What follows belongs to an exercise in optimizing a design on an open flow for small area; a production flow would make more cautious choices.
RTL that was checked went through simulation tests only; none was proved equivalent to the original.
Some runs may be left out. An edit can pass the tests and still lose a function that they never use.
For runs 2 to 5 and 14, only the layout was checked, not whether the RTL still works. The clock port is modelled as an ideal driver; clocking choices that lean on that would not hold on a real chip.

==> design/flow/config.mk <==
export PLATFORM = sky130hd
export DESIGN_NAME = top
export DESIGN_NICKNAME = top
export VERILOG_FILES = /design/flow/design.v
export SDC_FILE = /design/flow/constraint.sdc
export NUM_CORES = 4
export LEC_CHECK = 0
export CAP_MARGIN = 20
export CORE_MARGIN = 2
export CORE_UTILIZATION = 40
export SLEW_MARGIN = 20
==> design/flow/constraint.sdc <==
create_clock -name core_clock -period 8.0 [get_ports {clk}]
set_input_delay 1.6000 -clock core_clock [delete_from_list [all_inputs] [get_ports {clk}]]
set_output_delay 1.6000 -clock core_clock [all_outputs]
set_load 0.01 [all_outputs]
==> design/flow/design.v <==
module top(clk, rst_n, in, valid_in, last_in, out, valid_out, last_out, ready);
	input wire clk, rst_n;
	input wire [32-1:0] in;
	input wire valid_in, last_in;
	output wire [32-1:0] out;
	output wire valid_out, last_out;
	output wire ready;
	reg busy;		 
	reg [4:0] n;		 
	reg [5:0] oc;		 
	reg [32-1:0] v [0:31];
	wire take = busy & valid_in;
	wire shift = take | valid_out;
	wire [4:0] nb = take ? n : 5'd0;
	assign ready = take;
	assign valid_out = (oc >= 6'd5);
	assign last_out = (oc == 6'd36);
	assign out = v[31];
always @(posedge clk) begin
	if (!rst_n) begin
		busy <= 1'b0;
		n <= 5'd0;
		oc <= 6'd0;
	end else begin
		if (!busy & valid_in)
			busy <= 1'b1;
		else if (take & last_in)
			busy <= 1'b0;
		if (take)
			n <= last_in ? 5'd0 : n + 5'd1;
		if (take & last_in)
			oc <= 6'd1;
		else if (oc == 6'd36)
			oc <= 6'd0;
		else if (oc != 6'd0)
			oc <= oc + 6'd1;
	end
end
	wire [31:0] ge;
	function ge32;
		input [31:0] a, b;
		integer k;
		reg r;
		begin
			r = 1'b1;
			for (k = 0; k < 32; k = k + 1)
				r = (a[k] & ~b[k]) | ((a[k] | ~b[k]) & r);
			ge32 = r;
		end
	endfunction
	genvar i;
	generate
		for (i = 0; i < 32; i = i + 1) begin : g_cell
			assign ge[i] = (i >= nb) | ge32(v[i], in);
			if (i == 0) begin : c0
				always @(posedge clk)
					if (shift & ge[0])
						v[0] <= in;
			end else begin : cn
				always @(posedge clk)
					if (shift & ge[i])
						v[i] <= ge[i-1] ? v[i-1] : in;
			end
		end
	endgenerate
endmodule
==> design/flow/run.sh <==
#!/bin/bash
# synth_recipe.tcl (not shown) runs the flow's synth.tcl, then flattens the netlist and writes it again
# the make line also repeats each setting of config.mk as NAME=value (left out here)
make -C /OpenROAD-flow-scripts/flow DESIGN_CONFIG=/design/flow/config.mk WORK_HOME=/design/flow/orfs CLKGATE_MAP_FILE= SYNTH_SCRIPT=/design/flow/synth_recipe.tcl finish
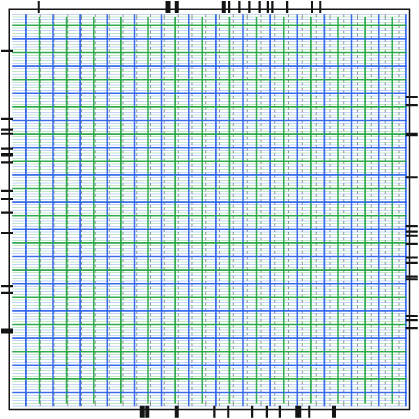
*PDN straps and rails, run 1*
(1 px per um) Pins as bars on the die edge. Tap cells in grey.
- VSS: blue
- VDD: green
- met1 rails: 145
- rows: 144
- tap cells: 2044

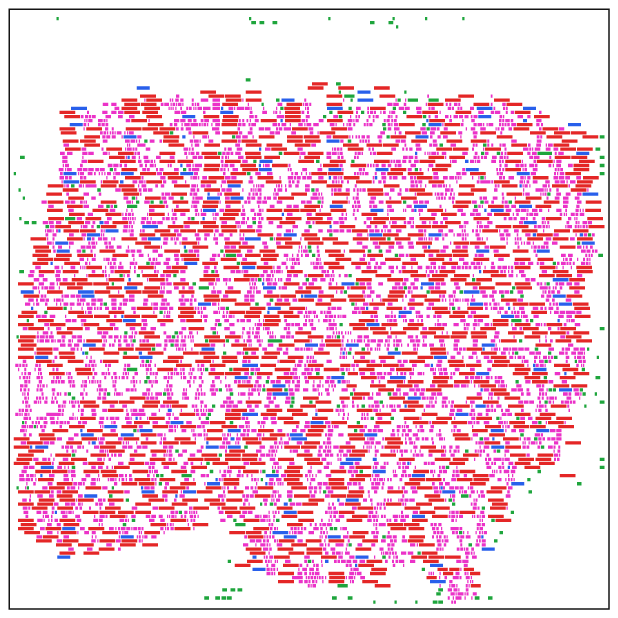
*Placed cells, one colour a class, run 1*
(1.5 px per um)
- clock drivers and dummy loads: blue (cells 213; share of their area 5.8%)
- remaining logic cells: magenta (cells 4174; share of their area 44%)
- remaining buffers and delay cells: green (cells 309; share of their area 3.8%)
- registers: red (cells 1036; share of their area 46%)

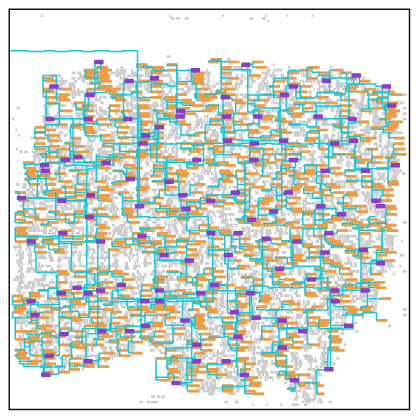
*Clock wires, drivers and flops, run 1*
(1 px per um)
- clock-net drivers: purple (count 115)
- clock wires: cyan (length 14900 um)
- flip-flops: orange (count 1036)
- flops lie: widely spread
- routed clock nets: 116
Worst Skew: 37.3 ps

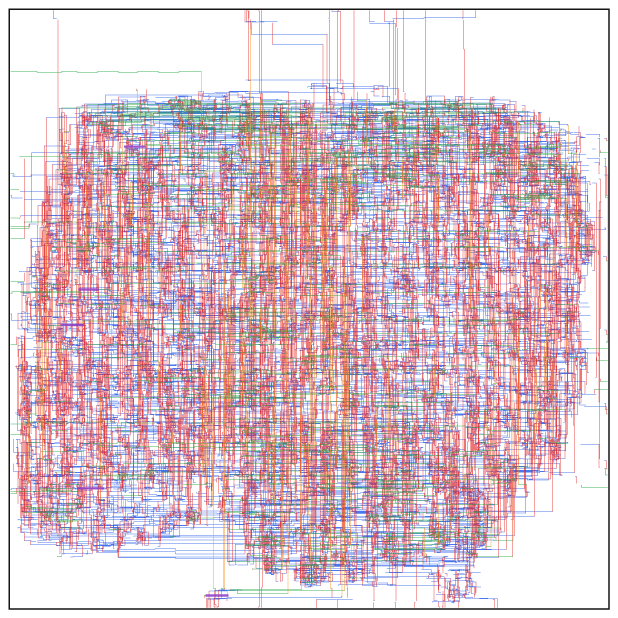
*Signal wires by layer, run 1*
(1.5 px per um)
- M4: orange (wire length 13100 um)
- M5: purple (wire length 69.0 um)
- M3: green (wire length 20.4 mm)
- M2: red (wire length 106 mm)
- M1: blue (wire length 87.0 mm)

==> impl_metrics.json, run 1 <==
{
  "crit_family": "simple AND/OR/NAND/NOR gates",
  "grt_pass1_wl_um": 327000,
  "fin_ws_ps": 2020,
  "post-route-period-util_pct": 74.8,
  "drt-total-wl_um": 226000,
  "fill_cells": 14168,
  "clkSlewWorstSetupHoldPaths_ps": 60,
  "nonClkBufAreaFrac_pct": 3.64,
  "first_global_vias": 47254,
  "syn_nets": 5743,
  "n_clock_buffer": 134,
  "wl_met3_um": 20400,
  "stdcell_count": 7783,
  "ys.flop_type": "edfxtp_1",
  "synth.largest_area_cell": "edfxtp_1",
  "grt_overflow": 0,
  "grt_max_degree": 92,
  "final_common_cell": "edfxtp_1",
  "hp-class": "reg2reg",
  "synth_adder_area_share_pct": 5.87,
  "timing.rr.end": "v[11][22]",
  "die_w_um": 399,
  "core.rowCount": 144,
  "fmax_mhz": 167,
  "top_regs": "v x1024, oc x6, n x5",
  "yosysUniqueCellTypes": 90,
  "dp_worst_setup_slack_ps": 1350,
  "crit_chain": "buf_2 > inv_2 > buf_4 > a222oi_1 > o311ai_0 > nor3_1 > a21oi_1 > a21oi_1 > maj3_1 > o21ai_0 > o21ai_0 > o32ai_1 > maj3_1 > nor2_4 > nor2_4",
  "drive_above_1_share_pct": 16.6,
  "grtUsageMet1_pct": 34.7,
  "area_growth_pct": 11.6,
  "wirelength_met1_um": 87000,
  "antenna-diode-count": 7,
  "core_sq_um": 154000,
  "async_flop_share_pct": 0,
  "cts_buffers": 115,
  "path_depth": 15,
  "nonClockBufferCount": 309,
  "synth-xor-area-share_pct": 0.112,
  "seq_cell_count": 1036,
  "mostFrequentLayoutCells": "edfxtp_1, inv_1, mux2_2, mux2i_1, maj3_1",
  "slew_headroom_pct": 17.5,
  "clk_latency_ps": 780,
  "arrival_ps": 6390,
  "yosys-top-cells-area": "edfxtp_1, mux2_2, mux2i_1",
  "clkCellAreaFrac_pct": 5.60,
  "wire_per_inst_um": 29.1,
  "r2r_slack_ps": 3010,
  "crit_start": "in[14]",
  "first_pass_iters": 7,
  "vias": 49010,
  "placedCellCount": 7559,
  "r2r-start": "v[11][9]",
  "cp-end-kind": "flip-flop",
  "dominant_cells": "registers",
  "regArea_sq_um": 31000,
  "worst_pin_slew_ps": 1230,
  "yosys.area_share.simple_pct": 9.69,
  "n_all_inverters": 461,
  "place_congestion": 0.919,
  "synth-compound-area-share_pct": 14.4,
  "cts_setup_buffers": 0,
  "met2_usage_pct": 45.5,
  "reg2regPathDepth": 13,
  "layout.nets": 5676,
  "wl_met2_um": 106000,
  "h-tree-depth": 3,
  "slew_violations": 0,
  "maxCapViolations": 0,
  "grt_usage_pct": 27.9,
  "multi_input_cells": 3713,
  "die_area_sq_um": 159000,
  "grt_setup_unrepaired": "false",
  "cts_hold_buf": 0,
  "syn_area_sq_um": 62300,
  "crit_path_end": "v[10][8]",
  "hold_path_depth": 2,
  "cts-root-buf": "clkbuf_16",
  "multi_input_area_sq_um": 27800,
  "largest_register": "v",
  "ys_warn_count": 2,
  "cts_resized": 0,
  "cts_tree": "done",
  "synth_top_family_by_area": "compound AO/OA/AOI/OAI gates",
  "postSynthAreaPerCell_sq_um": 10.9,
  "seq_share_pct": 44.6,
  "whs_ps": 465,
  "crit_required_ps": 8410,
  "gr-max-usage-layer": "met2",
  "ioPinCount": 71,
  "dp_hpwl_um": 158000,
  "crit_type": "in2reg",
  "initial_utilization_pct": 40.4,
  "routed.top_layer": "met5",
  "final_util_pct": 45.0,
  "met3_usage_pct": 5.74,
  "taps": 2044,
  "cp_max_fo": 32,
  "synth_edf_count": 1024,
  "placed_area_sq_um": 65600,
  "finish.instance_area_sq_um": 69600,
  "drc": 0,
  "vias_per_cell": 6.30,
  "slowest_stage": "nor2_4",
  "outcome": "finished clean",
  "portBuffers": 70,
  "synth_seq_cells": 1036
}
--- run 2 (diff from run 1) ---
==> design/flow/design.v (replaced) <==
module top(clk, rst_n, in, valid_in, last_in, out, valid_out, last_out, ready);
	input wire clk, rst_n;
	input wire [32-1:0] in;
	input wire valid_in, last_in;
	output wire [32-1:0] out;
	output wire valid_out, last_out;
	output wire ready;
	reg busy;		 
	reg [4:0] n;		 
	reg [5:0] oc;		 
	reg ta, tb, la, lb;	 
	reg [32-1:0] xa, xb;	 
	reg y0;			 
	wire take = busy & valid_in;
	wire shift = tb | valid_out;
	wire [4:0] nb = tb ? n : 5'd0;
	assign ready = take;
	assign valid_out = (oc >= 6'd5);
	assign last_out = (oc == 6'd36);
always @(posedge clk) begin
	if (!rst_n) begin
		busy <= 1'b0;
		n <= 5'd0;
		oc <= 6'd0;
		ta <= 1'b0;
		tb <= 1'b0;
	end else begin
		if (!busy & valid_in)
			busy <= 1'b1;
		else if (take & last_in)
			busy <= 1'b0;
		if (tb)
			n <= lb ? 5'd0 : n + 5'd1;
		if (take & last_in)
			oc <= 6'd1;
		else if (oc == 6'd36)
			oc <= 6'd0;
		else if (oc != 6'd0)
			oc <= oc + 6'd1;
		ta <= take;
		tb <= ta;
	end
end
	function cmp11;
		input [10:0] a, b;
		input c;
		integer k;
		reg r;
		begin
			r = c;
			for (k = 0; k < 11; k = k + 1)
				r = (a[k] & ~b[k]) | ((a[k] | ~b[k]) & r);
			cmp11 = r;
		end
	endfunction
	function cmp10;
		input [9:0] a, b;
		input c;
		integer k;
		reg r;
		begin
			r = c;
			for (k = 0; k < 10; k = k + 1)
				r = (a[k] & ~b[k]) | ((a[k] | ~b[k]) & r);
			cmp10 = r;
		end
	endfunction
always @(posedge clk) begin
	la <= last_in;
	lb <= la;
	xa <= in;
	xb <= xa;
	y0 <= cmp11(xa[10:0], in[10:0], 1'b1);
end
	wire x0 = cmp11(xb[10:0], in[10:0], 1'b1);
	wire x1 = cmp11(xb[21:11], xa[21:11], y0);
	reg [32-1:0] q [0:31];
	reg [31:0] r0, r1;	 
	wire [32-1:0] v [0:31];
	wire [31:0] c0, c1, ge, h, s, l;
	genvar i;
	generate
		for (i = 0; i < 32; i = i + 1) begin : g_cell
			wire [32-1:0] d;
			assign v[i] = (i % 2) ? ~q[i] : q[i];
			assign c0[i] = cmp11(v[i][10:0], in[10:0], 1'b1);
			assign c1[i] = cmp11(v[i][21:11], xa[21:11], r0[i]);
			assign ge[i] = (i >= nb) | cmp10(v[i][31:22], xb[31:22], r1[i]);
			assign h[i] = ~(shift & ge[i]);
			if (i == 0) begin : b0
				assign s[0] = 1'b0;
				assign l[0] = shift & ge[0];
				assign d = ({32{h[0]}} & v[0]) | ({32{l[0]}} & xb);
				always @(posedge clk) begin
					r0[0] <= (h[0] & c0[0]) | (l[0] & x0);
					r1[0] <= (h[0] & c1[0]) | (l[0] & x1);
				end
			end else begin : bn
				assign s[i] = shift & ge[i] & ge[i-1];
				assign l[i] = shift & ge[i] & ~ge[i-1];
				assign d = ({32{h[i]}} & v[i]) | ({32{s[i]}} & v[i-1]) | ({32{l[i]}} & xb);
				always @(posedge clk) begin
					r0[i] <= (h[i] & c0[i]) | (s[i] & c0[i-1]) | (l[i] & x0);
					r1[i] <= (h[i] & c1[i]) | (s[i] & c1[i-1]) | (l[i] & x1);
				end
			end
			always @(posedge clk)
				q[i] <= (i % 2) ? ~d : d;
		end
	endgenerate
	assign out = v[31];
endmodule
==> design/flow/flow/run.sh (new file) <==
#!/bin/bash
# Layout flow: the standard flow, except that synthesis maps the logic with
# an area-oriented ABC script (flow/area.abc) instead of ORFS's speed script.
# Registers are untouched: synthesis is synth_recipe.tcl as given, with only the
# script argument of its abc call replaced.
set -euo pipefail
WORK=$(pwd)
{
	echo "proc abc {args} {"
	echo "  set i [lsearch -exact \$args -script]"
	echo "  if {\$i >= 0} { set args [lreplace \$args [expr {\$i + 1}] [expr {\$i + 1}] {$WORK/flow/area.abc}] }"
	echo "  yosys abc {*}\$args"
	echo "}"
	cat "$WORK/synth_recipe.tcl"
} > "$WORK/own_synth.tcl"
# synthesis with the area script
sed "s#SYNTH_SCRIPT=[^ ]*synth_recipe.tcl#SYNTH_SCRIPT=$WORK/own_synth.tcl#" standard.sh > own_synth.sh
bash own_synth.sh synth > "$WORK/synth.log" 2>&1
# the rest of the standard flow
bash standard.sh > "$WORK/layout.log" 2>&1
==> design/flow/flow/area.abc (new file) <==
&get -n
&st
&dch
&nf -R 1000
&st
&dch
&nf -R 1000
&put
topo
stime -c
==> design/flow/standard.sh (new file) <==
#!/bin/bash
# synth_recipe.tcl (not shown) runs the flow's synth.tcl, then flattens the netlist and writes it again
# the make line also repeats each setting of config.mk as NAME=value (left out here)
make -C /OpenROAD-flow-scripts/flow DESIGN_CONFIG=/design/flow/config.mk WORK_HOME=/design/flow/orfs CLKGATE_MAP_FILE= SYNTH_SCRIPT=/design/flow/synth_recipe.tcl "${@:-finish}"
removed: design/flow/run.sh
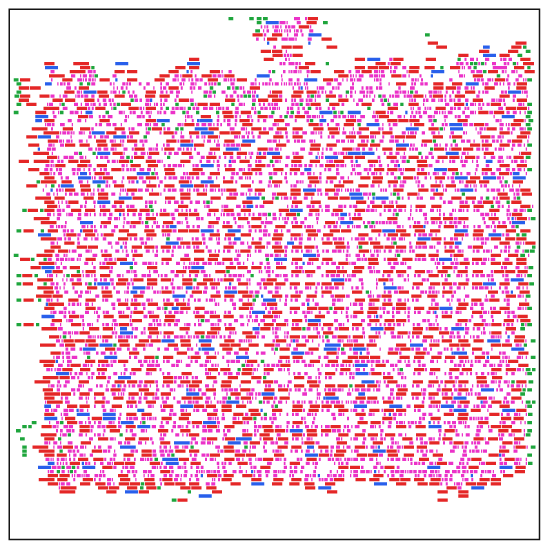
*Placed cells, one colour a class, run 2*
(1.5 px per um)
- clock drivers and dummy loads: blue (cells 235; share of their area 7.9%)
- remaining logic cells: magenta (cells 3938; share of their area 45%)
- remaining buffers and delay cells: green (cells 252; share of their area 3.7%)
- registers: red (cells 1167; share of their area 43%)
Core ar.: 120000 sq um
fraction of area in registers: 41.4%
Design Area, Final: 57300 sq um
num rows: 127
Core Util, Final: 47.6%

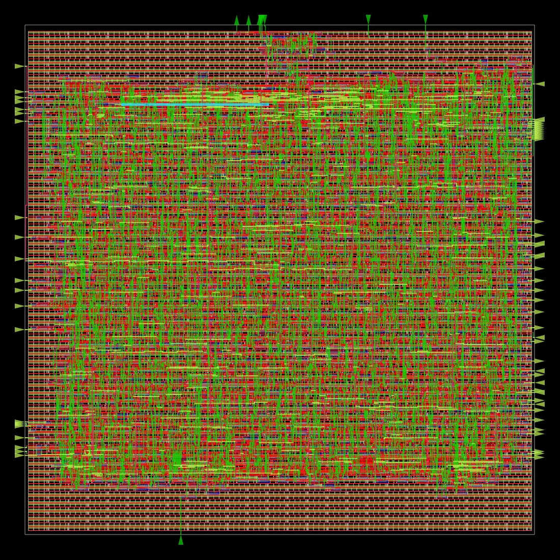
*Signal routing as the flow saved it, run 2*
total wire length: 135000 um
routed vias: 44.0k
All-Layer GR Usage: 21.0%

==> impl_metrics.json, run 2 <==
{
  "outcome": "finished clean",
  "synth-xor-area-share_pct": 0.0721,
  "syn_area_sq_um": 48600,
  "crit_chain": "clkdlybuf4s50_1 > clkinv_1 > buf_4 > o22ai_1 > o21ai_0 > maj3_1 > maj3_1 > maj3_1 > maj3_1 > maj3_1 > maj3_1 > maj3_1 > maj3_1 > maj3_1 > a221o_1",
  "initial_utilization_pct": 40.4,
  "worst_pin_slew_ps": 1040,
  "vias_per_cell": 6.11,
  "synth_adder_area_share_pct": 3.51,
  "reg2regPathDepth": 17,
  "n_clock_buffer": 210,
  "wl_met2_um": 65200,
  "nonClockBufferCount": 252,
  "taps": 1612,
  "whs_ps": 323,
  "portBuffers": 70,
  "fill_cells": 11731,
  "cts_hold_buf": 0,
  "gr-max-usage-layer": "met2",
  "async_flop_share_pct": 0,
  "wl_met3_um": 6010,
  "cts_setup_buffers": 0,
  "met3_usage_pct": 3.08,
  "postSynthAreaPerCell_sq_um": 9.52,
  "arrival_ps": 6440,
  "cp_max_fo": 20,
  "grt_pass1_wl_um": 221000,
  "regArea_sq_um": 23700,
  "first_pass_iters": 6,
  "yosysUniqueCellTypes": 46,
  "slew_violations": 0,
  "dp_hpwl_um": 101000,
  "synth_edf_count": 32,
  "cts_resized": 0,
  "crit_type": "in2reg",
  "grt_max_degree": 61,
  "hp-class": "reg2reg",
  "routed.top_layer": "met5",
  "crit_path_end": "r0[12]",
  "slew_headroom_pct": 30.5,
  "nonClkBufAreaFrac_pct": 3.61,
  "stdcell_count": 7206,
  "ys.flop_type": "dfxtp_1",
  "timing.rr.end": "r0[17]",
  "placed_area_sq_um": 52900,
  "synth_seq_cells": 1167,
  "seq_cell_count": 1167,
  "syn_nets": 5146,
  "multi_input_area_sq_um": 24600,
  "synth_top_family_by_area": "compound AO/OA/AOI/OAI gates",
  "post-route-period-util_pct": 72.8,
  "cts_buffers": 133,
  "multi_input_cells": 3815,
  "r2r_slack_ps": 2590,
  "top_regs": "q x992, xa x32, xb x32",
  "r2r-start": "xb[23]",
  "ioPinCount": 71,
  "yosys-top-cells-area": "dfxtp_1, a221oi_1, a22oi_1",
  "dominant_cells": "multi-input combinational cells",
  "crit_start": "in[1]",
  "fin_ws_ps": 2170,
  "wire_per_inst_um": 18.8,
  "area_growth_pct": 17.8
}
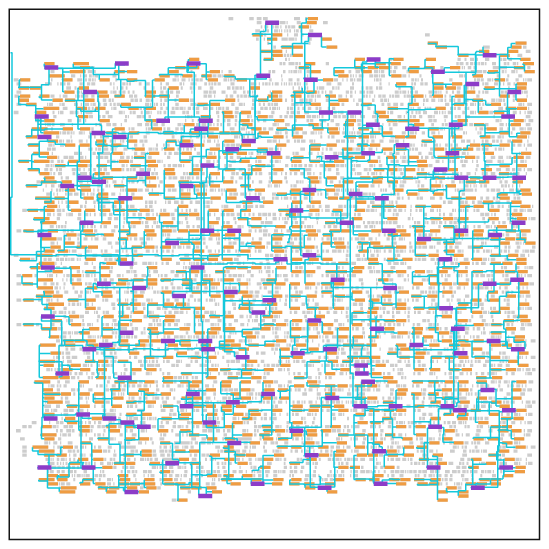
*Clock wires, drivers and flops, run 2*
(1.5 px per um)
- flip-flops: orange (count 1167)
- clock wires: cyan (length 14700 um)
- clock-net drivers: purple (count 133)
- flops lie: widely spread
clock latency (worst-skew pair): 740 ps
Worst Skew: 16.7 ps

--- run 3 (diff from run 2) ---
==> design/flow/config.mk (replaced) <==
export PLATFORM = sky130hd
export DESIGN_NAME = top
export DESIGN_NICKNAME = top
export VERILOG_FILES = /design/flow/design.v
export SDC_FILE = /design/flow/constraint.sdc
export NUM_CORES = 4
export LEC_CHECK = 0
export CAP_MARGIN = 10
export CORE_MARGIN = 2
export CORE_UTILIZATION = 60
export CTS_BUF_LIST = sky130_fd_sc_hd__clkbuf_4
export SLEW_MARGIN = 10
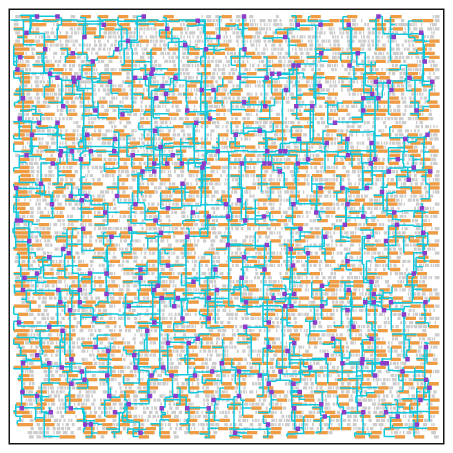
*Clock wires, drivers and flops, run 3*
(1.5 px per um)
- flip-flops: orange (count 1167)
- clock-net drivers: purple (count 318)
- clock wires: cyan (length 14900 um)
- flops lie: widely spread

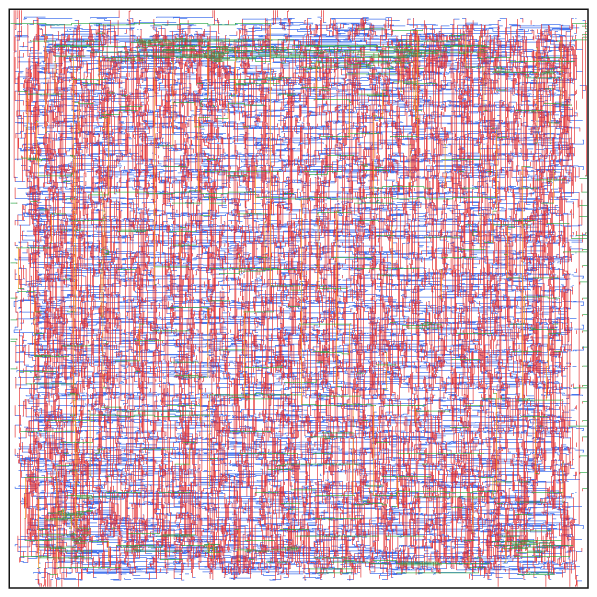
*Signal wires by layer, run 3*
(2 px per um)
- M4: orange (wire length 2830 um)
- M3: green (wire length 6130 um)
- M2: red (wire length 66.1 mm)
- M1: blue (wire length 56.5 mm)

==> impl_metrics.json, run 3 <==
{
  "synth_top_family_by_area": "compound AO/OA/AOI/OAI gates",
  "syn_area_sq_um": 48600,
  "slew_violations": 0,
  "postRouteAntennaNets": 0,
  "hp-class": "reg2reg",
  "synth_adder_area_share_pct": 3.51,
  "critPathLaunchType": "flip-flop",
  "reg2regPathDepth": 18,
  "grt_setup_unrepaired": "false",
  "fin_ws_ps": 2390,
  "hold_path_depth": 0,
  "clockBufferDepth": 4,
  "clkCellAreaFrac_pct": 6.76,
  "placed_area_sq_um": 52100,
  "top_regs": "q x992, xa x32, xb x32",
  "die_area_sq_um": 83300,
  "grt_usage_pct": 31.1,
  "r2r-start": "xb[23]",
  "slowest_stage": "clkinv_1",
  "synth.largest_area_cell": "dfxtp_1",
  "nonClkBufAreaFrac_pct": 3.60,
  "cpMostUsedCell": "maj3_1",
  "yosysSeqAreaShare_pct": 48.7,
  "multi_input_cells": 3815,
  "wl_met2_um": 66100,
  "met2_usage_pct": 56.2,
  "yosysMostFrequentCell": "dfxtp_1",
  "ys.flop_type": "dfxtp_1",
  "clkSlewWorstSetupHoldPaths_ps": 60,
  "seq_cell_count": 1167,
  "vias": 45610,
  "setup_viol": 0,
  "wire_per_inst_um": 19.0,
  "worst_pin_slew_ps": 1300,
  "final_common_cell": "dfxtp_1",
  "timing.rr.end": "q[4][2]",
  "crit_type": "reg2reg",
  "n_all_inverters": 123,
  "cp_max_fo": 36,
  "gr-max-usage-layer": "met2",
  "whs_endpoint": "xb[31]",
  "outcome": "finished clean",
  "dp_hpwl_um": 95000,
  "largest_register": "q",
  "min_from": "xa[31]",
  "postSynthAreaPerCell_sq_um": 9.52,
  "placedCellCount": 6410,
  "n_clock_buffer": 475,
  "r2r_slack_ps": 2390,
  "yosys-mux-area-fraction_pct": 0.0232,
  "cts_tree": "done",
  "yosysUniqueCellTypes": 46,
  "cts-root-buf": "clkbuf_4",
  "cts_buffers": 318,
  "first_global_vias": 43773,
  "cp-end-kind": "flip-flop",
  "place_congestion": 0.876,
  "yosys-top-cells-area": "dfxtp_1, a221oi_1, a22oi_1",
  "syn_nets": 5146,
  "first_iter_violations": 2898,
  "crit_path_end": "q[4][2]",
  "drt-total-wl_um": 132000,
  "synth_seq_cells": 1167,
  "grt_antenna_before_repair": 2,
  "grt_overflow": 0,
  "cts_setup_buffers": 0,
  "post-route-period-util_pct": 70.1,
  "crit_family": "buffers and inverters",
  "core.rowCount": 104,
  "drive_above_1_share_pct": 12.4,
  "nonClockBufferCount": 245,
  "ioPinCount": 71,
  "async_flop_share_pct": 0,
  "cts_resized": 0,
  "mostFrequentLayoutCells": "dfxtp_1, nor2_1, o21ai_0, a221oi_1, a22oi_1",
  "largest_reg_flops": 992,
  "layout.nets": 5711,
  "finalHoldViolations": 0,
  "seq_share_pct": 42.4,
  "taps": 1060,
  "dp_worst_setup_slack_ps": 1540,
  "ys_warn_count": 2,
  "period_minus_slack_ps": 5610,
  "area_growth_pct": 15.1,
  "clock-skew-final_ps": 66.5,
  "portBuffers": 70,
  "wirelength_met1_um": 56500,
  "met3_usage_pct": 5.16,
  "antenna-diode-count": 4,
  "synth_edf_count": 32,
  "crit_path_max_incr_delay_ps": 560,
  "netlist_instances": 5105,
  "critical_path_buf_inv_count": 4,
  "synth_commonest_cells": "dfxtp_1, nor2_1, o21ai_0",
  "cts.sinks": 1167,
  "first_pass_iters": 8,
  "crit_start": "xb[23]",
  "crit_chain": "clkinv_1 > buf_4 > o22ai_1 > a21oi_1 > a221oi_1 > o2bb2ai_1 > maj3_1 > maj3_1 > maj3_1 > maj3_1 > a21oi_1 > o21ai_0 > nand2_1 > buf_4 > nor2_2 > buf_4 > a22oi_1 > o21ai_0",
  "synth-compound-area-share_pct": 38.6,
  "maxCapViolations": 0,
  "dominant_cells": "multi-input combinational cells",
  "whs_ps": 326,
  "wl_met3_um": 6130,
  "h-tree-depth": 5,
  "final_util_pct": 69.5,
  "synth-xor-area-share_pct": 0.0721,
  "initial_utilization_pct": 60.4,
  "yosys.area_share.simple_pct": 8.17,
  "fmax_mhz": 178,
  "arrival_ps": 6570,
  "vias_per_cell": 6.59,
  "stdcell_count": 6925,
  "multi_input_area_share_pct": 44.1,
  "cts_hold_buf": 0,
  "grt_pass1_wl_um": 217000,
  "setup-tns-final_ps": 0,
  "regArea_sq_um": 23700,
  "path_depth": 18,
  "synth_top_area_share_pct": 46.8,
  "multi_input_area_sq_um": 24600,
  "clk_latency_ps": 1180,
  "drc": 0,
  "grt_max_degree": 67,
  "routed.top_layer": "met4",
  "crit_required_ps": 8960,
  "slew_headroom_pct": 12.4,
  "finish.instance_area_sq_um": 55900,
  "fill_cells": 6777,
  "grtUsageMet1_pct": 37.1
}
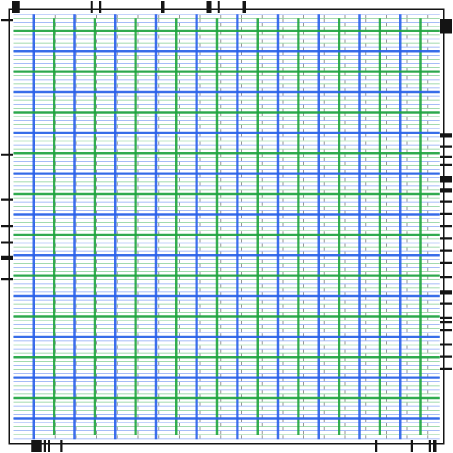
*PDN straps and rails, run 3*
(1.5 px per um) Pins as bars on the die edge. Tap cells in grey.
- VDD: green
- VSS: blue
- met5 straps: 20
- met4 straps: 20
- tap cells: 1060
Core ar.: 80400 sq um
Die Y-Extent: 289 um
Die Width: 289 um

--- run 4 (diff from run 3) ---
--- a/design/flow/config.mk
+++ b/design/flow/config.mk
@@ -8,5 +8,6 @@
 export CAP_MARGIN = 10
 export CORE_MARGIN = 2
 export CORE_UTILIZATION = 60
-export CTS_BUF_LIST = sky130_fd_sc_hd__clkbuf_4
+export CTS_BUF_LIST = sky130_fd_sc_hd__clkbuf_8
+export CTS_CLUSTER_SIZE = 25
 export SLEW_MARGIN = 10
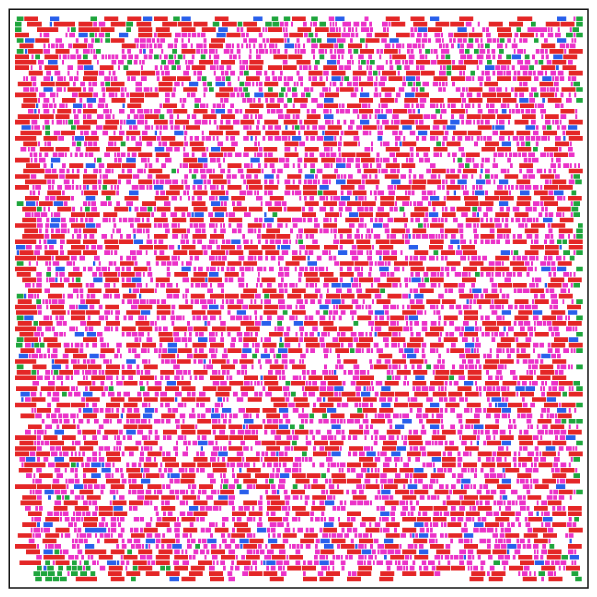
*Placed cells, one colour a class, run 4*
(2 px per um)
- remaining buffers and delay cells: green (cells 245; share of their area 3.7%)
- registers: red (cells 1167; share of their area 43%)
- remaining logic cells: magenta (cells 3938; share of their area 46%)
- clock drivers and dummy loads: blue (cells 341; share of their area 6.9%)

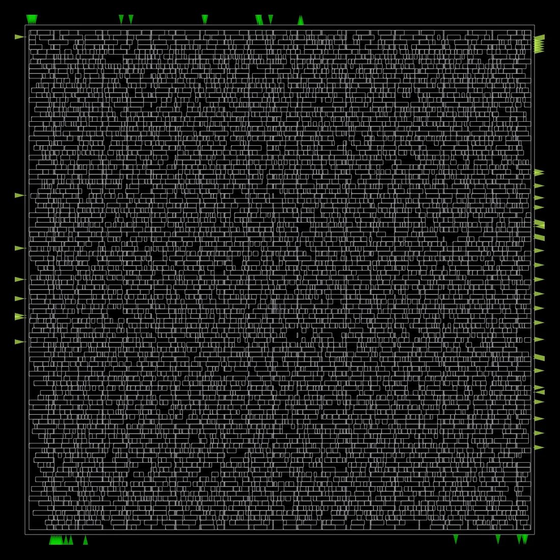
*Placement view, run 4*
TAP cells: 1060
num rows: 104
Core Util, Final: 69.5%
final instance count without filler cells: 6757

==> impl_metrics.json, run 4 <==
{
  "crit_chain": "clkdlybuf4s50_1 > clkinv_1 > buf_4 > o22ai_1 > o21ai_0 > maj3_1 > maj3_1 > maj3_1 > maj3_1 > maj3_1 > maj3_1 > maj3_1 > maj3_1 > maj3_1 > a221o_1",
  "whs_endpoint": "xb[31]",
  "postRouteAntennaNets": 0,
  "core_sq_um": 80400,
  "setup-tns-final_ps": 0,
  "synth_top_area_share_pct": 46.8,
  "wl_met3_um": 7010,
  "crit_type": "in2reg",
  "crit_family": "adder cells",
  "first_iter_violations": 2924,
  "mostFrequentLayoutCells": "dfxtp_1, nor2_1, o21ai_0, a221oi_1, a22oi_1",
  "layout.nets": 5584,
  "cp_max_fo": 20,
  "clkCellAreaFrac_pct": 6.72,
  "vias": 44978,
  "yosys.area_share.simple_pct": 8.17,
  "fin_ws_ps": 2420,
  "synth_seq_cells": 1167,
  "cts-root-buf": "clkbuf_8",
  "ys.flop_type": "dfxtp_1",
  "clock-skew-final_ps": 36.8,
  "synth_top_family_by_area": "compound AO/OA/AOI/OAI gates",
  "synth_adder_area_share_pct": 3.51,
  "finalHoldViolations": 0,
  "yosys-mux-area-fraction_pct": 0.0232,
  "cts_tree": "done",
  "nonClockBufferCount": 245,
  "crit_path_max_incr_delay_ps": 480,
  "netlist_instances": 5105,
  "dominant_cells": "multi-input combinational cells",
  "yosysSeqAreaShare_pct": 48.7,
  "r2r-start": "xb[23]",
  "crit_path_end": "r0[13]",
  "outcome": "finished clean",
  "fmax_mhz": 179,
  "cpMostUsedCell": "maj3_1",
  "die_area_sq_um": 83300,
  "ys_warn_count": 2,
  "cp-end-kind": "flip-flop",
  "syn_nets": 5146,
  "maxCapViolations": 0,
  "cts.sinks": 1167,
  "slowest_stage": "clkdlybuf4s50_1",
  "setup_viol": 0,
  "nonClkBufAreaFrac_pct": 3.60,
  "grt_antenna_before_repair": 1,
  "vias_per_cell": 6.66,
  "drc": 0,
  "first_global_vias": 42742,
  "cts_resized": 0,
  "multi_input_area_sq_um": 24600,
  "critPathLaunchType": "input port",
  "seq_share_pct": 42.4,
  "worst_pin_slew_ps": 1330,
  "drt-total-wl_um": 131000,
  "postSynthAreaPerCell_sq_um": 9.52,
  "whs_ps": 325,
  "reg2regPathDepth": 17,
  "place_congestion": 0.876,
  "placed_area_sq_um": 52100,
  "seq_cell_count": 1167,
  "grt_pass1_wl_um": 216000,
  "n_all_inverters": 123,
  "largest_reg_flops": 992,
  "post-route-period-util_pct": 69.8,
  "cts_buffers": 191,
  "synth-compound-area-share_pct": 38.6,
  "grt_setup_unrepaired": "false",
  "yosysMostFrequentCell": "dfxtp_1",
  "clockBufferDepth": 3,
  "met3_usage_pct": 5.19,
  "multi_input_area_share_pct": 44.1,
  "yosysUniqueCellTypes": 46,
  "clkSlewWorstSetupHoldPaths_ps": 60,
  "async_flop_share_pct": 0,
  "antenna-diode-count": 6,
  "ioPinCount": 71,
  "grt_usage_pct": 31.0,
  "grt_overflow": 0,
  "fill_cells": 6786,
  "placedCellCount": 6410,
  "path_depth": 15,
  "met2_usage_pct": 56.0,
  "area_growth_pct": 15.0,
  "first_pass_iters": 6,
  "cts_hold_buf": 0,
  "synth-xor-area-share_pct": 0.0721,
  "hold_path_depth": 0,
  "largest_register": "q",
  "die_w_um": 289
}
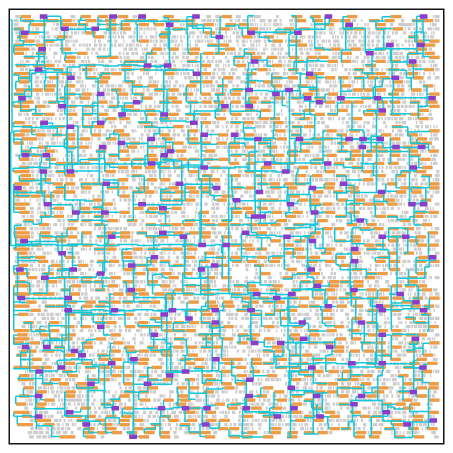
*Clock wires, drivers and flops, run 4*
(1.5 px per um)
- clock-net drivers: purple (count 191)
- flip-flops: orange (count 1167)
- clock wires: cyan (length 14300 um)
- routed clock nets: 192
- flops lie: widely spread

--- run 5 (diff from run 4) ---
--- a/design/flow/design.v
+++ b/design/flow/design.v
@@ -27,7 +27,7 @@
 	end else begin
 		if (!busy & valid_in)
 			busy <= 1'b1;
-		else if (take & last_in)
+		else if (ta & la)
 			busy <= 1'b0;
 		if (tb)
 			n <= lb ? 5'd0 : n + 5'd1;
@@ -90,7 +90,7 @@
 			if (i == 0) begin : b0
 				assign s[0] = 1'b0;
 				assign l[0] = shift & ge[0];
-				assign d = ({32{h[0]}} & v[0]) | ({32{l[0]}} & xb);
+				assign d = ({32{h[0]}} & q[0]) | ({32{l[0]}} & xb);
 				always @(posedge clk) begin
 					r0[0] <= (h[0] & c0[0]) | (l[0] & x0);
 					r1[0] <= (h[0] & c1[0]) | (l[0] & x1);
@@ -98,14 +98,14 @@
 			end else begin : bn
 				assign s[i] = shift & ge[i] & ge[i-1];
 				assign l[i] = shift & ge[i] & ~ge[i-1];
-				assign d = ({32{h[i]}} & v[i]) | ({32{s[i]}} & v[i-1]) | ({32{l[i]}} & xb);
+				assign d = ({32{h[i]}} & q[i]) | ({32{s[i]}} & ~q[i-1]) | ({32{l[i]}} & ((i % 2) ? ~xb : xb));
 				always @(posedge clk) begin
 					r0[i] <= (h[i] & c0[i]) | (s[i] & c0[i-1]) | (l[i] & x0);
 					r1[i] <= (h[i] & c1[i]) | (s[i] & c1[i-1]) | (l[i] & x1);
 				end
 			end
 			always @(posedge clk)
-				q[i] <= (i % 2) ? ~d : d;
+				q[i] <= d;
 		end
 	endgenerate
 	assign out = v[31];
--- a/design/flow/config.mk
+++ b/design/flow/config.mk
@@ -8,6 +8,7 @@
 export CAP_MARGIN = 10
 export CORE_MARGIN = 2
 export CORE_UTILIZATION = 60
-export CTS_BUF_LIST = sky130_fd_sc_hd__clkbuf_8
-export CTS_CLUSTER_SIZE = 25
+export CTS_BUF_LIST = sky130_fd_sc_hd__clkbuf_8 sky130_fd_sc_hd__clkbuf_16
+export CTS_CLUSTER_DIAMETER = 60
+export CTS_CLUSTER_SIZE = 40
 export SLEW_MARGIN = 10
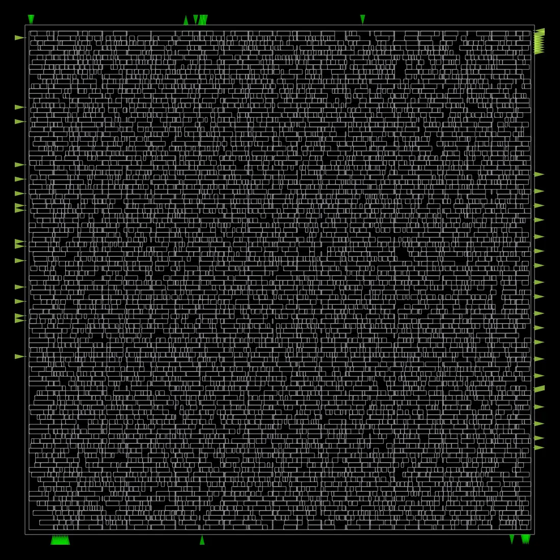
*Placement view, run 5*
Seq cells: 1167
fraction of area in registers: 42.9%
fillers: 6705
Core Util, Final: 68.6%

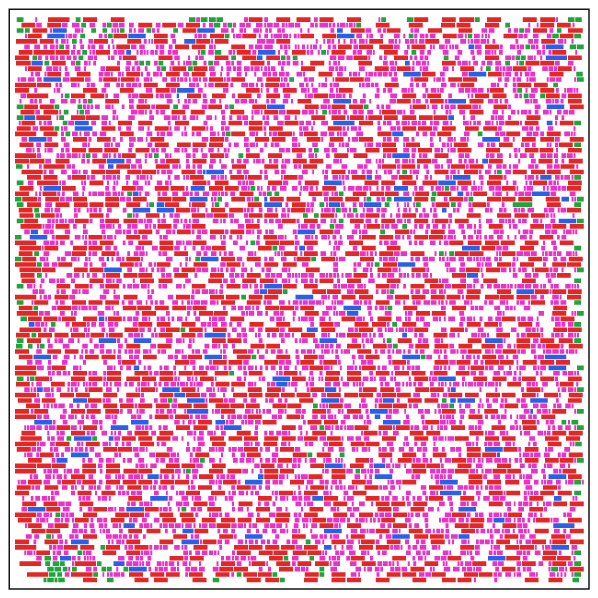
*Placed cells, one colour a class, run 5*
(2 px per um)
- remaining logic cells: magenta (cells 3986; share of their area 47%)
- remaining buffers and delay cells: green (cells 239; share of their area 3.7%)
- registers: red (cells 1167; share of their area 44%)
- clock drivers and dummy loads: blue (cells 155; share of their area 5.7%)
Core ar.: 80500 sq um
Design Area, Final: 55200 sq um

==> impl_metrics.json, run 5 <==
{
  "synth_commonest_cells": "dfxtp_1, nand2_1, o221ai_1",
  "antenna-diode-count": 0,
  "reg2regPathDepth": 15,
  "path_depth": 15,
  "first_iter_violations": 3183,
  "setup_viol": 0,
  "ioPinCount": 71,
  "ys_warn_count": 2,
  "cts_resized": 0,
  "post-route-period-util_pct": 72.7,
  "cp_max_fo": 17,
  "crit_start": "in[0]",
  "yosysSeqAreaShare_pct": 48.6,
  "dp_hpwl_um": 96500,
  "period_minus_slack_ps": 5820,
  "yosys-mux-area-fraction_pct": 0.0411,
  "clockBufferDepth": 3,
  "layout.nets": 5518,
  "cp-end-kind": "flip-flop",
  "crit_path_end": "r0[11]",
  "cts_buffers": 83,
  "fmax_mhz": 172,
  "h-tree-depth": 3,
  "n_clock_buffer": 84,
  "timing.rr.end": "q[16][2]",
  "hp-class": "reg2reg",
  "initial_utilization_pct": 60.5,
  "synth.largest_area_cell": "dfxtp_1",
  "synth_adder_area_share_pct": 2.71,
  "vias": 45093,
  "slew_headroom_pct": 19.0,
  "nonClockBufferCount": 239,
  "grt_pass1_wl_um": 218000,
  "crit_family": "adder cells",
  "dp_worst_setup_slack_ps": 1520,
  "hold_path_depth": 0,
  "synth_top_family_by_area": "compound AO/OA/AOI/OAI gates",
  "first_pass_iters": 6,
  "min_from": "xa[27]",
  "whs_endpoint": "xb[27]",
  "nonClkBufAreaFrac_pct": 3.58,
  "synth_edf_count": 32,
  "largest_register": "q",
  "grtUsageMet1_pct": 39.6,
  "multi_input_area_share_pct": 44.7,
  "cts_hold_buf": 0,
  "drive_above_1_share_pct": 6.36,
  "crit_path_max_incr_delay_ps": 480,
  "clk_latency_ps": 680,
  "die_area_sq_um": 83600,
  "drc": 0,
  "clkSlewWorstSetupHoldPaths_ps": 100,
  "met3_usage_pct": 3.06,
  "wirelength_met1_um": 58300,
  "netlist_instances": 5153,
  "yosys-top-cells-area": "dfxtp_1, o221ai_1, a22oi_1",
  "die_y_um": 289,
  "cts_tree": "done",
  "outcome": "finished clean",
  "yosysMostFrequentCell": "dfxtp_1",
  "critPathLaunchType": "input port",
  "routed.top_layer": "met4",
  "met2_usage_pct": 56.3,
  "synth-compound-area-share_pct": 38.7,
  "setup-tns-final_ps": 0,
  "first_global_vias": 42458,
  "r2r_slack_ps": 2580,
  "core.rowCount": 104,
  "place_congestion": 0.867,
  "die_w_um": 289,
  "grt_usage_pct": 31.2,
  "finalHoldViolations": 0,
  "grt_overflow": 0,
  "multi_input_area_sq_um": 24700,
  "multi_input_cells": 3868,
  "area_growth_pct": 13.2,
  "wl_met2_um": 66100,
  "slew_violations": 0,
  "cts-root-buf": "clkbuf_16",
  "postSynthAreaPerCell_sq_um": 9.46,
  "ys.flop_type": "dfxtp_1",
  "gr-max-usage-layer": "met2",
  "regArea_sq_um": 23700,
  "vias_per_cell": 6.83,
  "postRouteAntennaNets": 0,
  "fin_ws_ps": 2180,
  "grt_antenna_before_repair": 1,
  "mostFrequentLayoutCells": "dfxtp_1, nand2_1, o221ai_1, o21ai_0, a22oi_1",
  "maxCapViolations": 0,
  "synth_seq_cells": 1167,
  "yosys.area_share.simple_pct": 8.98,
  "top_regs": "q x992, xa x32, xb x32",
  "clkCellAreaFrac_pct": 5.56,
  "portBuffers": 70,
  "grt_max_degree": 68,
  "synth-xor-area-share_pct": 0.0898,
  "whs_ps": 331,
  "crit_chain": "clkdlybuf4s50_1 > clkinv_1 > buf_4 > o22ai_1 > o21ai_0 > maj3_1 > maj3_1 > maj3_1 > maj3_1 > maj3_1 > maj3_1 > maj3_1 > maj3_1 > maj3_1 > a221o_1",
  "grt_setup_unrepaired": "false",
  "crit_required_ps": 8560,
  "yosysUniqueCellTypes": 46,
  "worst_pin_slew_ps": 1220,
  "slowest_stage": "clkdlybuf4s50_1",
  "placedCellCount": 6451,
  "syn_nets": 5194,
  "final_common_cell": "dfxtp_1",
  "n_all_inverters": 118,
  "async_flop_share_pct": 0,
  "stdcell_count": 6607,
  "synth_top_area_share_pct": 46.6,
  "syn_area_sq_um": 48800,
  "taps": 1060,
  "cpMostUsedCell": "maj3_1",
  "wire_per_inst_um": 20.3,
  "wl_met3_um": 6440,
  "critical_path_buf_inv_count": 3,
  "crit_type": "in2reg",
  "largest_reg_flops": 992,
  "cts_setup_buffers": 0,
  "dominant_cells": "multi-input combinational cells",
  "drt-total-wl_um": 134000,
  "r2r-start": "xb[23]",
  "placed_area_sq_um": 52100,
  "arrival_ps": 6380,
  "cts.sinks": 1167
}
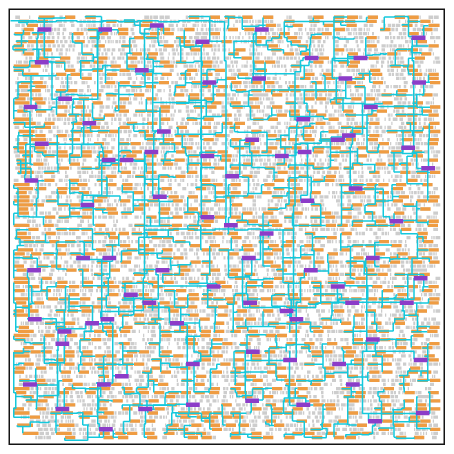
*Clock wires, drivers and flops, run 5*
(1.5 px per um)
- clock wires: cyan (length 12600 um)
- flip-flops: orange (count 1167)
- clock-net drivers: purple (count 83)
- flops lie: widely spread
Worst Skew: 36.2 ps

--- run 6 (diff from run 5) ---
==> design/flow/design.v (replaced) <==
module top(clk, rst_n, in, valid_in, last_in, out, valid_out, last_out, ready);
	input wire clk, rst_n;
	input wire [32-1:0] in;
	input wire valid_in, last_in;
	output wire [32-1:0] out;
	output wire valid_out, last_out;
	output wire ready;
	reg busy;		 
	reg [4:0] n;		 
	reg [5:0] oc;		 
	reg ta, la;		 
	reg [32-1:0] xa;	 
	wire take = busy & valid_in;
	wire shift = ta | valid_out;
	wire [4:0] nb = ta ? n : 5'd0;
	assign ready = take;
	assign valid_out = (oc >= 6'd5);
	assign last_out = (oc == 6'd36);
always @(posedge clk) begin
	if (!rst_n) begin
		busy <= 1'b0;
		n <= 5'd0;
		oc <= 6'd0;
		ta <= 1'b0;
	end else begin
		if (!busy & valid_in)
			busy <= 1'b1;
		else if (ta & la)
			busy <= 1'b0;
		if (ta)
			n <= la ? 5'd0 : n + 5'd1;
		if (take & last_in)
			oc <= 6'd1;
		else if (oc == 6'd36)
			oc <= 6'd0;
		else if (oc != 6'd0)
			oc <= oc + 6'd1;
		ta <= take;
	end
end
	function cmp16;
		input [15:0] a, b;
		input c;
		integer k;
		reg r;
		begin
			r = c;
			for (k = 0; k < 16; k = k + 1)
				r = (a[k] & ~b[k]) | ((a[k] | ~b[k]) & r);
			cmp16 = r;
		end
	endfunction
always @(posedge clk) begin
	la <= last_in;
	xa <= in;
end
	wire x0 = cmp16(xa[15:0], in[15:0], 1'b1);
	reg [32-1:0] q0;			 
	reg [32-1:0] q [1:31];		 
	wire [32-1:0] qo [0:31];		 
	reg [31:0] r0;		 
	wire [32-1:0] v [0:31];
	wire [31:0] c0, ge, h, s, l;
	genvar i;
	generate
		for (i = 0; i < 32; i = i + 1) begin : g_cell
			wire [32-1:0] d;
			assign v[i] = ((i + 1) % 2) ? ~qo[i] : qo[i];
			assign c0[i] = cmp16(v[i][15:0], in[15:0], 1'b1);
			assign ge[i] = (i >= nb) | cmp16(v[i][31:16], xa[31:16], r0[i]);
			assign h[i] = ~(shift & ge[i]);
			if (i == 0) begin : b0
				assign s[0] = 1'b0;
				assign l[0] = shift & ge[0];
				assign qo[0] = q0;
				assign d = ({32{h[0]}} & q0) | ({32{l[0] & ta}} & ~xa);
				always @(posedge clk) begin
					q0 <= d;
					r0[0] <= (h[0] & c0[0]) | (l[0] & x0);
				end
			end else begin : bn
				assign s[i] = shift & ge[i] & ge[i-1];
				assign l[i] = shift & ge[i] & ~ge[i-1];
				assign qo[i] = q[i];
				assign d = ({32{h[i]}} & q[i]) | ({32{s[i]}} & ~qo[i-1]) | ({32{l[i]}} & (((i + 1) % 2) ? ~xa : xa));
				always @(posedge clk) begin
					q[i] <= d;
					r0[i] <= (h[i] & c0[i]) | (s[i] & c0[i-1]) | (l[i] & x0);
				end
			end
		end
	endgenerate
	assign out = v[31];
endmodule
--- a/design/flow/flow/run.sh
+++ b/design/flow/flow/run.sh
@@ -1,6 +1,7 @@
 #!/bin/bash
 # Layout flow: the standard flow, except that synthesis maps the logic with
-# an area-oriented ABC script (flow/area.abc) instead of ORFS's speed script.
+# an area-oriented ABC script (flow/area.abc) instead of ORFS's speed script,
+# and the clock tree uses fewer, smaller buffers.
 # Registers are untouched: synthesis is synth_recipe.tcl as given, with only the
 # script argument of its abc call replaced.
 set -euo pipefail
@@ -16,5 +17,7 @@
 # synthesis with the area script
 sed "s#SYNTH_SCRIPT=[^ ]*synth_recipe.tcl#SYNTH_SCRIPT=$WORK/own_synth.tcl#" standard.sh > own_synth.sh
 bash own_synth.sh synth > "$WORK/synth.log" 2>&1
-# the rest of the standard flow
+# the rest of the standard flow; clock tree with large clusters of flip-flops
+# on clkbuf_8 leaves and no dummy loads
+export CTS_ARGS="-sink_clustering_enable -repair_clock_nets -sink_clustering_size 20 -sink_clustering_max_diameter 60 -buf_list sky130_fd_sc_hd__clkbuf_8 -dont_use_dummy_load"
 bash standard.sh > "$WORK/layout.log" 2>&1
==> design/flow/config.mk (replaced) <==
export PLATFORM = sky130hd
export DESIGN_NAME = top
export DESIGN_NICKNAME = top
export VERILOG_FILES = /design/flow/design.v
export SDC_FILE = /design/flow/constraint.sdc
export NUM_CORES = 4
export LEC_CHECK = 0
export CAP_MARGIN = 10
export CORE_MARGIN = 2
export CORE_UTILIZATION = 65
export SLEW_MARGIN = 10
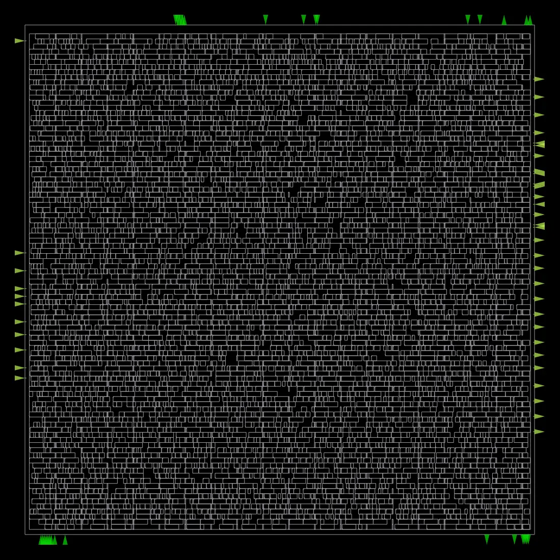
*Placement view, run 6*
final instance count without filler cells: 6238
fillers: 5704
TAP cells: 940
Core ar.: 70400 sq um
fraction of area in registers: 43.6%

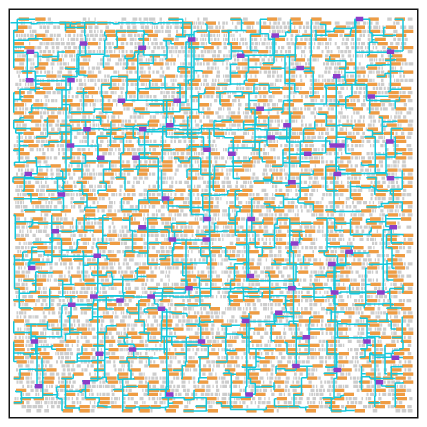
*Clock wires, drivers and flops, run 6*
(1.5 px per um)
- clock-net drivers: purple (count 74)
- clock wires: cyan (length 11300 um)
- flip-flops: orange (count 1101)
- routed clock nets: 75

==> impl_metrics.json, run 6 <==
{
  "dominant_cells": "multi-input combinational cells",
  "grt_max_degree": 69,
  "wl_met3_um": 5890,
  "initial_utilization_pct": 66.0,
  "portBuffers": 70,
  "synth_top_area_share_pct": 47.5,
  "synth-xor-area-share_pct": 0.0943,
  "drive_above_1_share_pct": 4.97,
  "r2r_slack_ps": 2420,
  "dp_hpwl_um": 87500,
  "ys.flop_type": "dfxtp_1",
  "crit_path_end": "r0[10]",
  "final_util_pct": 71.8,
  "yosysSeqAreaShare_pct": 47.5,
  "critical_path_buf_inv_count": 3,
  "crit_family": "adder cells",
  "cts-root-buf": "clkbuf_8",
  "timing.rr.end": "q[26][22]",
  "routed.top_layer": "met4",
  "yosys-mux-area-fraction_pct": 0.0216,
  "finalHoldViolations": 0,
  "syn_nets": 5040,
  "synth_commonest_cells": "dfxtp_1, o21ai_0, nand2_1",
  "yosysUniqueCellTypes": 45,
  "layout.nets": 5340,
  "nonClkBufAreaFrac_pct": 3.69,
  "first_iter_violations": 3174,
  "drt-total-wl_um": 119000,
  "cpMostUsedCell": "maj3_1",
  "clockBufferDepth": 3,
  "crit_path_max_incr_delay_ps": 490,
  "whs_endpoint": "q[15][15]",
  "top_regs": "q x992, q0 x32, xa x32",
  "period_minus_slack_ps": 6370,
  "wl_met2_um": 60800,
  "r2r-start": "xa[16]",
  "syn_area_sq_um": 46400,
  "vias_per_cell": 6.96,
  "h-tree-depth": 3,
  "core.rowCount": 97,
  "wire_per_inst_um": 19.1,
  "setup_viol": 0,
  "crit_type": "in2reg",
  "drc": 0,
  "synth_top_family_by_area": "compound AO/OA/AOI/OAI gates",
  "grt_usage_pct": 31.4,
  "regArea_sq_um": 22100,
  "die_area_sq_um": 73600,
  "clkSlewWorstSetupHoldPaths_ps": 110,
  "yosysMostFrequentCell": "dfxtp_1",
  "ys_warn_count": 2,
  "wirelength_met1_um": 51000,
  "n_clock_buffer": 74,
  "met2_usage_pct": 58.3,
  "grtUsageMet1_pct": 39.0,
  "first_pass_iters": 6,
  "synth.largest_area_cell": "dfxtp_1",
  "crit_start": "in[3]",
  "cp_max_fo": 30,
  "cp-end-kind": "flip-flop",
  "yosys.area_share.simple_pct": 8.52,
  "crit_chain": "clkdlybuf4s50_1 > clkinv_1 > buf_4 > a221oi_1 > o2bb2ai_1 > maj3_1 > maj3_1 > maj3_1 > maj3_1 > maj3_1 > maj3_1 > maj3_1 > maj3_1 > maj3_1 > maj3_1 > nor2b_1 > a21oi_1 > o21ai_0",
  "multi_input_area_sq_um": 24200,
  "multi_input_cells": 3823,
  "hp-class": "reg2reg",
  "first_global_vias": 40835,
  "crit_required_ps": 8580,
  "cts_tree": "done",
  "reg2regPathDepth": 18,
  "vias": 43439,
  "maxCapViolations": 0,
  "grt_antenna_before_repair": 2,
  "finish.instance_area_sq_um": 50600,
  "final_common_cell": "dfxtp_1",
  "met3_usage_pct": 3.54,
  "fmax_mhz": 157,
  "clock-skew-final_ps": 68.6,
  "path_depth": 18,
  "placedCellCount": 6162,
  "min_from": "q[14][15]",
  "worst_pin_slew_ps": 1220,
  "async_flop_share_pct": 0,
  "synth_adder_area_share_pct": 2.23,
  "clk_latency_ps": 720,
  "grt_setup_unrepaired": "false",
  "cts_setup_buffers": 0,
  "critPathLaunchType": "input port",
  "yosys-top-cells-area": "dfxtp_1, o221ai_1, a22oi_1",
  "grt_pass1_wl_um": 200000,
  "cts_buffers": 74,
  "n_all_inverters": 75,
  "synth_seq_cells": 1101,
  "largest_reg_flops": 992,
  "cts_resized": 0,
  "hold_path_depth": 1,
  "setup-tns-final_ps": 0,
  "netlist_instances": 4999,
  "gr-max-usage-layer": "met2",
  "antenna-diode-count": 1,
  "arrival_ps": 6950,
  "cts.sinks": 1101,
  "ioPinCount": 71,
  "fin_ws_ps": 1630,
  "outcome": "finished clean",
  "slew_headroom_pct": 17.7,
  "seq_cell_count": 1101,
  "placed_area_sq_um": 49500,
  "clkCellAreaFrac_pct": 2.01,
  "synth-compound-area-share_pct": 41.1,
  "largest_register": "q",
  "dp_worst_setup_slack_ps": 914,
  "cts_hold_buf": 0,
  "grt_overflow": 0,
  "nonClockBufferCount": 224,
  "post-route-period-util_pct": 79.6,
  "area_growth_pct": 8.93,
  "whs_ps": 454,
  "mostFrequentLayoutCells": "dfxtp_1, o21ai_0, nand2_1, a22oi_1, o221ai_1",
  "slew_violations": 0,
  "slowest_stage": "clkdlybuf4s50_1",
  "place_congestion": 0.865,
  "synth_edf_count": 0,
  "postRouteAntennaNets": 0,
  "postSynthAreaPerCell_sq_um": 9.29,
  "multi_input_area_share_pct": 47.8
}
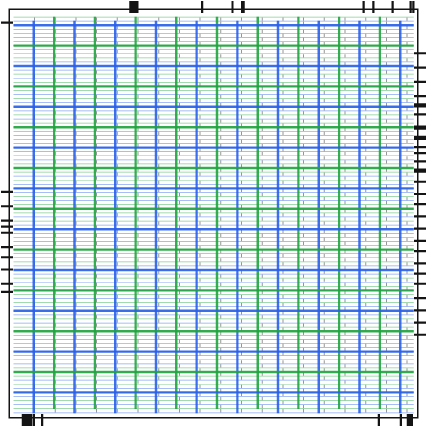
*PDN straps and rails, run 6*
(1.5 px per um) Pins as bars on the die edge. Tap cells in grey.
- VDD: green
- VSS: blue
- met1 rails: 98
- tap cells: 940
Die Width: 271 um
Die Y-Extent: 271 um

--- run 7 (diff from run 6) ---
--- a/design/flow/flow/run.sh
+++ b/design/flow/flow/run.sh
@@ -18,6 +18,6 @@
 sed "s#SYNTH_SCRIPT=[^ ]*synth_recipe.tcl#SYNTH_SCRIPT=$WORK/own_synth.tcl#" standard.sh > own_synth.sh
 bash own_synth.sh synth > "$WORK/synth.log" 2>&1
 # the rest of the standard flow; clock tree with large clusters of flip-flops
-# on clkbuf_8 leaves and no dummy loads
-export CTS_ARGS="-sink_clustering_enable -repair_clock_nets -sink_clustering_size 20 -sink_clustering_max_diameter 60 -buf_list sky130_fd_sc_hd__clkbuf_8 -dont_use_dummy_load"
+# on clkbuf_16 leaves and no dummy loads
+export CTS_ARGS="-sink_clustering_enable -repair_clock_nets -sink_clustering_size 30 -sink_clustering_max_diameter 100 -buf_list sky130_fd_sc_hd__clkbuf_16 -dont_use_dummy_load"
 bash standard.sh > "$WORK/layout.log" 2>&1
--- a/design/flow/config.mk
+++ b/design/flow/config.mk
@@ -7,5 +7,5 @@
 export LEC_CHECK = 0
 export CAP_MARGIN = 10
 export CORE_MARGIN = 2
-export CORE_UTILIZATION = 65
+export CORE_UTILIZATION = 70
 export SLEW_MARGIN = 10
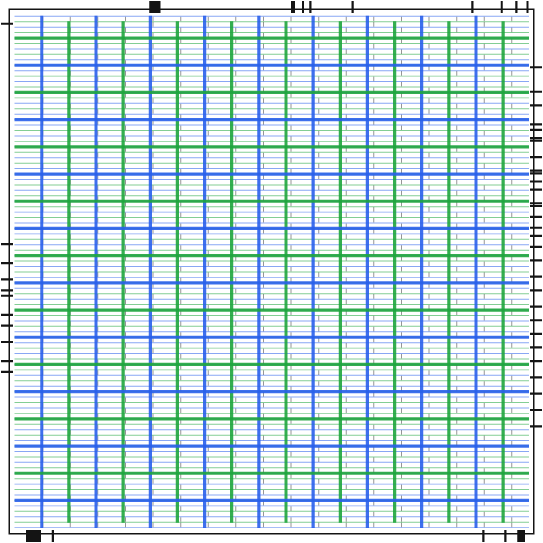
*PDN straps and rails, run 7*
(2 px per um) Pins as bars on the die edge. Tap cells in grey.
- VSS: blue
- VDD: green
- met5 straps: 18
- rows: 94
Core ar.: 65700 sq um
Die Width: 262 um

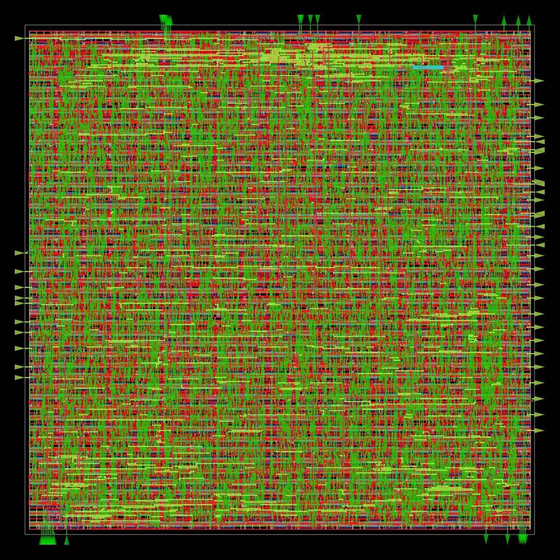
*Signal routing as the flow saved it, run 7*
Routed met3 length: 6400 um
wire per inst: 19.4 um
M1 WL: 49500 um
total wire length: 119000 um
All-Layer GR Usage: 33.9%

==> impl_metrics.json, run 7 <==
{
  "maxCapViolations": 0,
  "cp-end-kind": "flip-flop",
  "ys.flop_type": "dfxtp_1",
  "multi_input_cells": 3823,
  "synth-compound-area-share_pct": 41.1,
  "cpMostUsedCell": "maj3_1",
  "cts_tree": "done",
  "nonClkBufAreaFrac_pct": 3.65,
  "h-tree-depth": 2,
  "n_clock_buffer": 42,
  "crit_chain": "clkdlybuf4s50_1 > clkinv_1 > a22oi_1 > a21oi_1 > a221oi_1 > o2bb2ai_1 > maj3_1 > maj3_1 > maj3_1 > maj3_1 > maj3_1 > maj3_1 > maj3_1 > maj3_1 > maj3_1 > maj3_1 > nor2b_1 > a21oi_1 > o21ai_0",
  "slowest_stage": "clkdlybuf4s50_1",
  "cts_resized": 0,
  "yosysMostFrequentCell": "dfxtp_1",
  "whs_ps": 474,
  "syn_nets": 5040,
  "synth_top_family_by_area": "compound AO/OA/AOI/OAI gates",
  "grt_overflow": 0,
  "nonClockBufferCount": 221,
  "clkSlewWorstSetupHoldPaths_ps": 110,
  "fmax_mhz": 154,
  "wl_met2_um": 61100,
  "worst_pin_slew_ps": 1240,
  "vias": 43719,
  "place_congestion": 0.865,
  "grt_antenna_before_repair": 1,
  "multi_input_area_share_pct": 47.9,
  "grt_setup_unrepaired": "false",
  "first_global_vias": 41410,
  "antenna-diode-count": 0,
  "crit_start": "in[2]",
  "die_area_sq_um": 68400,
  "crit_path_end": "r0[10]",
  "grtUsageMet1_pct": 41.3,
  "slew_headroom_pct": 17.4,
  "clk_latency_ps": 640,
  "routed.top_layer": "met5",
  "taps": 864,
  "gr-max-usage-layer": "met2",
  "period_minus_slack_ps": 6470,
  "whs_endpoint": "q[23][16]",
  "finalHoldViolations": 0,
  "crit_path_max_incr_delay_ps": 480,
  "yosysSeqAreaShare_pct": 47.5,
  "clock-skew-final_ps": 28.0,
  "met2_usage_pct": 63.2,
  "synth_top_area_share_pct": 47.5,
  "grt_max_degree": 69,
  "crit_type": "in2reg",
  "yosys-mux-area-fraction_pct": 0.0216,
  "path_depth": 19,
  "cts_buffers": 42,
  "first_pass_iters": 8,
  "placedCellCount": 6083,
  "initial_utilization_pct": 70.6,
  "outcome": "finished clean",
  "fill_cells": 4978,
  "ys_warn_count": 2,
  "postRouteAntennaNets": 0,
  "area_growth_pct": 8.74,
  "regArea_sq_um": 22100,
  "synth.largest_area_cell": "dfxtp_1",
  "postSynthAreaPerCell_sq_um": 9.29,
  "synth-xor-area-share_pct": 0.0943,
  "largest_register": "q",
  "finish.instance_area_sq_um": 50500,
  "syn_area_sq_um": 46400,
  "arrival_ps": 6970,
  "critical_path_buf_inv_count": 2,
  "synth_adder_area_share_pct": 2.23,
  "setup_viol": 0,
  "cts_setup_buffers": 0,
  "top_regs": "q x992, q0 x32, xa x32",
  "grt_pass1_wl_um": 198000,
  "hold_path_depth": 1,
  "final_common_cell": "dfxtp_1",
  "cts_hold_buf": 0,
  "cts.sinks": 1101,
  "r2r-start": "xa[16]",
  "crit_family": "adder cells",
  "ioPinCount": 71,
  "yosysUniqueCellTypes": 45,
  "setup-tns-final_ps": 0,
  "cts-root-buf": "clkbuf_16"
}
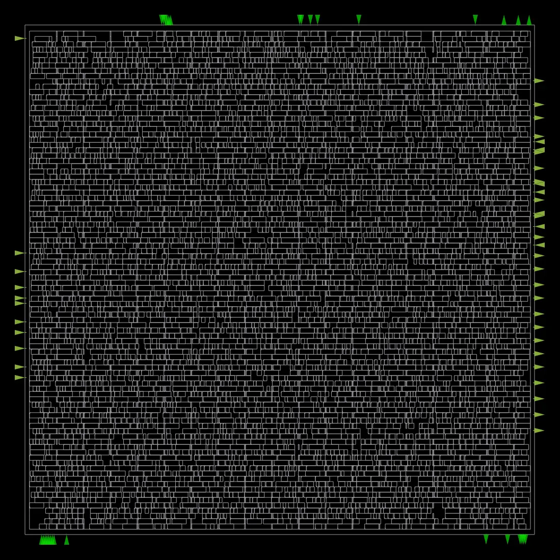
*Placement view, run 7*
final instance count without filler cells: 6126
fraction of area in registers: 43.7%
Core Util, Final: 76.8%
Seq cells: 1101
num rows: 94

--- run 8 (diff from run 7) ---
--- a/design/flow/design.v
+++ b/design/flow/design.v
@@ -50,30 +50,36 @@
 			cmp16 = r;
 		end
 	endfunction
+	reg p;
+always @(posedge clk) begin
+	if (!rst_n)
+		p <= 1'b0;
+	else
+		p <= ~p;
+end
 always @(posedge clk) begin
 	la <= last_in;
-	xa <= in;
+	xa <= in ^ {32{~p}};
 end
-	wire x0 = cmp16(xa[15:0], in[15:0], 1'b1);
+	wire [15:0] inp = in[15:0] ^ {16{p}};	 
+	wire x0 = cmp16(xa[15:0], inp, ~p);
 	reg [32-1:0] q0;			 
 	reg [32-1:0] q [1:31];		 
 	wire [32-1:0] qo [0:31];		 
 	reg [31:0] r0;		 
-	wire [32-1:0] v [0:31];
 	wire [31:0] c0, ge, h, s, l;
 	genvar i;
 	generate
 		for (i = 0; i < 32; i = i + 1) begin : g_cell
 			wire [32-1:0] d;
-			assign v[i] = ((i + 1) % 2) ? ~qo[i] : qo[i];
-			assign c0[i] = cmp16(v[i][15:0], in[15:0], 1'b1);
-			assign ge[i] = (i >= nb) | cmp16(v[i][31:16], xa[31:16], r0[i]);
+			assign c0[i] = cmp16(qo[i][15:0], inp, ~p);
+			assign ge[i] = (i >= nb) | (p ^ cmp16(qo[i][31:16], xa[31:16], ~r0[i]));
 			assign h[i] = ~(shift & ge[i]);
 			if (i == 0) begin : b0
 				assign s[0] = 1'b0;
 				assign l[0] = shift & ge[0];
 				assign qo[0] = q0;
-				assign d = ({32{h[0]}} & q0) | ({32{l[0] & ta}} & ~xa);
+				assign d = ~(({32{h[0]}} & q0) | ({32{l[0] & ta}} & xa));
 				always @(posedge clk) begin
 					q0 <= d;
 					r0[0] <= (h[0] & c0[0]) | (l[0] & x0);
@@ -82,7 +88,7 @@
 				assign s[i] = shift & ge[i] & ge[i-1];
 				assign l[i] = shift & ge[i] & ~ge[i-1];
 				assign qo[i] = q[i];
-				assign d = ({32{h[i]}} & q[i]) | ({32{s[i]}} & ~qo[i-1]) | ({32{l[i]}} & (((i + 1) % 2) ? ~xa : xa));
+				assign d = ~(({32{h[i]}} & q[i]) | ({32{s[i]}} & qo[i-1]) | ({32{l[i]}} & xa));
 				always @(posedge clk) begin
 					q[i] <= d;
 					r0[i] <= (h[i] & c0[i]) | (s[i] & c0[i-1]) | (l[i] & x0);
@@ -90,5 +96,5 @@
 			end
 		end
 	endgenerate
-	assign out = v[31];
+	assign out = q[31] ^ {32{p}};
 endmodule
==> design/flow/flow/area.abc (replaced) <==
&get -n
&st
&dch
&nf -R 1000
&put
topo
stime -c
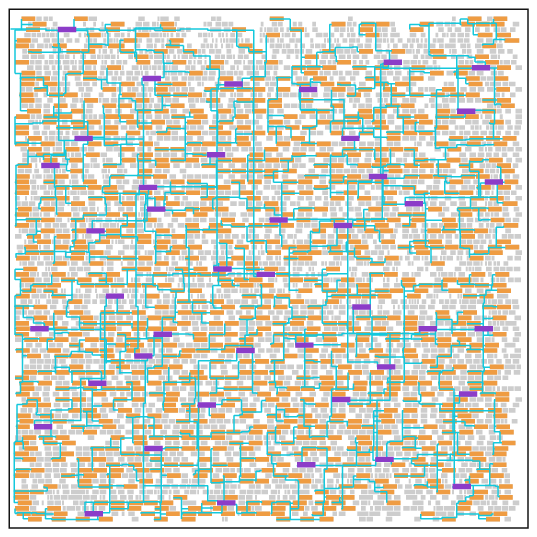
*Clock wires, drivers and flops, run 8*
(2 px per um)
- flip-flops: orange (count 1102)
- clock-net drivers: purple (count 42)
- clock wires: cyan (length 10200 um)
- flops lie: widely spread
- routed clock nets: 43

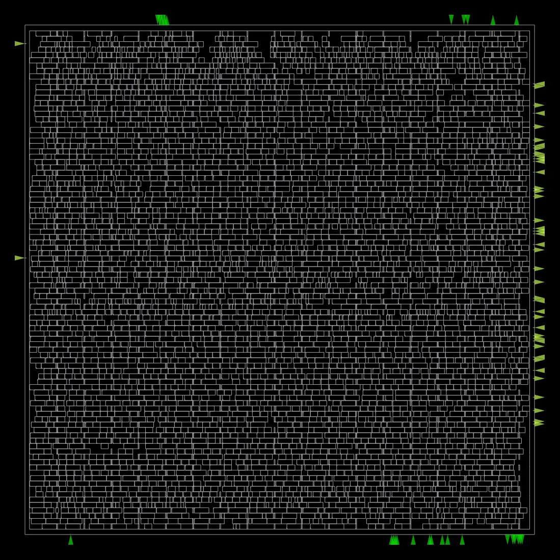
*Placement view, run 8*
num rows: 93
fraction of area in registers: 44.1%

==> impl_metrics.json, run 8 <==
{
  "postSynthAreaPerCell_sq_um": 11.8,
  "place_congestion": 0.880,
  "cts_tree": "done",
  "path_depth": 20,
  "yosys-mux-area-fraction_pct": 0.0248,
  "portBuffers": 70,
  "multi_input_cells": 2568,
  "n_all_inverters": 174,
  "slowest_stage": "clkdlybuf4s50_1",
  "r2r_slack_ps": 700,
  "grt_overflow": 0,
  "regArea_sq_um": 22100,
  "synth_commonest_cells": "dfxtp_1, a222oi_1, maj3_1",
  "wirelength_met1_um": 44300,
  "fill_cells": 4333,
  "r2r-start": "xa[17]",
  "outcome": "finished clean",
  "finalHoldViolations": 0,
  "crit_chain": "clkdlybuf4s50_1 > xnor2_2 > buf_12 > buf_4 > maj3_1 > maj3_1 > maj3_1 > maj3_1 > maj3_1 > maj3_1 > maj3_1 > maj3_1 > maj3_1 > maj3_1 > maj3_1 > maj3_1 > maj3_1 > maj3_1 > maj3_2 > a221o_1",
  "crit_required_ps": 8510,
  "clk_latency_ps": 630,
  "gr-max-usage-layer": "met2",
  "mostFrequentLayoutCells": "dfxtp_1, a222oi_1, maj3_1, clkinv_1, buf_4",
  "hp-class": "reg2reg",
  "cts_hold_buf": 0,
  "finish.instance_area_sq_um": 50000,
  "crit_start": "in[1]",
  "crit_type": "in2reg",
  "yosys-top-cells-area": "dfxtp_1, a222oi_1, maj3_1",
  "dominant_cells": "multi-input combinational cells",
  "postRouteAntennaNets": 0,
  "clkSlewWorstSetupHoldPaths_ps": 110,
  "largest_register": "q",
  "fin_ws_ps": 147,
  "layout.nets": 4172,
  "cts_setup_buffers": 0,
  "yosysSeqAreaShare_pct": 48.6,
  "slew_violations": 0,
  "grtUsageMet1_pct": 37.5,
  "syn_nets": 3885,
  "crit_path_end": "r0[30]",
  "grt_antenna_before_repair": 0,
  "ioPinCount": 71,
  "dp_worst_setup_slack_ps": -539,
  "die_y_um": 259,
  "first_iter_violations": 6013,
  "post-route-period-util_pct": 98.2,
  "grt_pass1_wl_um": 183000,
  "n_clock_buffer": 42,
  "clockBufferDepth": 3,
  "top_regs": "q x992, q0 x32, xa x32",
  "largest_reg_flops": 992,
  "setup_viol": 0,
  "cts-root-buf": "clkbuf_16",
  "async_flop_share_pct": 0,
  "cts_buffers": 42,
  "hold_path_depth": 1,
  "taps": 855,
  "syn_area_sq_um": 45400,
  "synth.largest_area_cell": "dfxtp_1",
  "whs_ps": 468,
  "first_global_vias": 37180,
  "wl_met2_um": 56600,
  "synth-compound-area-share_pct": 28.4,
  "placed_area_sq_um": 48900,
  "nonClkBufAreaFrac_pct": 4.22,
  "cts_resized": 0,
  "synth_top_family_by_area": "compound AO/OA/AOI/OAI gates",
  "grt_setup_unrepaired": "true",
  "seq_cell_count": 1102,
  "arrival_ps": 8360,
  "core_sq_um": 64200,
  "whs_endpoint": "q[31][25]",
  "reg2regPathDepth": 25,
  "period_minus_slack_ps": 7850,
  "yosysUniqueCellTypes": 41,
  "yosysMostFrequentCell": "dfxtp_1",
  "antenna-diode-count": 0,
  "vias_per_cell": 7.52,
  "grt_max_degree": 50,
  "die_area_sq_um": 66900
}
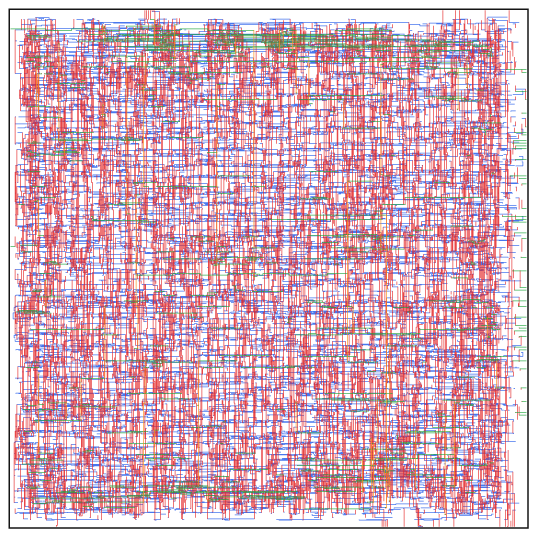
*Signal wires by layer, run 8*
(2 px per um)
- M3: green (wire length 6030 um)
- M2: red (wire length 56.6 mm)
- M4: orange (wire length 1690 um)
- M1: blue (wire length 44.3 mm)
All-Layer GR Usage: 31.5%
wire per inst: 21.8 um
total wire length: 109000 um
routed vias: 37.5k

--- run 9 (diff from run 8) ---
==> design/flow/flow/area.abc (replaced) <==
&get -n
&st
&dch -f
&nf -R 1000
&st
&dch -f
&nf -R 1000
&st
&dch -f
&nf -R 1000
&put
topo
stime -c
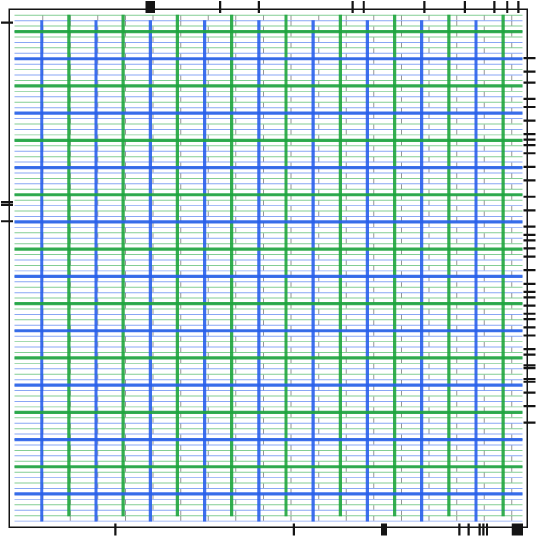
*PDN straps and rails, run 9*
(2 px per um) Pins as bars on the die edge. Tap cells in grey.
- VDD: green
- VSS: blue
- met5 straps: 18
- rows: 93
- met1 rails: 94
- signal pins: 71
- met4 straps: 18

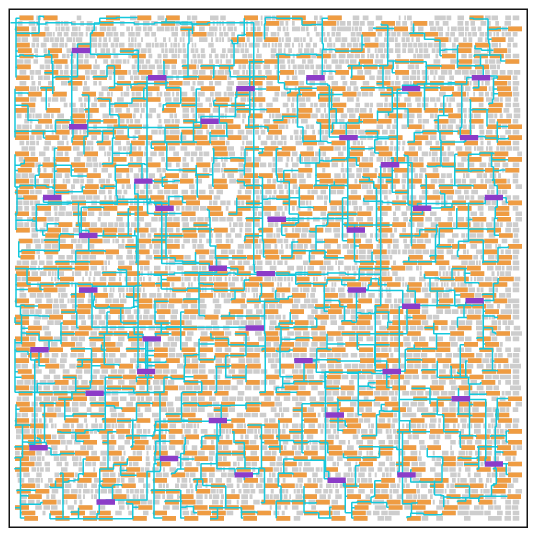
*Clock wires, drivers and flops, run 9*
(2 px per um)
- clock-net drivers: purple (count 42)
- flip-flops: orange (count 1102)
- clock wires: cyan (length 10400 um)
- routed clock nets: 43

==> impl_metrics.json, run 9 <==
{
  "wirelength_met1_um": 46400,
  "crit_path_max_incr_delay_ps": 500,
  "wl_met3_um": 5790,
  "ioPinCount": 71,
  "setup-tns-final_ps": 0,
  "crit_path_end": "r0[30]",
  "synth_top_family_by_area": "compound AO/OA/AOI/OAI gates",
  "crit_required_ps": 8510,
  "hold_path_depth": 1,
  "layout.nets": 4442,
  "initial_utilization_pct": 70.5,
  "top_regs": "q x992, q0 x32, xa x32",
  "die_y_um": 258,
  "die_w_um": 258,
  "min_from": "q[17][10]",
  "cp-end-kind": "flip-flop",
  "synth-compound-area-share_pct": 36.7,
  "antenna-diode-count": 0,
  "area_growth_pct": 9.95,
  "fmax_mhz": 146,
  "synth_edf_count": 0,
  "largest_reg_flops": 992,
  "cts_hold_buf": 0,
  "crit_type": "in2reg",
  "outcome": "finished clean",
  "cts_buffers": 42,
  "clk_latency_ps": 630,
  "ys_warn_count": 2,
  "cpMostUsedCell": "maj3_1",
  "multi_input_area_sq_um": 23300,
  "crit_chain": "clkdlybuf4s50_1 > clkinv_1 > nand2_1 > buf_4 > o221ai_1 > a21oi_1 > a221oi_1 > nor2_1 > a221oi_1 > o21ai_0 > maj3_1 > maj3_1 > maj3_1 > maj3_1 > maj3_1 > maj3_1 > maj3_1 > maj3_1 > buf_4 > a22oi_1 > o21ai_0",
  "setup_viol": 0,
  "fill_cells": 4570,
  "r2r_slack_ps": 1730,
  "postSynthAreaPerCell_sq_um": 11.0,
  "whs_ps": 462,
  "dp_hpwl_um": 81200,
  "core.rowCount": 93,
  "yosysMostFrequentCell": "dfxtp_1",
  "met3_usage_pct": 3.09,
  "largest_register": "q",
  "worst_pin_slew_ps": 1190,
  "grt_overflow": 0,
  "cts_resized": 0,
  "wl_met2_um": 57100,
  "yosysSeqAreaShare_pct": 48.7,
  "synth.largest_area_cell": "dfxtp_1",
  "hp-class": "reg2reg",
  "met2_usage_pct": 58.9,
  "netlist_instances": 4116,
  "slew_violations": 0,
  "grtUsageMet1_pct": 39.7,
  "cts_setup_buffers": 0,
  "slew_headroom_pct": 20.5,
  "wire_per_inst_um": 21.1,
  "n_all_inverters": 59,
  "clockBufferDepth": 3,
  "synth_top_area_share_pct": 48.7,
  "placed_area_sq_um": 48700
}
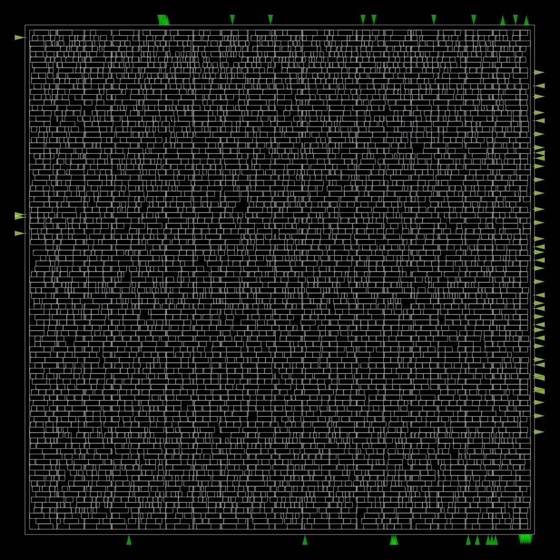
*Placement view, run 9*
Core ar.: 64200 sq um
final instance count without filler cells: 5254
fraction of area in registers: 44.3%
Core Util, Final: 77.5%

--- run 10 (diff from run 9) ---
--- a/design/flow/flow/run.sh
+++ b/design/flow/flow/run.sh
@@ -20,4 +20,6 @@
 # the rest of the standard flow; clock tree with large clusters of flip-flops
 # on clkbuf_16 leaves and no dummy loads
 export CTS_ARGS="-sink_clustering_enable -repair_clock_nets -sink_clustering_size 30 -sink_clustering_max_diameter 100 -buf_list sky130_fd_sc_hd__clkbuf_16 -dont_use_dummy_load"
+# every port still gets its own buffer, of the platform's smallest buffer cell
+export BUFFER_PORTS_ARGS="-buffer_cell sky130_fd_sc_hd__buf_1"
 bash standard.sh > "$WORK/layout.log" 2>&1
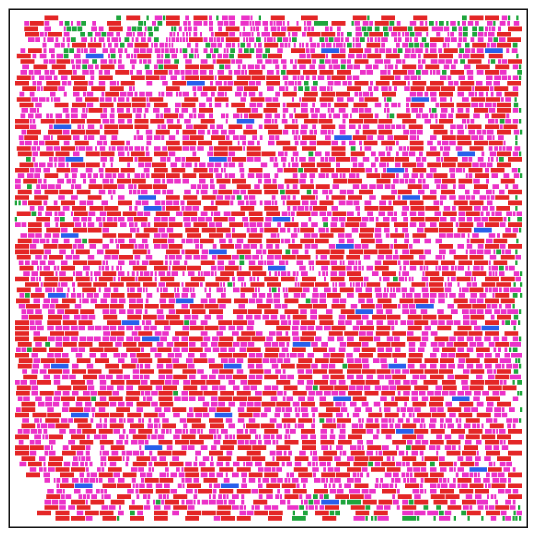
*Placed cells, one colour a class, run 10*
(2 px per um)
- remaining buffers and delay cells: green (cells 226; share of their area 3.1%)
- clock-net drivers: blue (cells 42; share of their area 2.2%)
- remaining logic cells: magenta (cells 3014; share of their area 49%)
- registers: red (cells 1102; share of their area 46%)
Core Util, Final: 76.6%
fraction of area in registers: 44.9%
Design Area, Final: 49200 sq um

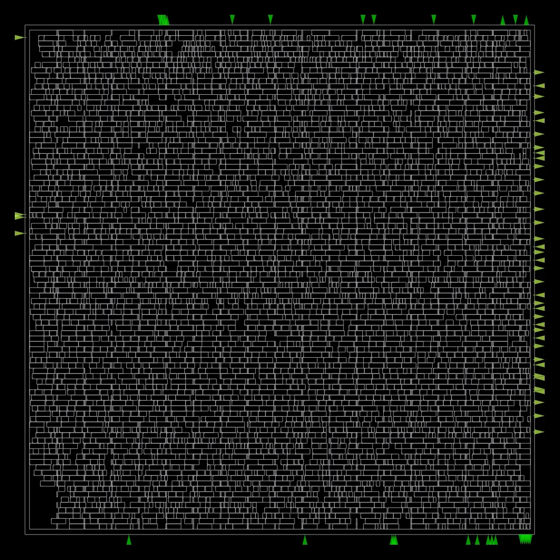
*Placement view, run 10*
TAP cells: 855
fillers: 4623
Seq cells: 1102
final instance count without filler cells: 5239

==> impl_metrics.json, run 10 <==
{
  "grt_max_degree": 65,
  "slowest_stage": "maj3_1",
  "vias": 40369,
  "top_regs": "q x992, q0 x32, xa x32",
  "crit_path_end": "r0[30]",
  "multi_input_cells": 2955,
  "routed.top_layer": "met4",
  "dp_worst_setup_slack_ps": 778,
  "gr-max-usage-layer": "met2",
  "cts_setup_buffers": 0,
  "post-route-period-util_pct": 83.3,
  "whs_endpoint": "q[8][17]",
  "first_pass_iters": 11,
  "synth_commonest_cells": "dfxtp_1, a222oi_1, maj3_1",
  "grt_pass1_wl_um": 189000,
  "drc": 0,
  "clk_latency_ps": 620,
  "grt_usage_pct": 32.5,
  "clock-skew-final_ps": 36.9,
  "mostFrequentLayoutCells": "dfxtp_1, a222oi_1, maj3_1, a21oi_1, o22ai_1",
  "slew_headroom_pct": 17.8,
  "nonClkBufAreaFrac_pct": 3.02,
  "yosysUniqueCellTypes": 41,
  "period_minus_slack_ps": 6660,
  "antenna-diode-count": 0,
  "wire_per_inst_um": 21.6,
  "largest_reg_flops": 992,
  "syn_area_sq_um": 45300,
  "multi_input_area_sq_um": 23300,
  "yosys-top-cells-area": "dfxtp_1, a222oi_1, maj3_1",
  "async_flop_share_pct": 0,
  "ys.flop_type": "dfxtp_1",
  "min_from": "q[7][17]",
  "placedCellCount": 5197,
  "regArea_sq_um": 22100,
  "met2_usage_pct": 59.7,
  "die_y_um": 258,
  "multi_input_area_share_pct": 47.4,
  "synth_top_family_by_area": "compound AO/OA/AOI/OAI gates",
  "maxCapViolations": 0,
  "synth-xor-area-share_pct": 1.86,
  "cts_tree": "done",
  "crit_start": "in[0]",
  "whs_ps": 438,
  "grt_setup_unrepaired": "false",
  "slew_violations": 0,
  "critical_path_buf_inv_count": 3,
  "n_all_inverters": 59,
  "crit_family": "adder cells",
  "cts_resized": 0,
  "synth_seq_cells": 1102,
  "synth_edf_count": 0,
  "crit_required_ps": 8500,
  "r2r-start": "xa[18]",
  "dp_hpwl_um": 81400,
  "yosysMostFrequentCell": "dfxtp_1",
  "grt_antenna_before_repair": 0,
  "arrival_ps": 7160,
  "clockBufferDepth": 3,
  "fin_ws_ps": 1340,
  "cts.sinks": 1102,
  "largest_register": "q",
  "hp-class": "reg2reg",
  "drive_above_1_share_pct": 6.39,
  "core.rowCount": 93,
  "synth_top_area_share_pct": 48.7,
  "outcome": "finished clean",
  "crit_chain": "buf_1 > clkinv_1 > o221ai_1 > a21oi_1 > a221oi_1 > nor2_1 > a221oi_1 > o21ai_0 > maj3_1 > maj3_1 > maj3_1 > maj3_1 > maj3_1 > maj3_1 > maj3_1 > maj3_1 > buf_4 > a22oi_1 > o21ai_0",
  "critPathLaunchType": "input port",
  "cts-root-buf": "clkbuf_16",
  "ioPinCount": 71,
  "reg2regPathDepth": 18,
  "dominant_cells": "multi-input combinational cells",
  "synth-compound-area-share_pct": 36.7,
  "placed_area_sq_um": 48100,
  "ys_warn_count": 2,
  "clkCellAreaFrac_pct": 2.14,
  "cpMostUsedCell": "maj3_1",
  "crit_path_max_incr_delay_ps": 600,
  "syn_nets": 4157,
  "first_iter_violations": 6292,
  "cts_hold_buf": 0,
  "grt_overflow": 0,
  "final_common_cell": "dfxtp_1",
  "initial_utilization_pct": 70.5,
  "die_area_sq_um": 66700,
  "finalHoldViolations": 0,
  "yosys.area_share.simple_pct": 3.98,
  "cp-end-kind": "flip-flop",
  "worst_pin_slew_ps": 1230,
  "wirelength_met1_um": 47000,
  "timing.rr.end": "q[9][21]",
  "wl_met2_um": 58300,
  "first_global_vias": 38363,
  "portBuffers": 70,
  "drt-total-wl_um": 113000,
  "n_clock_buffer": 42,
  "core_sq_um": 64200,
  "synth_adder_area_share_pct": 8.19,
  "yosys-mux-area-fraction_pct": 0.0470,
  "grtUsageMet1_pct": 40.6,
  "synth.largest_area_cell": "dfxtp_1",
  "wl_met3_um": 5950,
  "area_growth_pct": 8.67,
  "setup-tns-final_ps": 0,
  "setup_viol": 0,
  "place_congestion": 0.871,
  "clkSlewWorstSetupHoldPaths_ps": 110,
  "r2r_slack_ps": 1600,
  "postRouteAntennaNets": 0,
  "cp_max_fo": 17,
  "netlist_instances": 4116,
  "path_depth": 19,
  "nonClockBufferCount": 226,
  "fmax_mhz": 150,
  "cts_buffers": 42,
  "h-tree-depth": 2,
  "met3_usage_pct": 2.98,
  "die_w_um": 258,
  "vias_per_cell": 7.71,
  "postSynthAreaPerCell_sq_um": 11.0,
  "hold_path_depth": 1,
  "layout.nets": 4427,
  "crit_type": "in2reg",
  "yosysSeqAreaShare_pct": 48.7
}
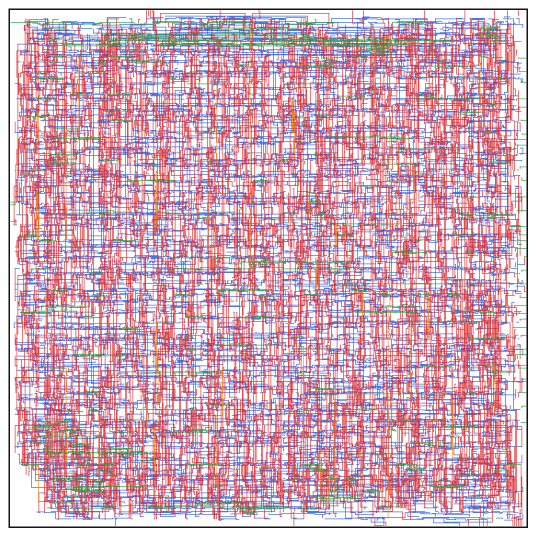
*Signal wires by layer, run 10*
(2 px per um)
- M4: orange (wire length 2000 um)
- M1: blue (wire length 47.0 mm)
- M2: red (wire length 58.3 mm)
- M3: green (wire length 5950 um)

--- run 11 (diff from run 10) ---
--- a/design/flow/design.v
+++ b/design/flow/design.v
@@ -68,7 +68,7 @@
 	wire [32-1:0] qo [0:31];		 
 	reg [31:0] r0;		 
 	wire [31:0] c0, ge, h, s, l;
-	genvar i;
+	genvar i, j;
 	generate
 		for (i = 0; i < 32; i = i + 1) begin : g_cell
 			wire [32-1:0] d;
@@ -79,7 +79,9 @@
 				assign s[0] = 1'b0;
 				assign l[0] = shift & ge[0];
 				assign qo[0] = q0;
-				assign d = ~(({32{h[0]}} & q0) | ({32{l[0] & ta}} & xa));
+				for (j = 0; j < 32; j = j + 1) begin : b
+					aoi22 u(.y(d[j]), .a0(h[0]), .a1(q0[j]), .b0(l[0] & ta), .b1(xa[j]));
+				end
 				always @(posedge clk) begin
 					q0 <= d;
 					r0[0] <= (h[0] & c0[0]) | (l[0] & x0);
@@ -88,7 +90,9 @@
 				assign s[i] = shift & ge[i] & ge[i-1];
 				assign l[i] = shift & ge[i] & ~ge[i-1];
 				assign qo[i] = q[i];
-				assign d = ~(({32{h[i]}} & q[i]) | ({32{s[i]}} & qo[i-1]) | ({32{l[i]}} & xa));
+				for (j = 0; j < 32; j = j + 1) begin : b
+					aoi222 u(.y(d[j]), .a0(h[i]), .a1(q[i][j]), .b0(s[i]), .b1(qo[i-1][j]), .c0(l[i]), .c1(xa[j]));
+				end
 				always @(posedge clk) begin
 					q[i] <= d;
 					r0[i] <= (h[i] & c0[i]) | (s[i] & c0[i-1]) | (l[i] & x0);
@@ -98,3 +102,13 @@
 	endgenerate
 	assign out = q[31] ^ {32{p}};
 endmodule
+module aoi222(y, a0, a1, b0, b1, c0, c1);
+	output wire y;
+	input wire a0, a1, b0, b1, c0, c1;
+	assign y = ~((a0 & a1) | (b0 & b1) | (c0 & c1));
+endmodule
+module aoi22(y, a0, a1, b0, b1);
+	output wire y;
+	input wire a0, a1, b0, b1;
+	assign y = ~((a0 & a1) | (b0 & b1));
+endmodule
--- a/design/flow/flow/run.sh
+++ b/design/flow/flow/run.sh
@@ -3,7 +3,8 @@
 # an area-oriented ABC script (flow/area.abc) instead of ORFS's speed script,
 # and the clock tree uses fewer, smaller buffers.
 # Registers are untouched: synthesis is synth_recipe.tcl as given, with only the
-# script argument of its abc call replaced.
+# script argument of its abc call replaced and two small modules kept apart
+# until its final flatten.
 set -euo pipefail
 WORK=$(pwd)
 {
@@ -16,7 +17,9 @@
 } > "$WORK/own_synth.tcl"
 # synthesis with the area script
 sed "s#SYNTH_SCRIPT=[^ ]*synth_recipe.tcl#SYNTH_SCRIPT=$WORK/own_synth.tcl#" standard.sh > own_synth.sh
-bash own_synth.sh synth > "$WORK/synth.log" 2>&1
+# with each storage bit's and-or-invert (modules aoi222, aoi22 in top.v) mapped
+# on its own, then flattened as synth_recipe.tcl does
+SYNTH_KEEP_MODULES="aoi222 aoi22" bash own_synth.sh synth > "$WORK/synth.log" 2>&1
 # the rest of the standard flow; clock tree with large clusters of flip-flops
 # on clkbuf_16 leaves and no dummy loads
 export CTS_ARGS="-sink_clustering_enable -repair_clock_nets -sink_clustering_size 30 -sink_clustering_max_diameter 100 -buf_list sky130_fd_sc_hd__clkbuf_16 -dont_use_dummy_load"
--- a/design/flow/config.mk
+++ b/design/flow/config.mk
@@ -7,5 +7,5 @@
 export LEC_CHECK = 0
 export CAP_MARGIN = 10
 export CORE_MARGIN = 2
-export CORE_UTILIZATION = 70
+export CORE_UTILIZATION = 80
 export SLEW_MARGIN = 10
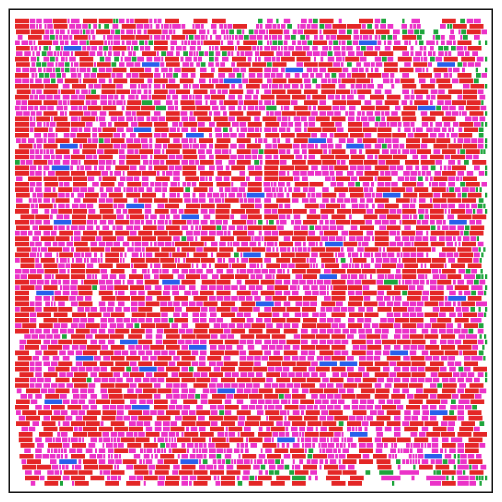
*Placed cells, one colour a class, run 11*
(2 px per um)
- remaining buffers and delay cells: green (cells 233; share of their area 3.2%)
- clock-net drivers: blue (cells 42; share of their area 2.2%)
- remaining logic cells: magenta (cells 2815; share of their area 48%)
- registers: red (cells 1102; share of their area 46%)
Design Area, Final: 48700 sq um
Core Util, Final: 88.1%
Core ar.: 55300 sq um

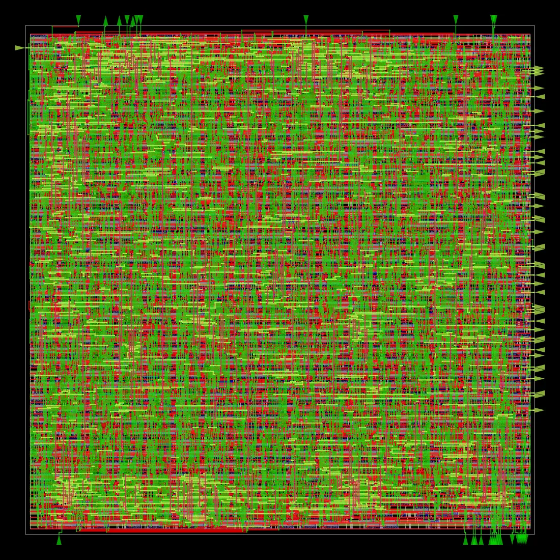
*Signal routing as the flow saved it, run 11*
wire per inst: 24.3 um
total wire length: 120000 um

==> impl_metrics.json, run 11 <==
{
  "outcome": "finished clean",
  "n_all_inverters": 49,
  "multi_input_area_sq_um": 22900,
  "initial_utilization_pct": 81.1,
  "multi_input_cells": 2766,
  "grt_antenna_before_repair": 0,
  "hp-class": "reg2reg",
  "ys.flop_type": "dfxtp_1",
  "finalHoldViolations": 0,
  "crit_required_ps": 8510,
  "vias": 40908,
  "synth-compound-area-share_pct": 33.5,
  "whs_ps": 461,
  "reg2regPathDepth": 21,
  "drc": 0,
  "cts_setup_buffers": 0,
  "first_global_vias": 40308,
  "setup_viol": 0,
  "clockBufferDepth": 3,
  "die_y_um": 241,
  "cts_hold_buf": 0,
  "grt_max_degree": 63,
  "first_iter_violations": 7780,
  "crit_path_max_incr_delay_ps": 410,
  "die_area_sq_um": 58000,
  "synth_top_area_share_pct": 49.2,
  "fill_cells": 2712,
  "grt_setup_unrepaired": "false",
  "grtUsageMet1_pct": 46.3,
  "synth-xor-area-share_pct": 1.84,
  "cts_resized": 0,
  "clkSlewWorstSetupHoldPaths_ps": 110,
  "min_from": "q[23][16]",
  "met3_usage_pct": 5.17,
  "postRouteAntennaNets": 0,
  "slowest_stage": "maj3_1",
  "n_clock_buffer": 42,
  "post-route-period-util_pct": 93.3,
  "seq_share_pct": 45.3,
  "area_growth_pct": 8.66,
  "fmax_mhz": 134,
  "top_regs": "q x992, q0 x32, xa x32",
  "mostFrequentLayoutCells": "dfxtp_1, a222oi_1, maj3_1, nand2_1, o22ai_1",
  "largest_register": "q",
  "r2r_slack_ps": 970,
  "placed_area_sq_um": 47600,
  "dominant_cells": "multi-input combinational cells",
  "placedCellCount": 4895,
  "cts.sinks": 1102,
  "yosys.area_share.simple_pct": 3.86,
  "crit_chain": "clkbuf_2 > buf_4 > buf_4 > a21oi_1 > nor2_1 > a221oi_1 > o21ai_0 > maj3_1 > maj3_1 > maj3_1 > maj3_1 > maj3_1 > maj3_1 > maj3_1 > maj3_1 > maj3_1 > maj3_1 > maj3_1 > maj3_1 > a222oi_1 > clkinv_1",
  "wirelength_met1_um": 44600,
  "place_congestion": 0.886,
  "timing.rr.end": "q[16][15]",
  "crit_start": "in[0]",
  "layout.nets": 4234,
  "clock-skew-final_ps": 29.6,
  "cpMostUsedCell": "maj3_1",
  "synth_top_family_by_area": "compound AO/OA/AOI/OAI gates",
  "h-tree-depth": 2,
  "core.rowCount": 86,
  "ioPinCount": 71,
  "met2_usage_pct": 73.7,
  "routed.top_layer": "met4",
  "fin_ws_ps": 536,
  "netlist_instances": 3917,
  "critPathLaunchType": "input port",
  "crit_type": "in2reg",
  "grt_pass1_wl_um": 196000,
  "setup-tns-final_ps": 0,
  "largest_reg_flops": 992,
  "final_common_cell": "dfxtp_1",
  "arrival_ps": 7970,
  "portBuffers": 70,
  "r2r-start": "xa[17]",
  "clkCellAreaFrac_pct": 2.16,
  "postSynthAreaPerCell_sq_um": 11.5,
  "crit_family": "adder cells",
  "wl_met3_um": 8780,
  "cp_max_fo": 22,
  "seq_cell_count": 1102,
  "cts_tree": "done",
  "drive_above_1_share_pct": 6.94,
  "synth_commonest_cells": "dfxtp_1, a222oi_1, maj3_1",
  "syn_area_sq_um": 44900,
  "yosys-top-cells-area": "dfxtp_1, a222oi_1, maj3_1",
  "taps": 748,
  "cts-root-buf": "clkbuf_16",
  "die_w_um": 241,
  "grt_overflow": 0,
  "synth_adder_area_share_pct": 11.2,
  "multi_input_area_share_pct": 47.1,
  "worst_pin_slew_ps": 1240,
  "wl_met2_um": 62700,
  "async_flop_share_pct": 0,
  "cp-end-kind": "flip-flop",
  "slew_violations": 0,
  "yosysMostFrequentCell": "dfxtp_1",
  "first_pass_iters": 15
}
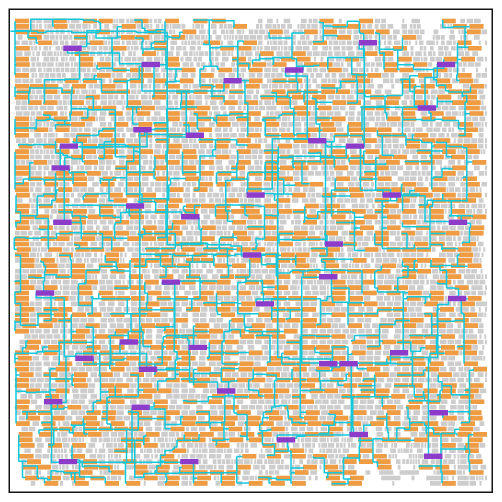
*Clock wires, drivers and flops, run 11*
(2 px per um)
- clock wires: cyan (length 9710 um)
- flip-flops: orange (count 1102)
- clock-net drivers: purple (count 42)
- flops lie: widely spread
clock latency (worst-skew pair): 640 ps

--- run 12 (diff from run 11) ---
--- a/design/flow/config.mk
+++ b/design/flow/config.mk
@@ -7,5 +7,5 @@
 export LEC_CHECK = 0
 export CAP_MARGIN = 10
 export CORE_MARGIN = 2
-export CORE_UTILIZATION = 80
+export CORE_UTILIZATION = 70
 export SLEW_MARGIN = 10
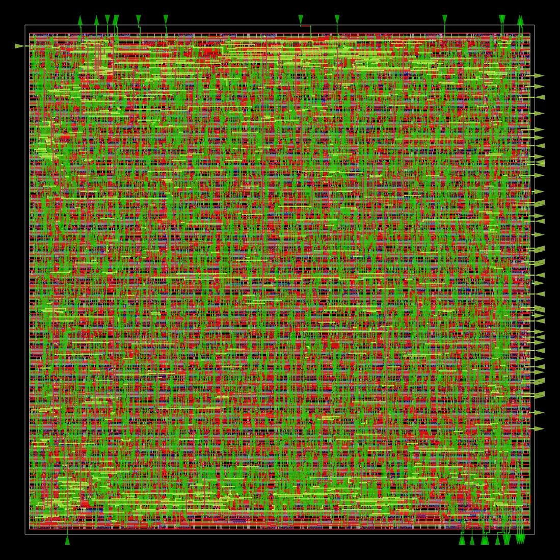
*Signal routing as the flow saved it, run 12*
Top Layer Used: met4
met2 WL: 56900 um

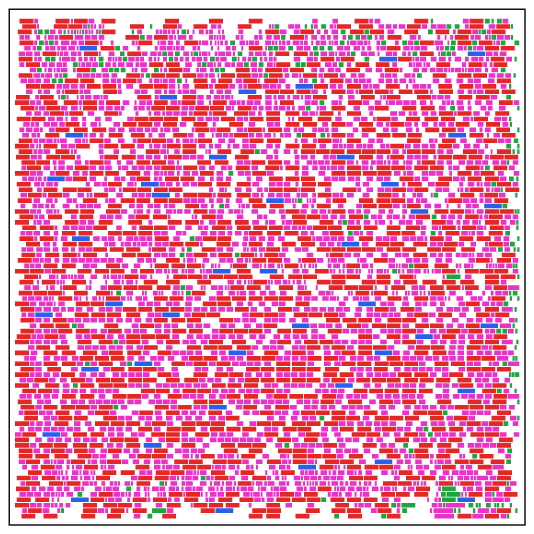
*Placed cells, one colour a class, run 12*
(2 px per um)
- clock-net drivers: blue (cells 42; share of their area 2.2%)
- registers: red (cells 1102; share of their area 46%)
- remaining buffers and delay cells: green (cells 233; share of their area 3.3%)
- remaining logic cells: magenta (cells 2815; share of their area 48%)
Core ar.: 63200 sq um
Core Util, Final: 77.3%
fraction of area in registers: 45.2%

==> impl_metrics.json, run 12 <==
{
  "r2r_slack_ps": 1120,
  "vias_per_cell": 7.69,
  "grt_setup_unrepaired": "false",
  "timing.rr.end": "r0[11]",
  "drt-total-wl_um": 108000,
  "arrival_ps": 7780,
  "die_w_um": 257,
  "synth_edf_count": 0,
  "dominant_cells": "multi-input combinational cells",
  "placed_area_sq_um": 47800,
  "first_iter_violations": 6127,
  "period_minus_slack_ps": 7260,
  "cts.sinks": 1102,
  "crit_type": "in2reg",
  "synth_commonest_cells": "dfxtp_1, a222oi_1, maj3_1",
  "drive_above_1_share_pct": 6.89,
  "async_flop_share_pct": 0,
  "yosys-mux-area-fraction_pct": 0.0474,
  "die_y_um": 257,
  "final_common_cell": "dfxtp_1",
  "syn_area_sq_um": 44900,
  "critPathLaunchType": "input port",
  "first_global_vias": 37852,
  "setup_viol": 0,
  "grt_usage_pct": 31.2,
  "synth.largest_area_cell": "dfxtp_1",
  "initial_utilization_pct": 71.0,
  "cts-root-buf": "clkbuf_16",
  "cts_hold_buf": 0,
  "synth_top_family_by_area": "compound AO/OA/AOI/OAI gates",
  "ys_warn_count": 3,
  "synth_seq_cells": 1102,
  "whs_ps": 456,
  "n_clock_buffer": 42,
  "cpMostUsedCell": "maj3_1",
  "largest_register": "q",
  "postSynthAreaPerCell_sq_um": 11.5,
  "yosysUniqueCellTypes": 47,
  "critical_path_buf_inv_count": 4,
  "nonClockBufferCount": 233,
  "n_all_inverters": 49,
  "crit_family": "adder cells",
  "vias": 38739,
  "ys.flop_type": "dfxtp_1",
  "clkCellAreaFrac_pct": 2.15,
  "synth-xor-area-share_pct": 1.84,
  "cts_buffers": 42,
  "crit_chain": "clkbuf_2 > nor2_2 > buf_12 > buf_12 > a21oi_1 > nor2_1 > a221oi_1 > o21ai_0 > maj3_1 > maj3_1 > maj3_1 > maj3_1 > maj3_1 > maj3_1 > maj3_1 > maj3_1 > maj3_1 > maj3_1 > maj3_1 > maj3_1 > a222oi_1 > clkinv_1",
  "clkSlewWorstSetupHoldPaths_ps": 110,
  "worst_pin_slew_ps": 1190,
  "synth_top_area_share_pct": 49.2,
  "met3_usage_pct": 3.27,
  "crit_required_ps": 8510,
  "gr-max-usage-layer": "met2",
  "clockBufferDepth": 3,
  "wire_per_inst_um": 21.5,
  "layout.nets": 4234,
  "seq_cell_count": 1102,
  "whs_endpoint": "q[16][16]",
  "wirelength_met1_um": 43800,
  "post-route-period-util_pct": 90.8,
  "grt_overflow": 0,
  "dp_hpwl_um": 79400,
  "min_from": "q[15][16]",
  "crit_path_max_incr_delay_ps": 390,
  "yosysSeqAreaShare_pct": 49.2,
  "die_area_sq_um": 66100,
  "cts_setup_buffers": 0,
  "grt_max_degree": 63,
  "grtUsageMet1_pct": 36.6,
  "wl_met3_um": 5580,
  "grt_pass1_wl_um": 180000,
  "r2r-start": "p",
  "drc": 0,
  "path_depth": 22,
  "multi_input_cells": 2766,
  "setup-tns-final_ps": 0,
  "slew_violations": 0,
  "crit_path_end": "r0[11]",
  "postRouteAntennaNets": 0,
  "nonClkBufAreaFrac_pct": 3.20,
  "yosys.area_share.simple_pct": 3.86,
  "outcome": "finished clean",
  "top_regs": "q x992, q0 x32, xa x32",
  "finalHoldViolations": 0,
  "dp_worst_setup_slack_ps": 81.3,
  "hold_path_depth": 1,
  "finish.instance_area_sq_um": 48900,
  "place_congestion": 0.860,
  "yosys-top-cells-area": "dfxtp_1, a222oi_1, maj3_1",
  "multi_input_area_sq_um": 22900
}
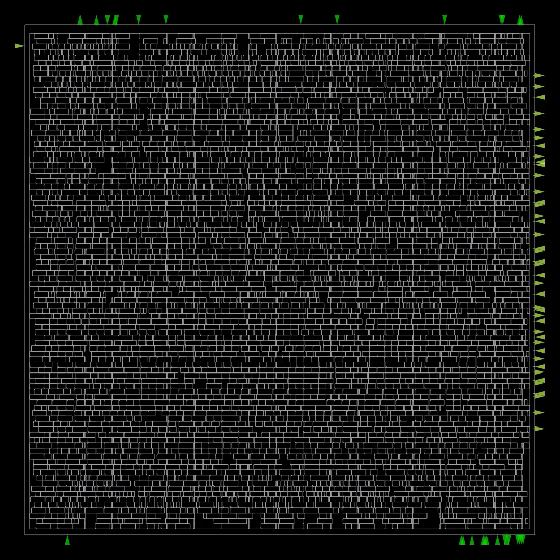
*Placement view, run 12*
TAP cells: 846
num rows: 92
fillers: 4291
final instance count without filler cells: 5039

--- run 13 (diff from run 12) ---
==> design/flow/config.mk (replaced) <==
export PLATFORM = sky130hd
export DESIGN_NAME = top
export DESIGN_NICKNAME = top
export VERILOG_FILES = /design/flow/design.v
export SDC_FILE = /design/flow/constraint.sdc
export NUM_CORES = 4
export LEC_CHECK = 0
export CAP_MARGIN = 0
export CORE_MARGIN = 2
export CORE_UTILIZATION = 70
export SLEW_MARGIN = 0
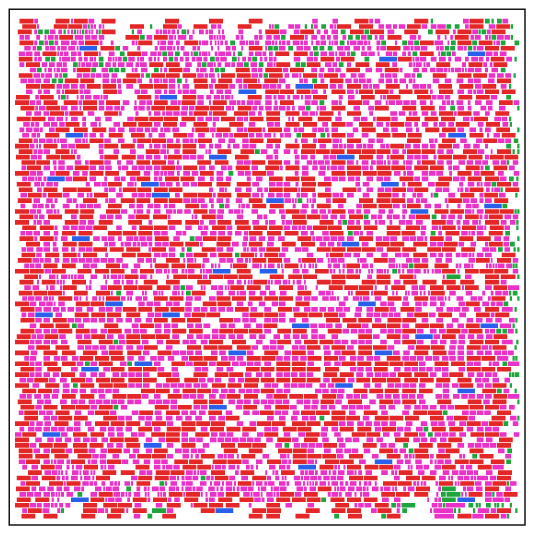
*Placed cells, one colour a class, run 13*
(2 px per um)
- remaining buffers and delay cells: green (cells 233; share of their area 3.3%)
- clock-net drivers: blue (cells 42; share of their area 2.2%)
- registers: red (cells 1102; share of their area 46%)
- remaining logic cells: magenta (cells 2815; share of their area 48%)

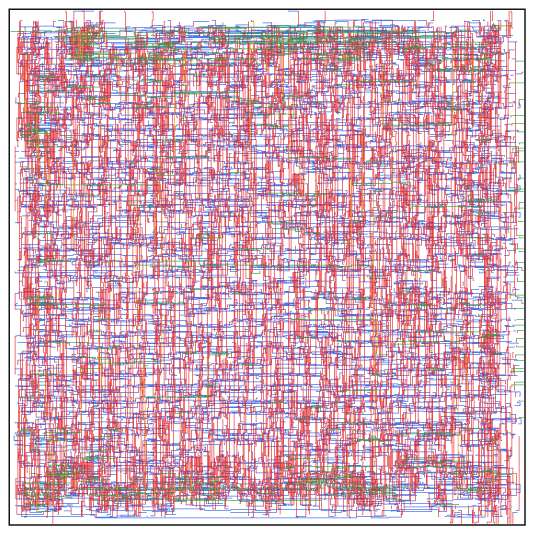
*Signal wires by layer, run 13*
(2 px per um)
- M2: red (wire length 56.9 mm)
- M4: orange (wire length 1900 um)
- M1: blue (wire length 43.5 mm)
- M3: green (wire length 5540 um)
wire per inst: 21.4 um
total wire length: 108000 um
All-Layer GR Usage: 31.2%
routed vias: 38.6k

==> impl_metrics.json, run 13 <==
{
  "whs_endpoint": "q[21][16]",
  "n_clock_buffer": 42,
  "cts_resized": 0,
  "worst_pin_slew_ps": 1300,
  "largest_reg_flops": 992,
  "critical_path_buf_inv_count": 4,
  "cts_setup_buffers": 0,
  "first_pass_iters": 14,
  "crit_chain": "clkbuf_2 > nor2_2 > buf_12 > buf_12 > a21oi_1 > nor2_1 > a221oi_1 > o21ai_0 > maj3_1 > maj3_1 > maj3_1 > maj3_1 > maj3_1 > maj3_1 > maj3_1 > maj3_1 > maj3_1 > maj3_1 > maj3_1 > maj3_1 > a222oi_1 > clkinv_1",
  "final_common_cell": "dfxtp_1",
  "min_from": "q[20][16]",
  "slew_violations": 0,
  "stdcell_count": 5039,
  "slew_headroom_pct": 13.1,
  "cts_tree": "done",
  "wl_met2_um": 56900,
  "seq_cell_count": 1102,
  "synth_adder_area_share_pct": 11.2,
  "setup_viol": 0,
  "met3_usage_pct": 3.27,
  "clk_latency_ps": 630,
  "die_area_sq_um": 66100,
  "ys.flop_type": "dfxtp_1",
  "grt_max_degree": 63,
  "cts.sinks": 1102,
  "synth_commonest_cells": "dfxtp_1, a222oi_1, maj3_1",
  "first_iter_violations": 5843,
  "outcome": "finished clean",
  "die_w_um": 257,
  "nonClockBufferCount": 233,
  "grt_overflow": 0,
  "synth_seq_cells": 1102,
  "yosys-top-cells-area": "dfxtp_1, a222oi_1, maj3_1",
  "fmax_mhz": 138,
  "netlist_instances": 3917,
  "drive_above_1_share_pct": 6.80,
  "crit_start": "in[0]",
  "area_growth_pct": 8.92,
  "initial_utilization_pct": 71.0,
  "layout.nets": 4234,
  "path_depth": 22,
  "synth_top_family_by_area": "compound AO/OA/AOI/OAI gates",
  "synth_edf_count": 0,
  "dp_worst_setup_slack_ps": 81.3,
  "whs_ps": 452,
  "n_all_inverters": 49,
  "multi_input_cells": 2766,
  "place_congestion": 0.860,
  "timing.rr.end": "r0[11]",
  "die_y_um": 257,
  "yosys.area_share.simple_pct": 3.86,
  "regArea_sq_um": 22100,
  "taps": 846,
  "vias_per_cell": 7.66,
  "largest_register": "q",
  "reg2regPathDepth": 21,
  "grt_antenna_before_repair": 1,
  "r2r-start": "p",
  "fin_ws_ps": 732,
  "dp_hpwl_um": 79400,
  "routed.top_layer": "met4"
}
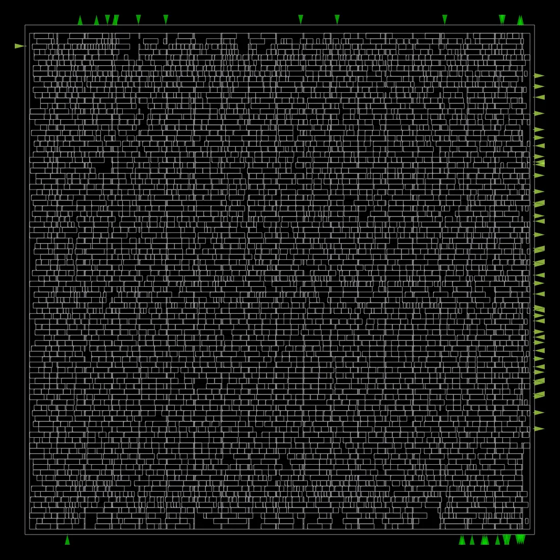
*Placement view, run 13*
fillers: 4294
Core Util, Final: 77.3%
fraction of area in registers: 45.2%

## Run 14: large edit since run 13, in outline
design/flow/design.v: 114 -> 757 lines; modules unchanged: 0
  two: new, 105 lines
  four: new, 156 lines
  eight: new, 160 lines
  steen: new, 160 lines
  thtwo: new, 160 lines
  top: edited, 104 -> 16 lines
  removed: aoi222, aoi22
==> module top as of run 14 <==
module top(clk, rst_n, in, valid_in, last_in, out, valid_out, last_out, ready);
	input wire clk, rst_n;
	input wire [32-1:0] in;
	input wire valid_in, last_in;
	output wire [32-1:0] out;
	output wire valid_out, last_out;
	output wire ready;
	wire [32-1:0] out0, out1, out2, out3;
	wire valid_out0, valid_out1, valid_out2, valid_out3;
	wire last_out0, last_out1, last_out2, last_out3;
two tw0(.clk(clk), .rst_n(rst_n), .in(in), .valid_in(valid_in), .last_in(last_in), .out(out0), .valid_out(valid_out0), .last_out(last_out0), .ready(ready));
four f0(.clk(clk), .rst_n(rst_n), .in(out0), .valid_in(valid_out0), .last_in(last_out0), .out(out1), .valid_out(valid_out1), .last_out(last_out1));
eight e0(.clk(clk), .rst_n(rst_n), .in(out1), .valid_in(valid_out1), .last_in(last_out1), .out(out2), .valid_out(valid_out2), .last_out(last_out2));
steen s0(.clk(clk), .rst_n(rst_n), .in(out2), .valid_in(valid_out2), .last_in(last_out2), .out(out3), .valid_out(valid_out3), .last_out(last_out3));
thtwo t0(.clk(clk), .rst_n(rst_n), .in(out3), .valid_in(valid_out3), .last_in(last_out3), .out(out), .valid_out(valid_out), .last_out(last_out));
endmodule
==> module two as of run 14 <==
module two(clk, rst_n, in, valid_in, last_in, out, valid_out, last_out, ready);
	input wire clk, rst_n;
	input wire [32-1:0] in;
	input wire valid_in, last_in;
	output reg [32-1:0] out;
	output reg valid_out, last_out;
	output wire ready;
	reg [32-1:0] buff;
parameter [1:0] IDLE = 2'b00, S0 = 2'b01, S1 = 2'b10, S2 = 2'b11;
	reg [1:0] state;
	reg delay_last;
	wire we;
	wire S0_enable;
	wire S1_enable;
	wire S2_enable;
	wire S0toS1;
	wire S1toS2;
	wire S2toS1, S2toIDLE;
always @(posedge clk) begin
	if (!rst_n) begin
		state <= IDLE;
	end else begin
		case (state)
		IDLE : begin
			if (valid_in) begin
				state <= S0;
			end else begin
				state <= IDLE;
			end
		end
		S0 : begin
			if (S0toS1) begin
				state <= S1;
			end else begin
				state <= S0;
			end
		end
		S1 : begin
			if (S1toS2) begin
				state <= S2;
			end else begin
				state <= S1;
			end
		end
		S2 : begin
			if (S2toIDLE) begin
				state <= IDLE;
			end else if (S2toS1) begin
				state <= S1;
			end else begin
				state <= S2;
			end
		end
		endcase
	end
end
always @(posedge clk) begin
	if (!rst_n) begin
		buff <= 0;
		valid_out <= 0;
		last_out <= 0;
	end else begin
		if (S0_enable) begin
			buff <= in;
			valid_out <= 0;
			last_out <= 0;
		end else if (S1_enable) begin
			out <= (in > buff) ? in : buff;
			valid_out <= 1;
			last_out <= 0;
			buff <= (in > buff) ? buff : in;
		end else if (S2_enable) begin
			out <= buff;
			valid_out <= 1;
			last_out <= (S2toIDLE) ? 1 : 0;
			buff <= (we) ? in : buff;
		end else begin
			valid_out <= 0;
			last_out <= 0;
		end
	end
end
always @(posedge clk) begin
	if (!rst_n) begin
		delay_last <= 0;
	end else begin
		if (last_in) begin
			delay_last <= 1;
		end else if (S2toIDLE) begin
			delay_last <= 0;
		end else begin
			delay_last <= 0;
		end
	end
end
assign ready = (state != IDLE) & valid_in;
assign we = ready;
assign S0_enable = (state == S0) & we;
assign S1_enable = (state == S1) & we;
assign S2_enable = (state == S2);
assign S0toS1 = (state == S0) & we;
assign S1toS2 = (state == S1) & we;
assign S2toS1 = (state == S2) & we & !delay_last;
assign S2toIDLE = (state == S2) & delay_last;
endmodule
==> design/flow/run.sh (new file) <==
#!/bin/bash
# synth_recipe.tcl (not shown) runs the flow's synth.tcl, then flattens the netlist and writes it again
# the make line also repeats each setting of config.mk as NAME=value (left out here)
make -C /OpenROAD-flow-scripts/flow DESIGN_CONFIG=/design/flow/config.mk WORK_HOME=/design/flow/orfs CLKGATE_MAP_FILE= SYNTH_SCRIPT=/design/flow/synth_recipe.tcl finish
--- a/design/flow/config.mk
+++ b/design/flow/config.mk
@@ -6,6 +6,6 @@
 export NUM_CORES = 4
 export LEC_CHECK = 0
-export CAP_MARGIN = 0
+export CAP_MARGIN = 20
 export CORE_MARGIN = 2
-export CORE_UTILIZATION = 70
-export SLEW_MARGIN = 0
+export CORE_UTILIZATION = 40
+export SLEW_MARGIN = 20
removed: design/flow/flow/run.sh
removed: design/flow/flow/area.abc
removed: design/flow/standard.sh
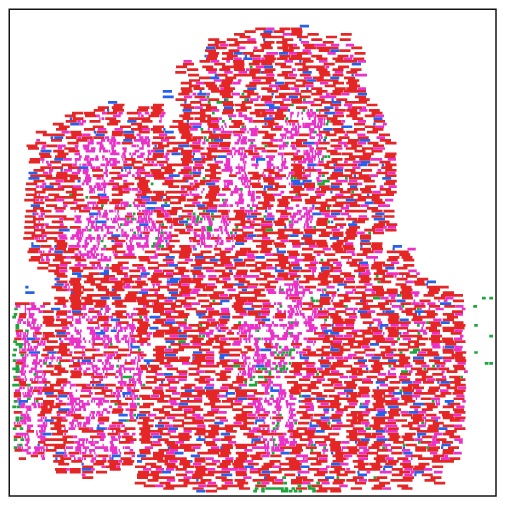
*Placed cells, one colour a class, run 14*
(1 px per um)
- clock drivers and dummy loads: blue (cells 406; share of their area 7.0%)
- registers: red (cells 2185; share of their area 64%)
- remaining logic cells: magenta (cells 2847; share of their area 27%)
- remaining buffers and delay cells: green (cells 272; share of their area 2.3%)

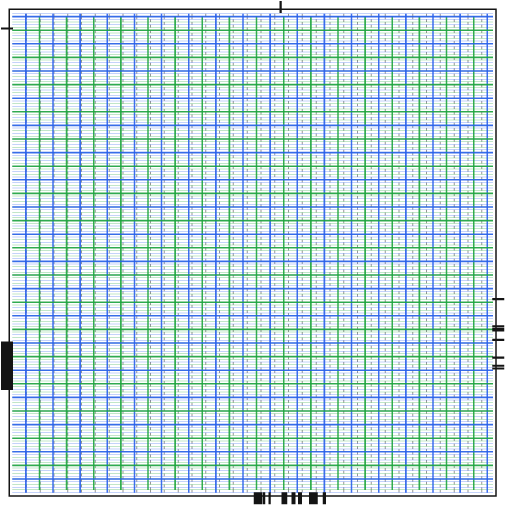
*PDN straps and rails, run 14*
(1 px per um) Pins as bars on the die edge. Tap cells in grey.
- VDD: green
- VSS: blue
- rows: 176
- met5 straps: 35
- met4 straps: 35
- met1 rails: 177
- signal pins: 71
Core ar.: 230000 sq um
Die Y-Extent: 485 um
Die Width: 485 um

==> impl_metrics.json, run 14 <==
{
  "h-tree-depth": 4,
  "clockBufferDepth": 3,
  "path_depth": 13,
  "slowest_stage": "o21ai_0",
  "worst_pin_slew_ps": 1130,
  "largest_register": "t0.fifo",
  "cpMostUsedCell": "buf_4",
  "setup-tns-final_ps": 0,
  "synth_edf_count": 2080,
  "grt_antenna_before_repair": 3,
  "fill_cells": 19412,
  "synth_top_area_share_pct": 67.4,
  "synth_commonest_cells": "edfxtp_1, mux4_2, nand2_1",
  "cts_buffers": 220,
  "clkSlewWorstSetupHoldPaths_ps": 60,
  "grt_pass1_wl_um": 344000,
  "met3_usage_pct": 2.67,
  "cp_max_fo": 64,
  "crit_chain": "buf_4 > mux4_2 > mux2_2 > o21ai_0 > ha_1 > nand4_1 > nor4_1 > nand2_1 > a22o_1 > o21ai_4 > or2_4 > o21ai_2 > buf_4",
  "syn_nets": 5641,
  "yosysMostFrequentCell": "edfxtp_1",
  "cts.sinks": 2185,
  "cts_tree": "done",
  "placedCellCount": 8328,
  "synth_seq_cells": 2185,
  "crit_family": "compound AO/OA/AOI/OAI gates",
  "dp_hpwl_um": 142000,
  "grt_usage_pct": 19.7,
  "vias_per_cell": 5.73,
  "ys.flop_type": "edfxtp_1",
  "wl_met3_um": 14100,
  "nonClockBufferCount": 272,
  "fin_ws_ps": 1610,
  "regArea_sq_um": 64600,
  "yosysSeqAreaShare_pct": 69.7,
  "setup_viol": 0,
  "whs_ps": 469,
  "mostFrequentLayoutCells": "edfxtp_1, mux4_2, nand2_1, ha_1, clkbuf_16",
  "min_from": "tw0.buff[10]",
  "outcome": "finished clean",
  "hold_path_depth": 2,
  "gr-max-usage-layer": "met2",
  "crit_path_end": "t0.fifo[5][29]",
  "met2_usage_pct": 31.4,
  "reg2regPathDepth": 13,
  "top_regs": "t0.fifo x1024, s0.fifo x512, e0.fifo x256",
  "cts_resized": 0,
  "crit_path_max_incr_delay_ps": 870,
  "final_common_cell": "edfxtp_1",
  "initial_utilization_pct": 40.3,
  "yosys-top-cells-area": "edfxtp_1, mux4_2, ha_1",
  "vias": 50042,
  "grtUsageMet1_pct": 27.6,
  "ioPinCount": 71,
  "synth_top_family_by_area": "multiplexers",
  "dp_worst_setup_slack_ps": 1720,
  "synth_adder_area_share_pct": 4.20,
  "cp-end-kind": "flip-flop",
  "whs_endpoint": "tw0.buff[10]",
  "seq_cell_count": 2185,
  "finalHoldViolations": 0,
  "first_pass_iters": 6,
  "maxCapViolations": 0,
  "arrival_ps": 6980,
  "first_iter_violations": 4924,
  "critPathLaunchType": "flip-flop",
  "multi_input_area_sq_um": 27000,
  "post-route-period-util_pct": 79.9,
  "dominant_cells": "registers",
  "seq_share_pct": 61.2,
  "grt_max_degree": 82,
  "cts_hold_buf": 0,
  "postSynthAreaPerCell_sq_um": 17.5,
  "r2r_slack_ps": 1610,
  "grt_overflow": 0,
  "clkCellAreaFrac_pct": 6.74,
  "largest_reg_flops": 1024,
  "postRouteAntennaNets": 0,
  "multi_input_area_share_pct": 25.6,
  "synth-xor-area-share_pct": 0.104,
  "nonClkBufAreaFrac_pct": 2.22,
  "netlist_instances": 5294,
  "crit_type": "reg2reg",
  "wl_met2_um": 110000,
  "n_clock_buffer": 284
}
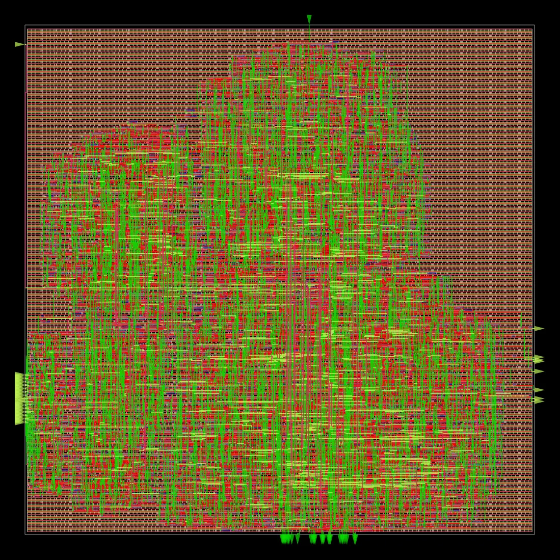
*Signal routing as the flow saved it, run 14*
wire per inst: 26.8 um
M1 WL: 100000 um

[what the ideal ports hide]
The flow's constraints put no driver on any port. The routed layouts listed below were extracted and timed again, unchanged, in two steps.
Step 1 sets driving cells, clkbuf_16 on the clock port and buf_2 on the other inputs (assumed; they add their load-dependent delay and slew).
Step 2 moves the port delays by t, midway between the first and last clock arrival at a register: inputs arrive t later, outputs are due t later. That takes back most of the time a late clock gives input paths.
Slacks: ideal / step 1 / step 2; pairs: ideal / step 1.
| run | t (ns) | slack for setup (ns) | worst hold slack (ns) | worst setup path at the end |
|---|---|---|---|---|
| run 1 | 0.841 | 2.020 / 2.083 / 1.241 | 0.465 / 0.465 / 0.465 | input to register |
| run 2 | 0.794 | 2.172 / 2.213 / 1.420 | 0.323 / 0.323 / 0.323 | input to register |
| run 3 | 1.211 | 2.393 / 2.393 / 1.533 | 0.326 / 0.326 / 0.326 | input to register |
| run 4 | 0.918 | 2.417 / 2.440 / 1.539 | 0.325 / 0.325 / 0.325 | input to register |
| run 5 | 0.734 | 2.182 / 2.229 / 1.495 | 0.331 / 0.331 / 0.331 | input to register |
| run 6 | 0.758 | 1.631 / 1.675 / 0.917 | 0.454 / 0.454 / 0.454 | input to register |
| run 7 | 0.692 | 1.527 / 1.569 / 0.877 | 0.474 / 0.474 / 0.474 | input to register |
| run 8 | 0.679 | 0.147 / 0.182 / -0.498 | 0.468 / 0.468 / 0.468 | input to register |
| run 9 | 0.685 | 1.156 / 1.202 / 0.517 | 0.462 / 0.462 / 0.462 | input to register |
| run 10 | 0.671 | 1.340 / 1.387 / 0.716 | 0.438 / 0.438 / 0.438 | input to register |
| run 11 | 0.698 | 0.536 / 0.578 / -0.120 | 0.461 / 0.461 / 0.461 | input to register |
| run 12 | 0.689 | 0.735 / 0.779 / 0.090 | 0.456 / 0.456 / 0.456 | input to register |
| run 13 | 0.687 | 0.732 / 0.773 / 0.086 | 0.452 / 0.452 / 0.452 | input to register |
| run 14 | 0.933 | 1.607 / 1.607 / 1.607 | 0.469 / 0.469 / 0.469 | register to register |
With both steps, setup timing fails in run 8 and run 11, where it was met with ideal ports. For run 4, which loses most, drivers alone change the setup slack by +0.023 ns; drivers and shift together by -0.878 ns.
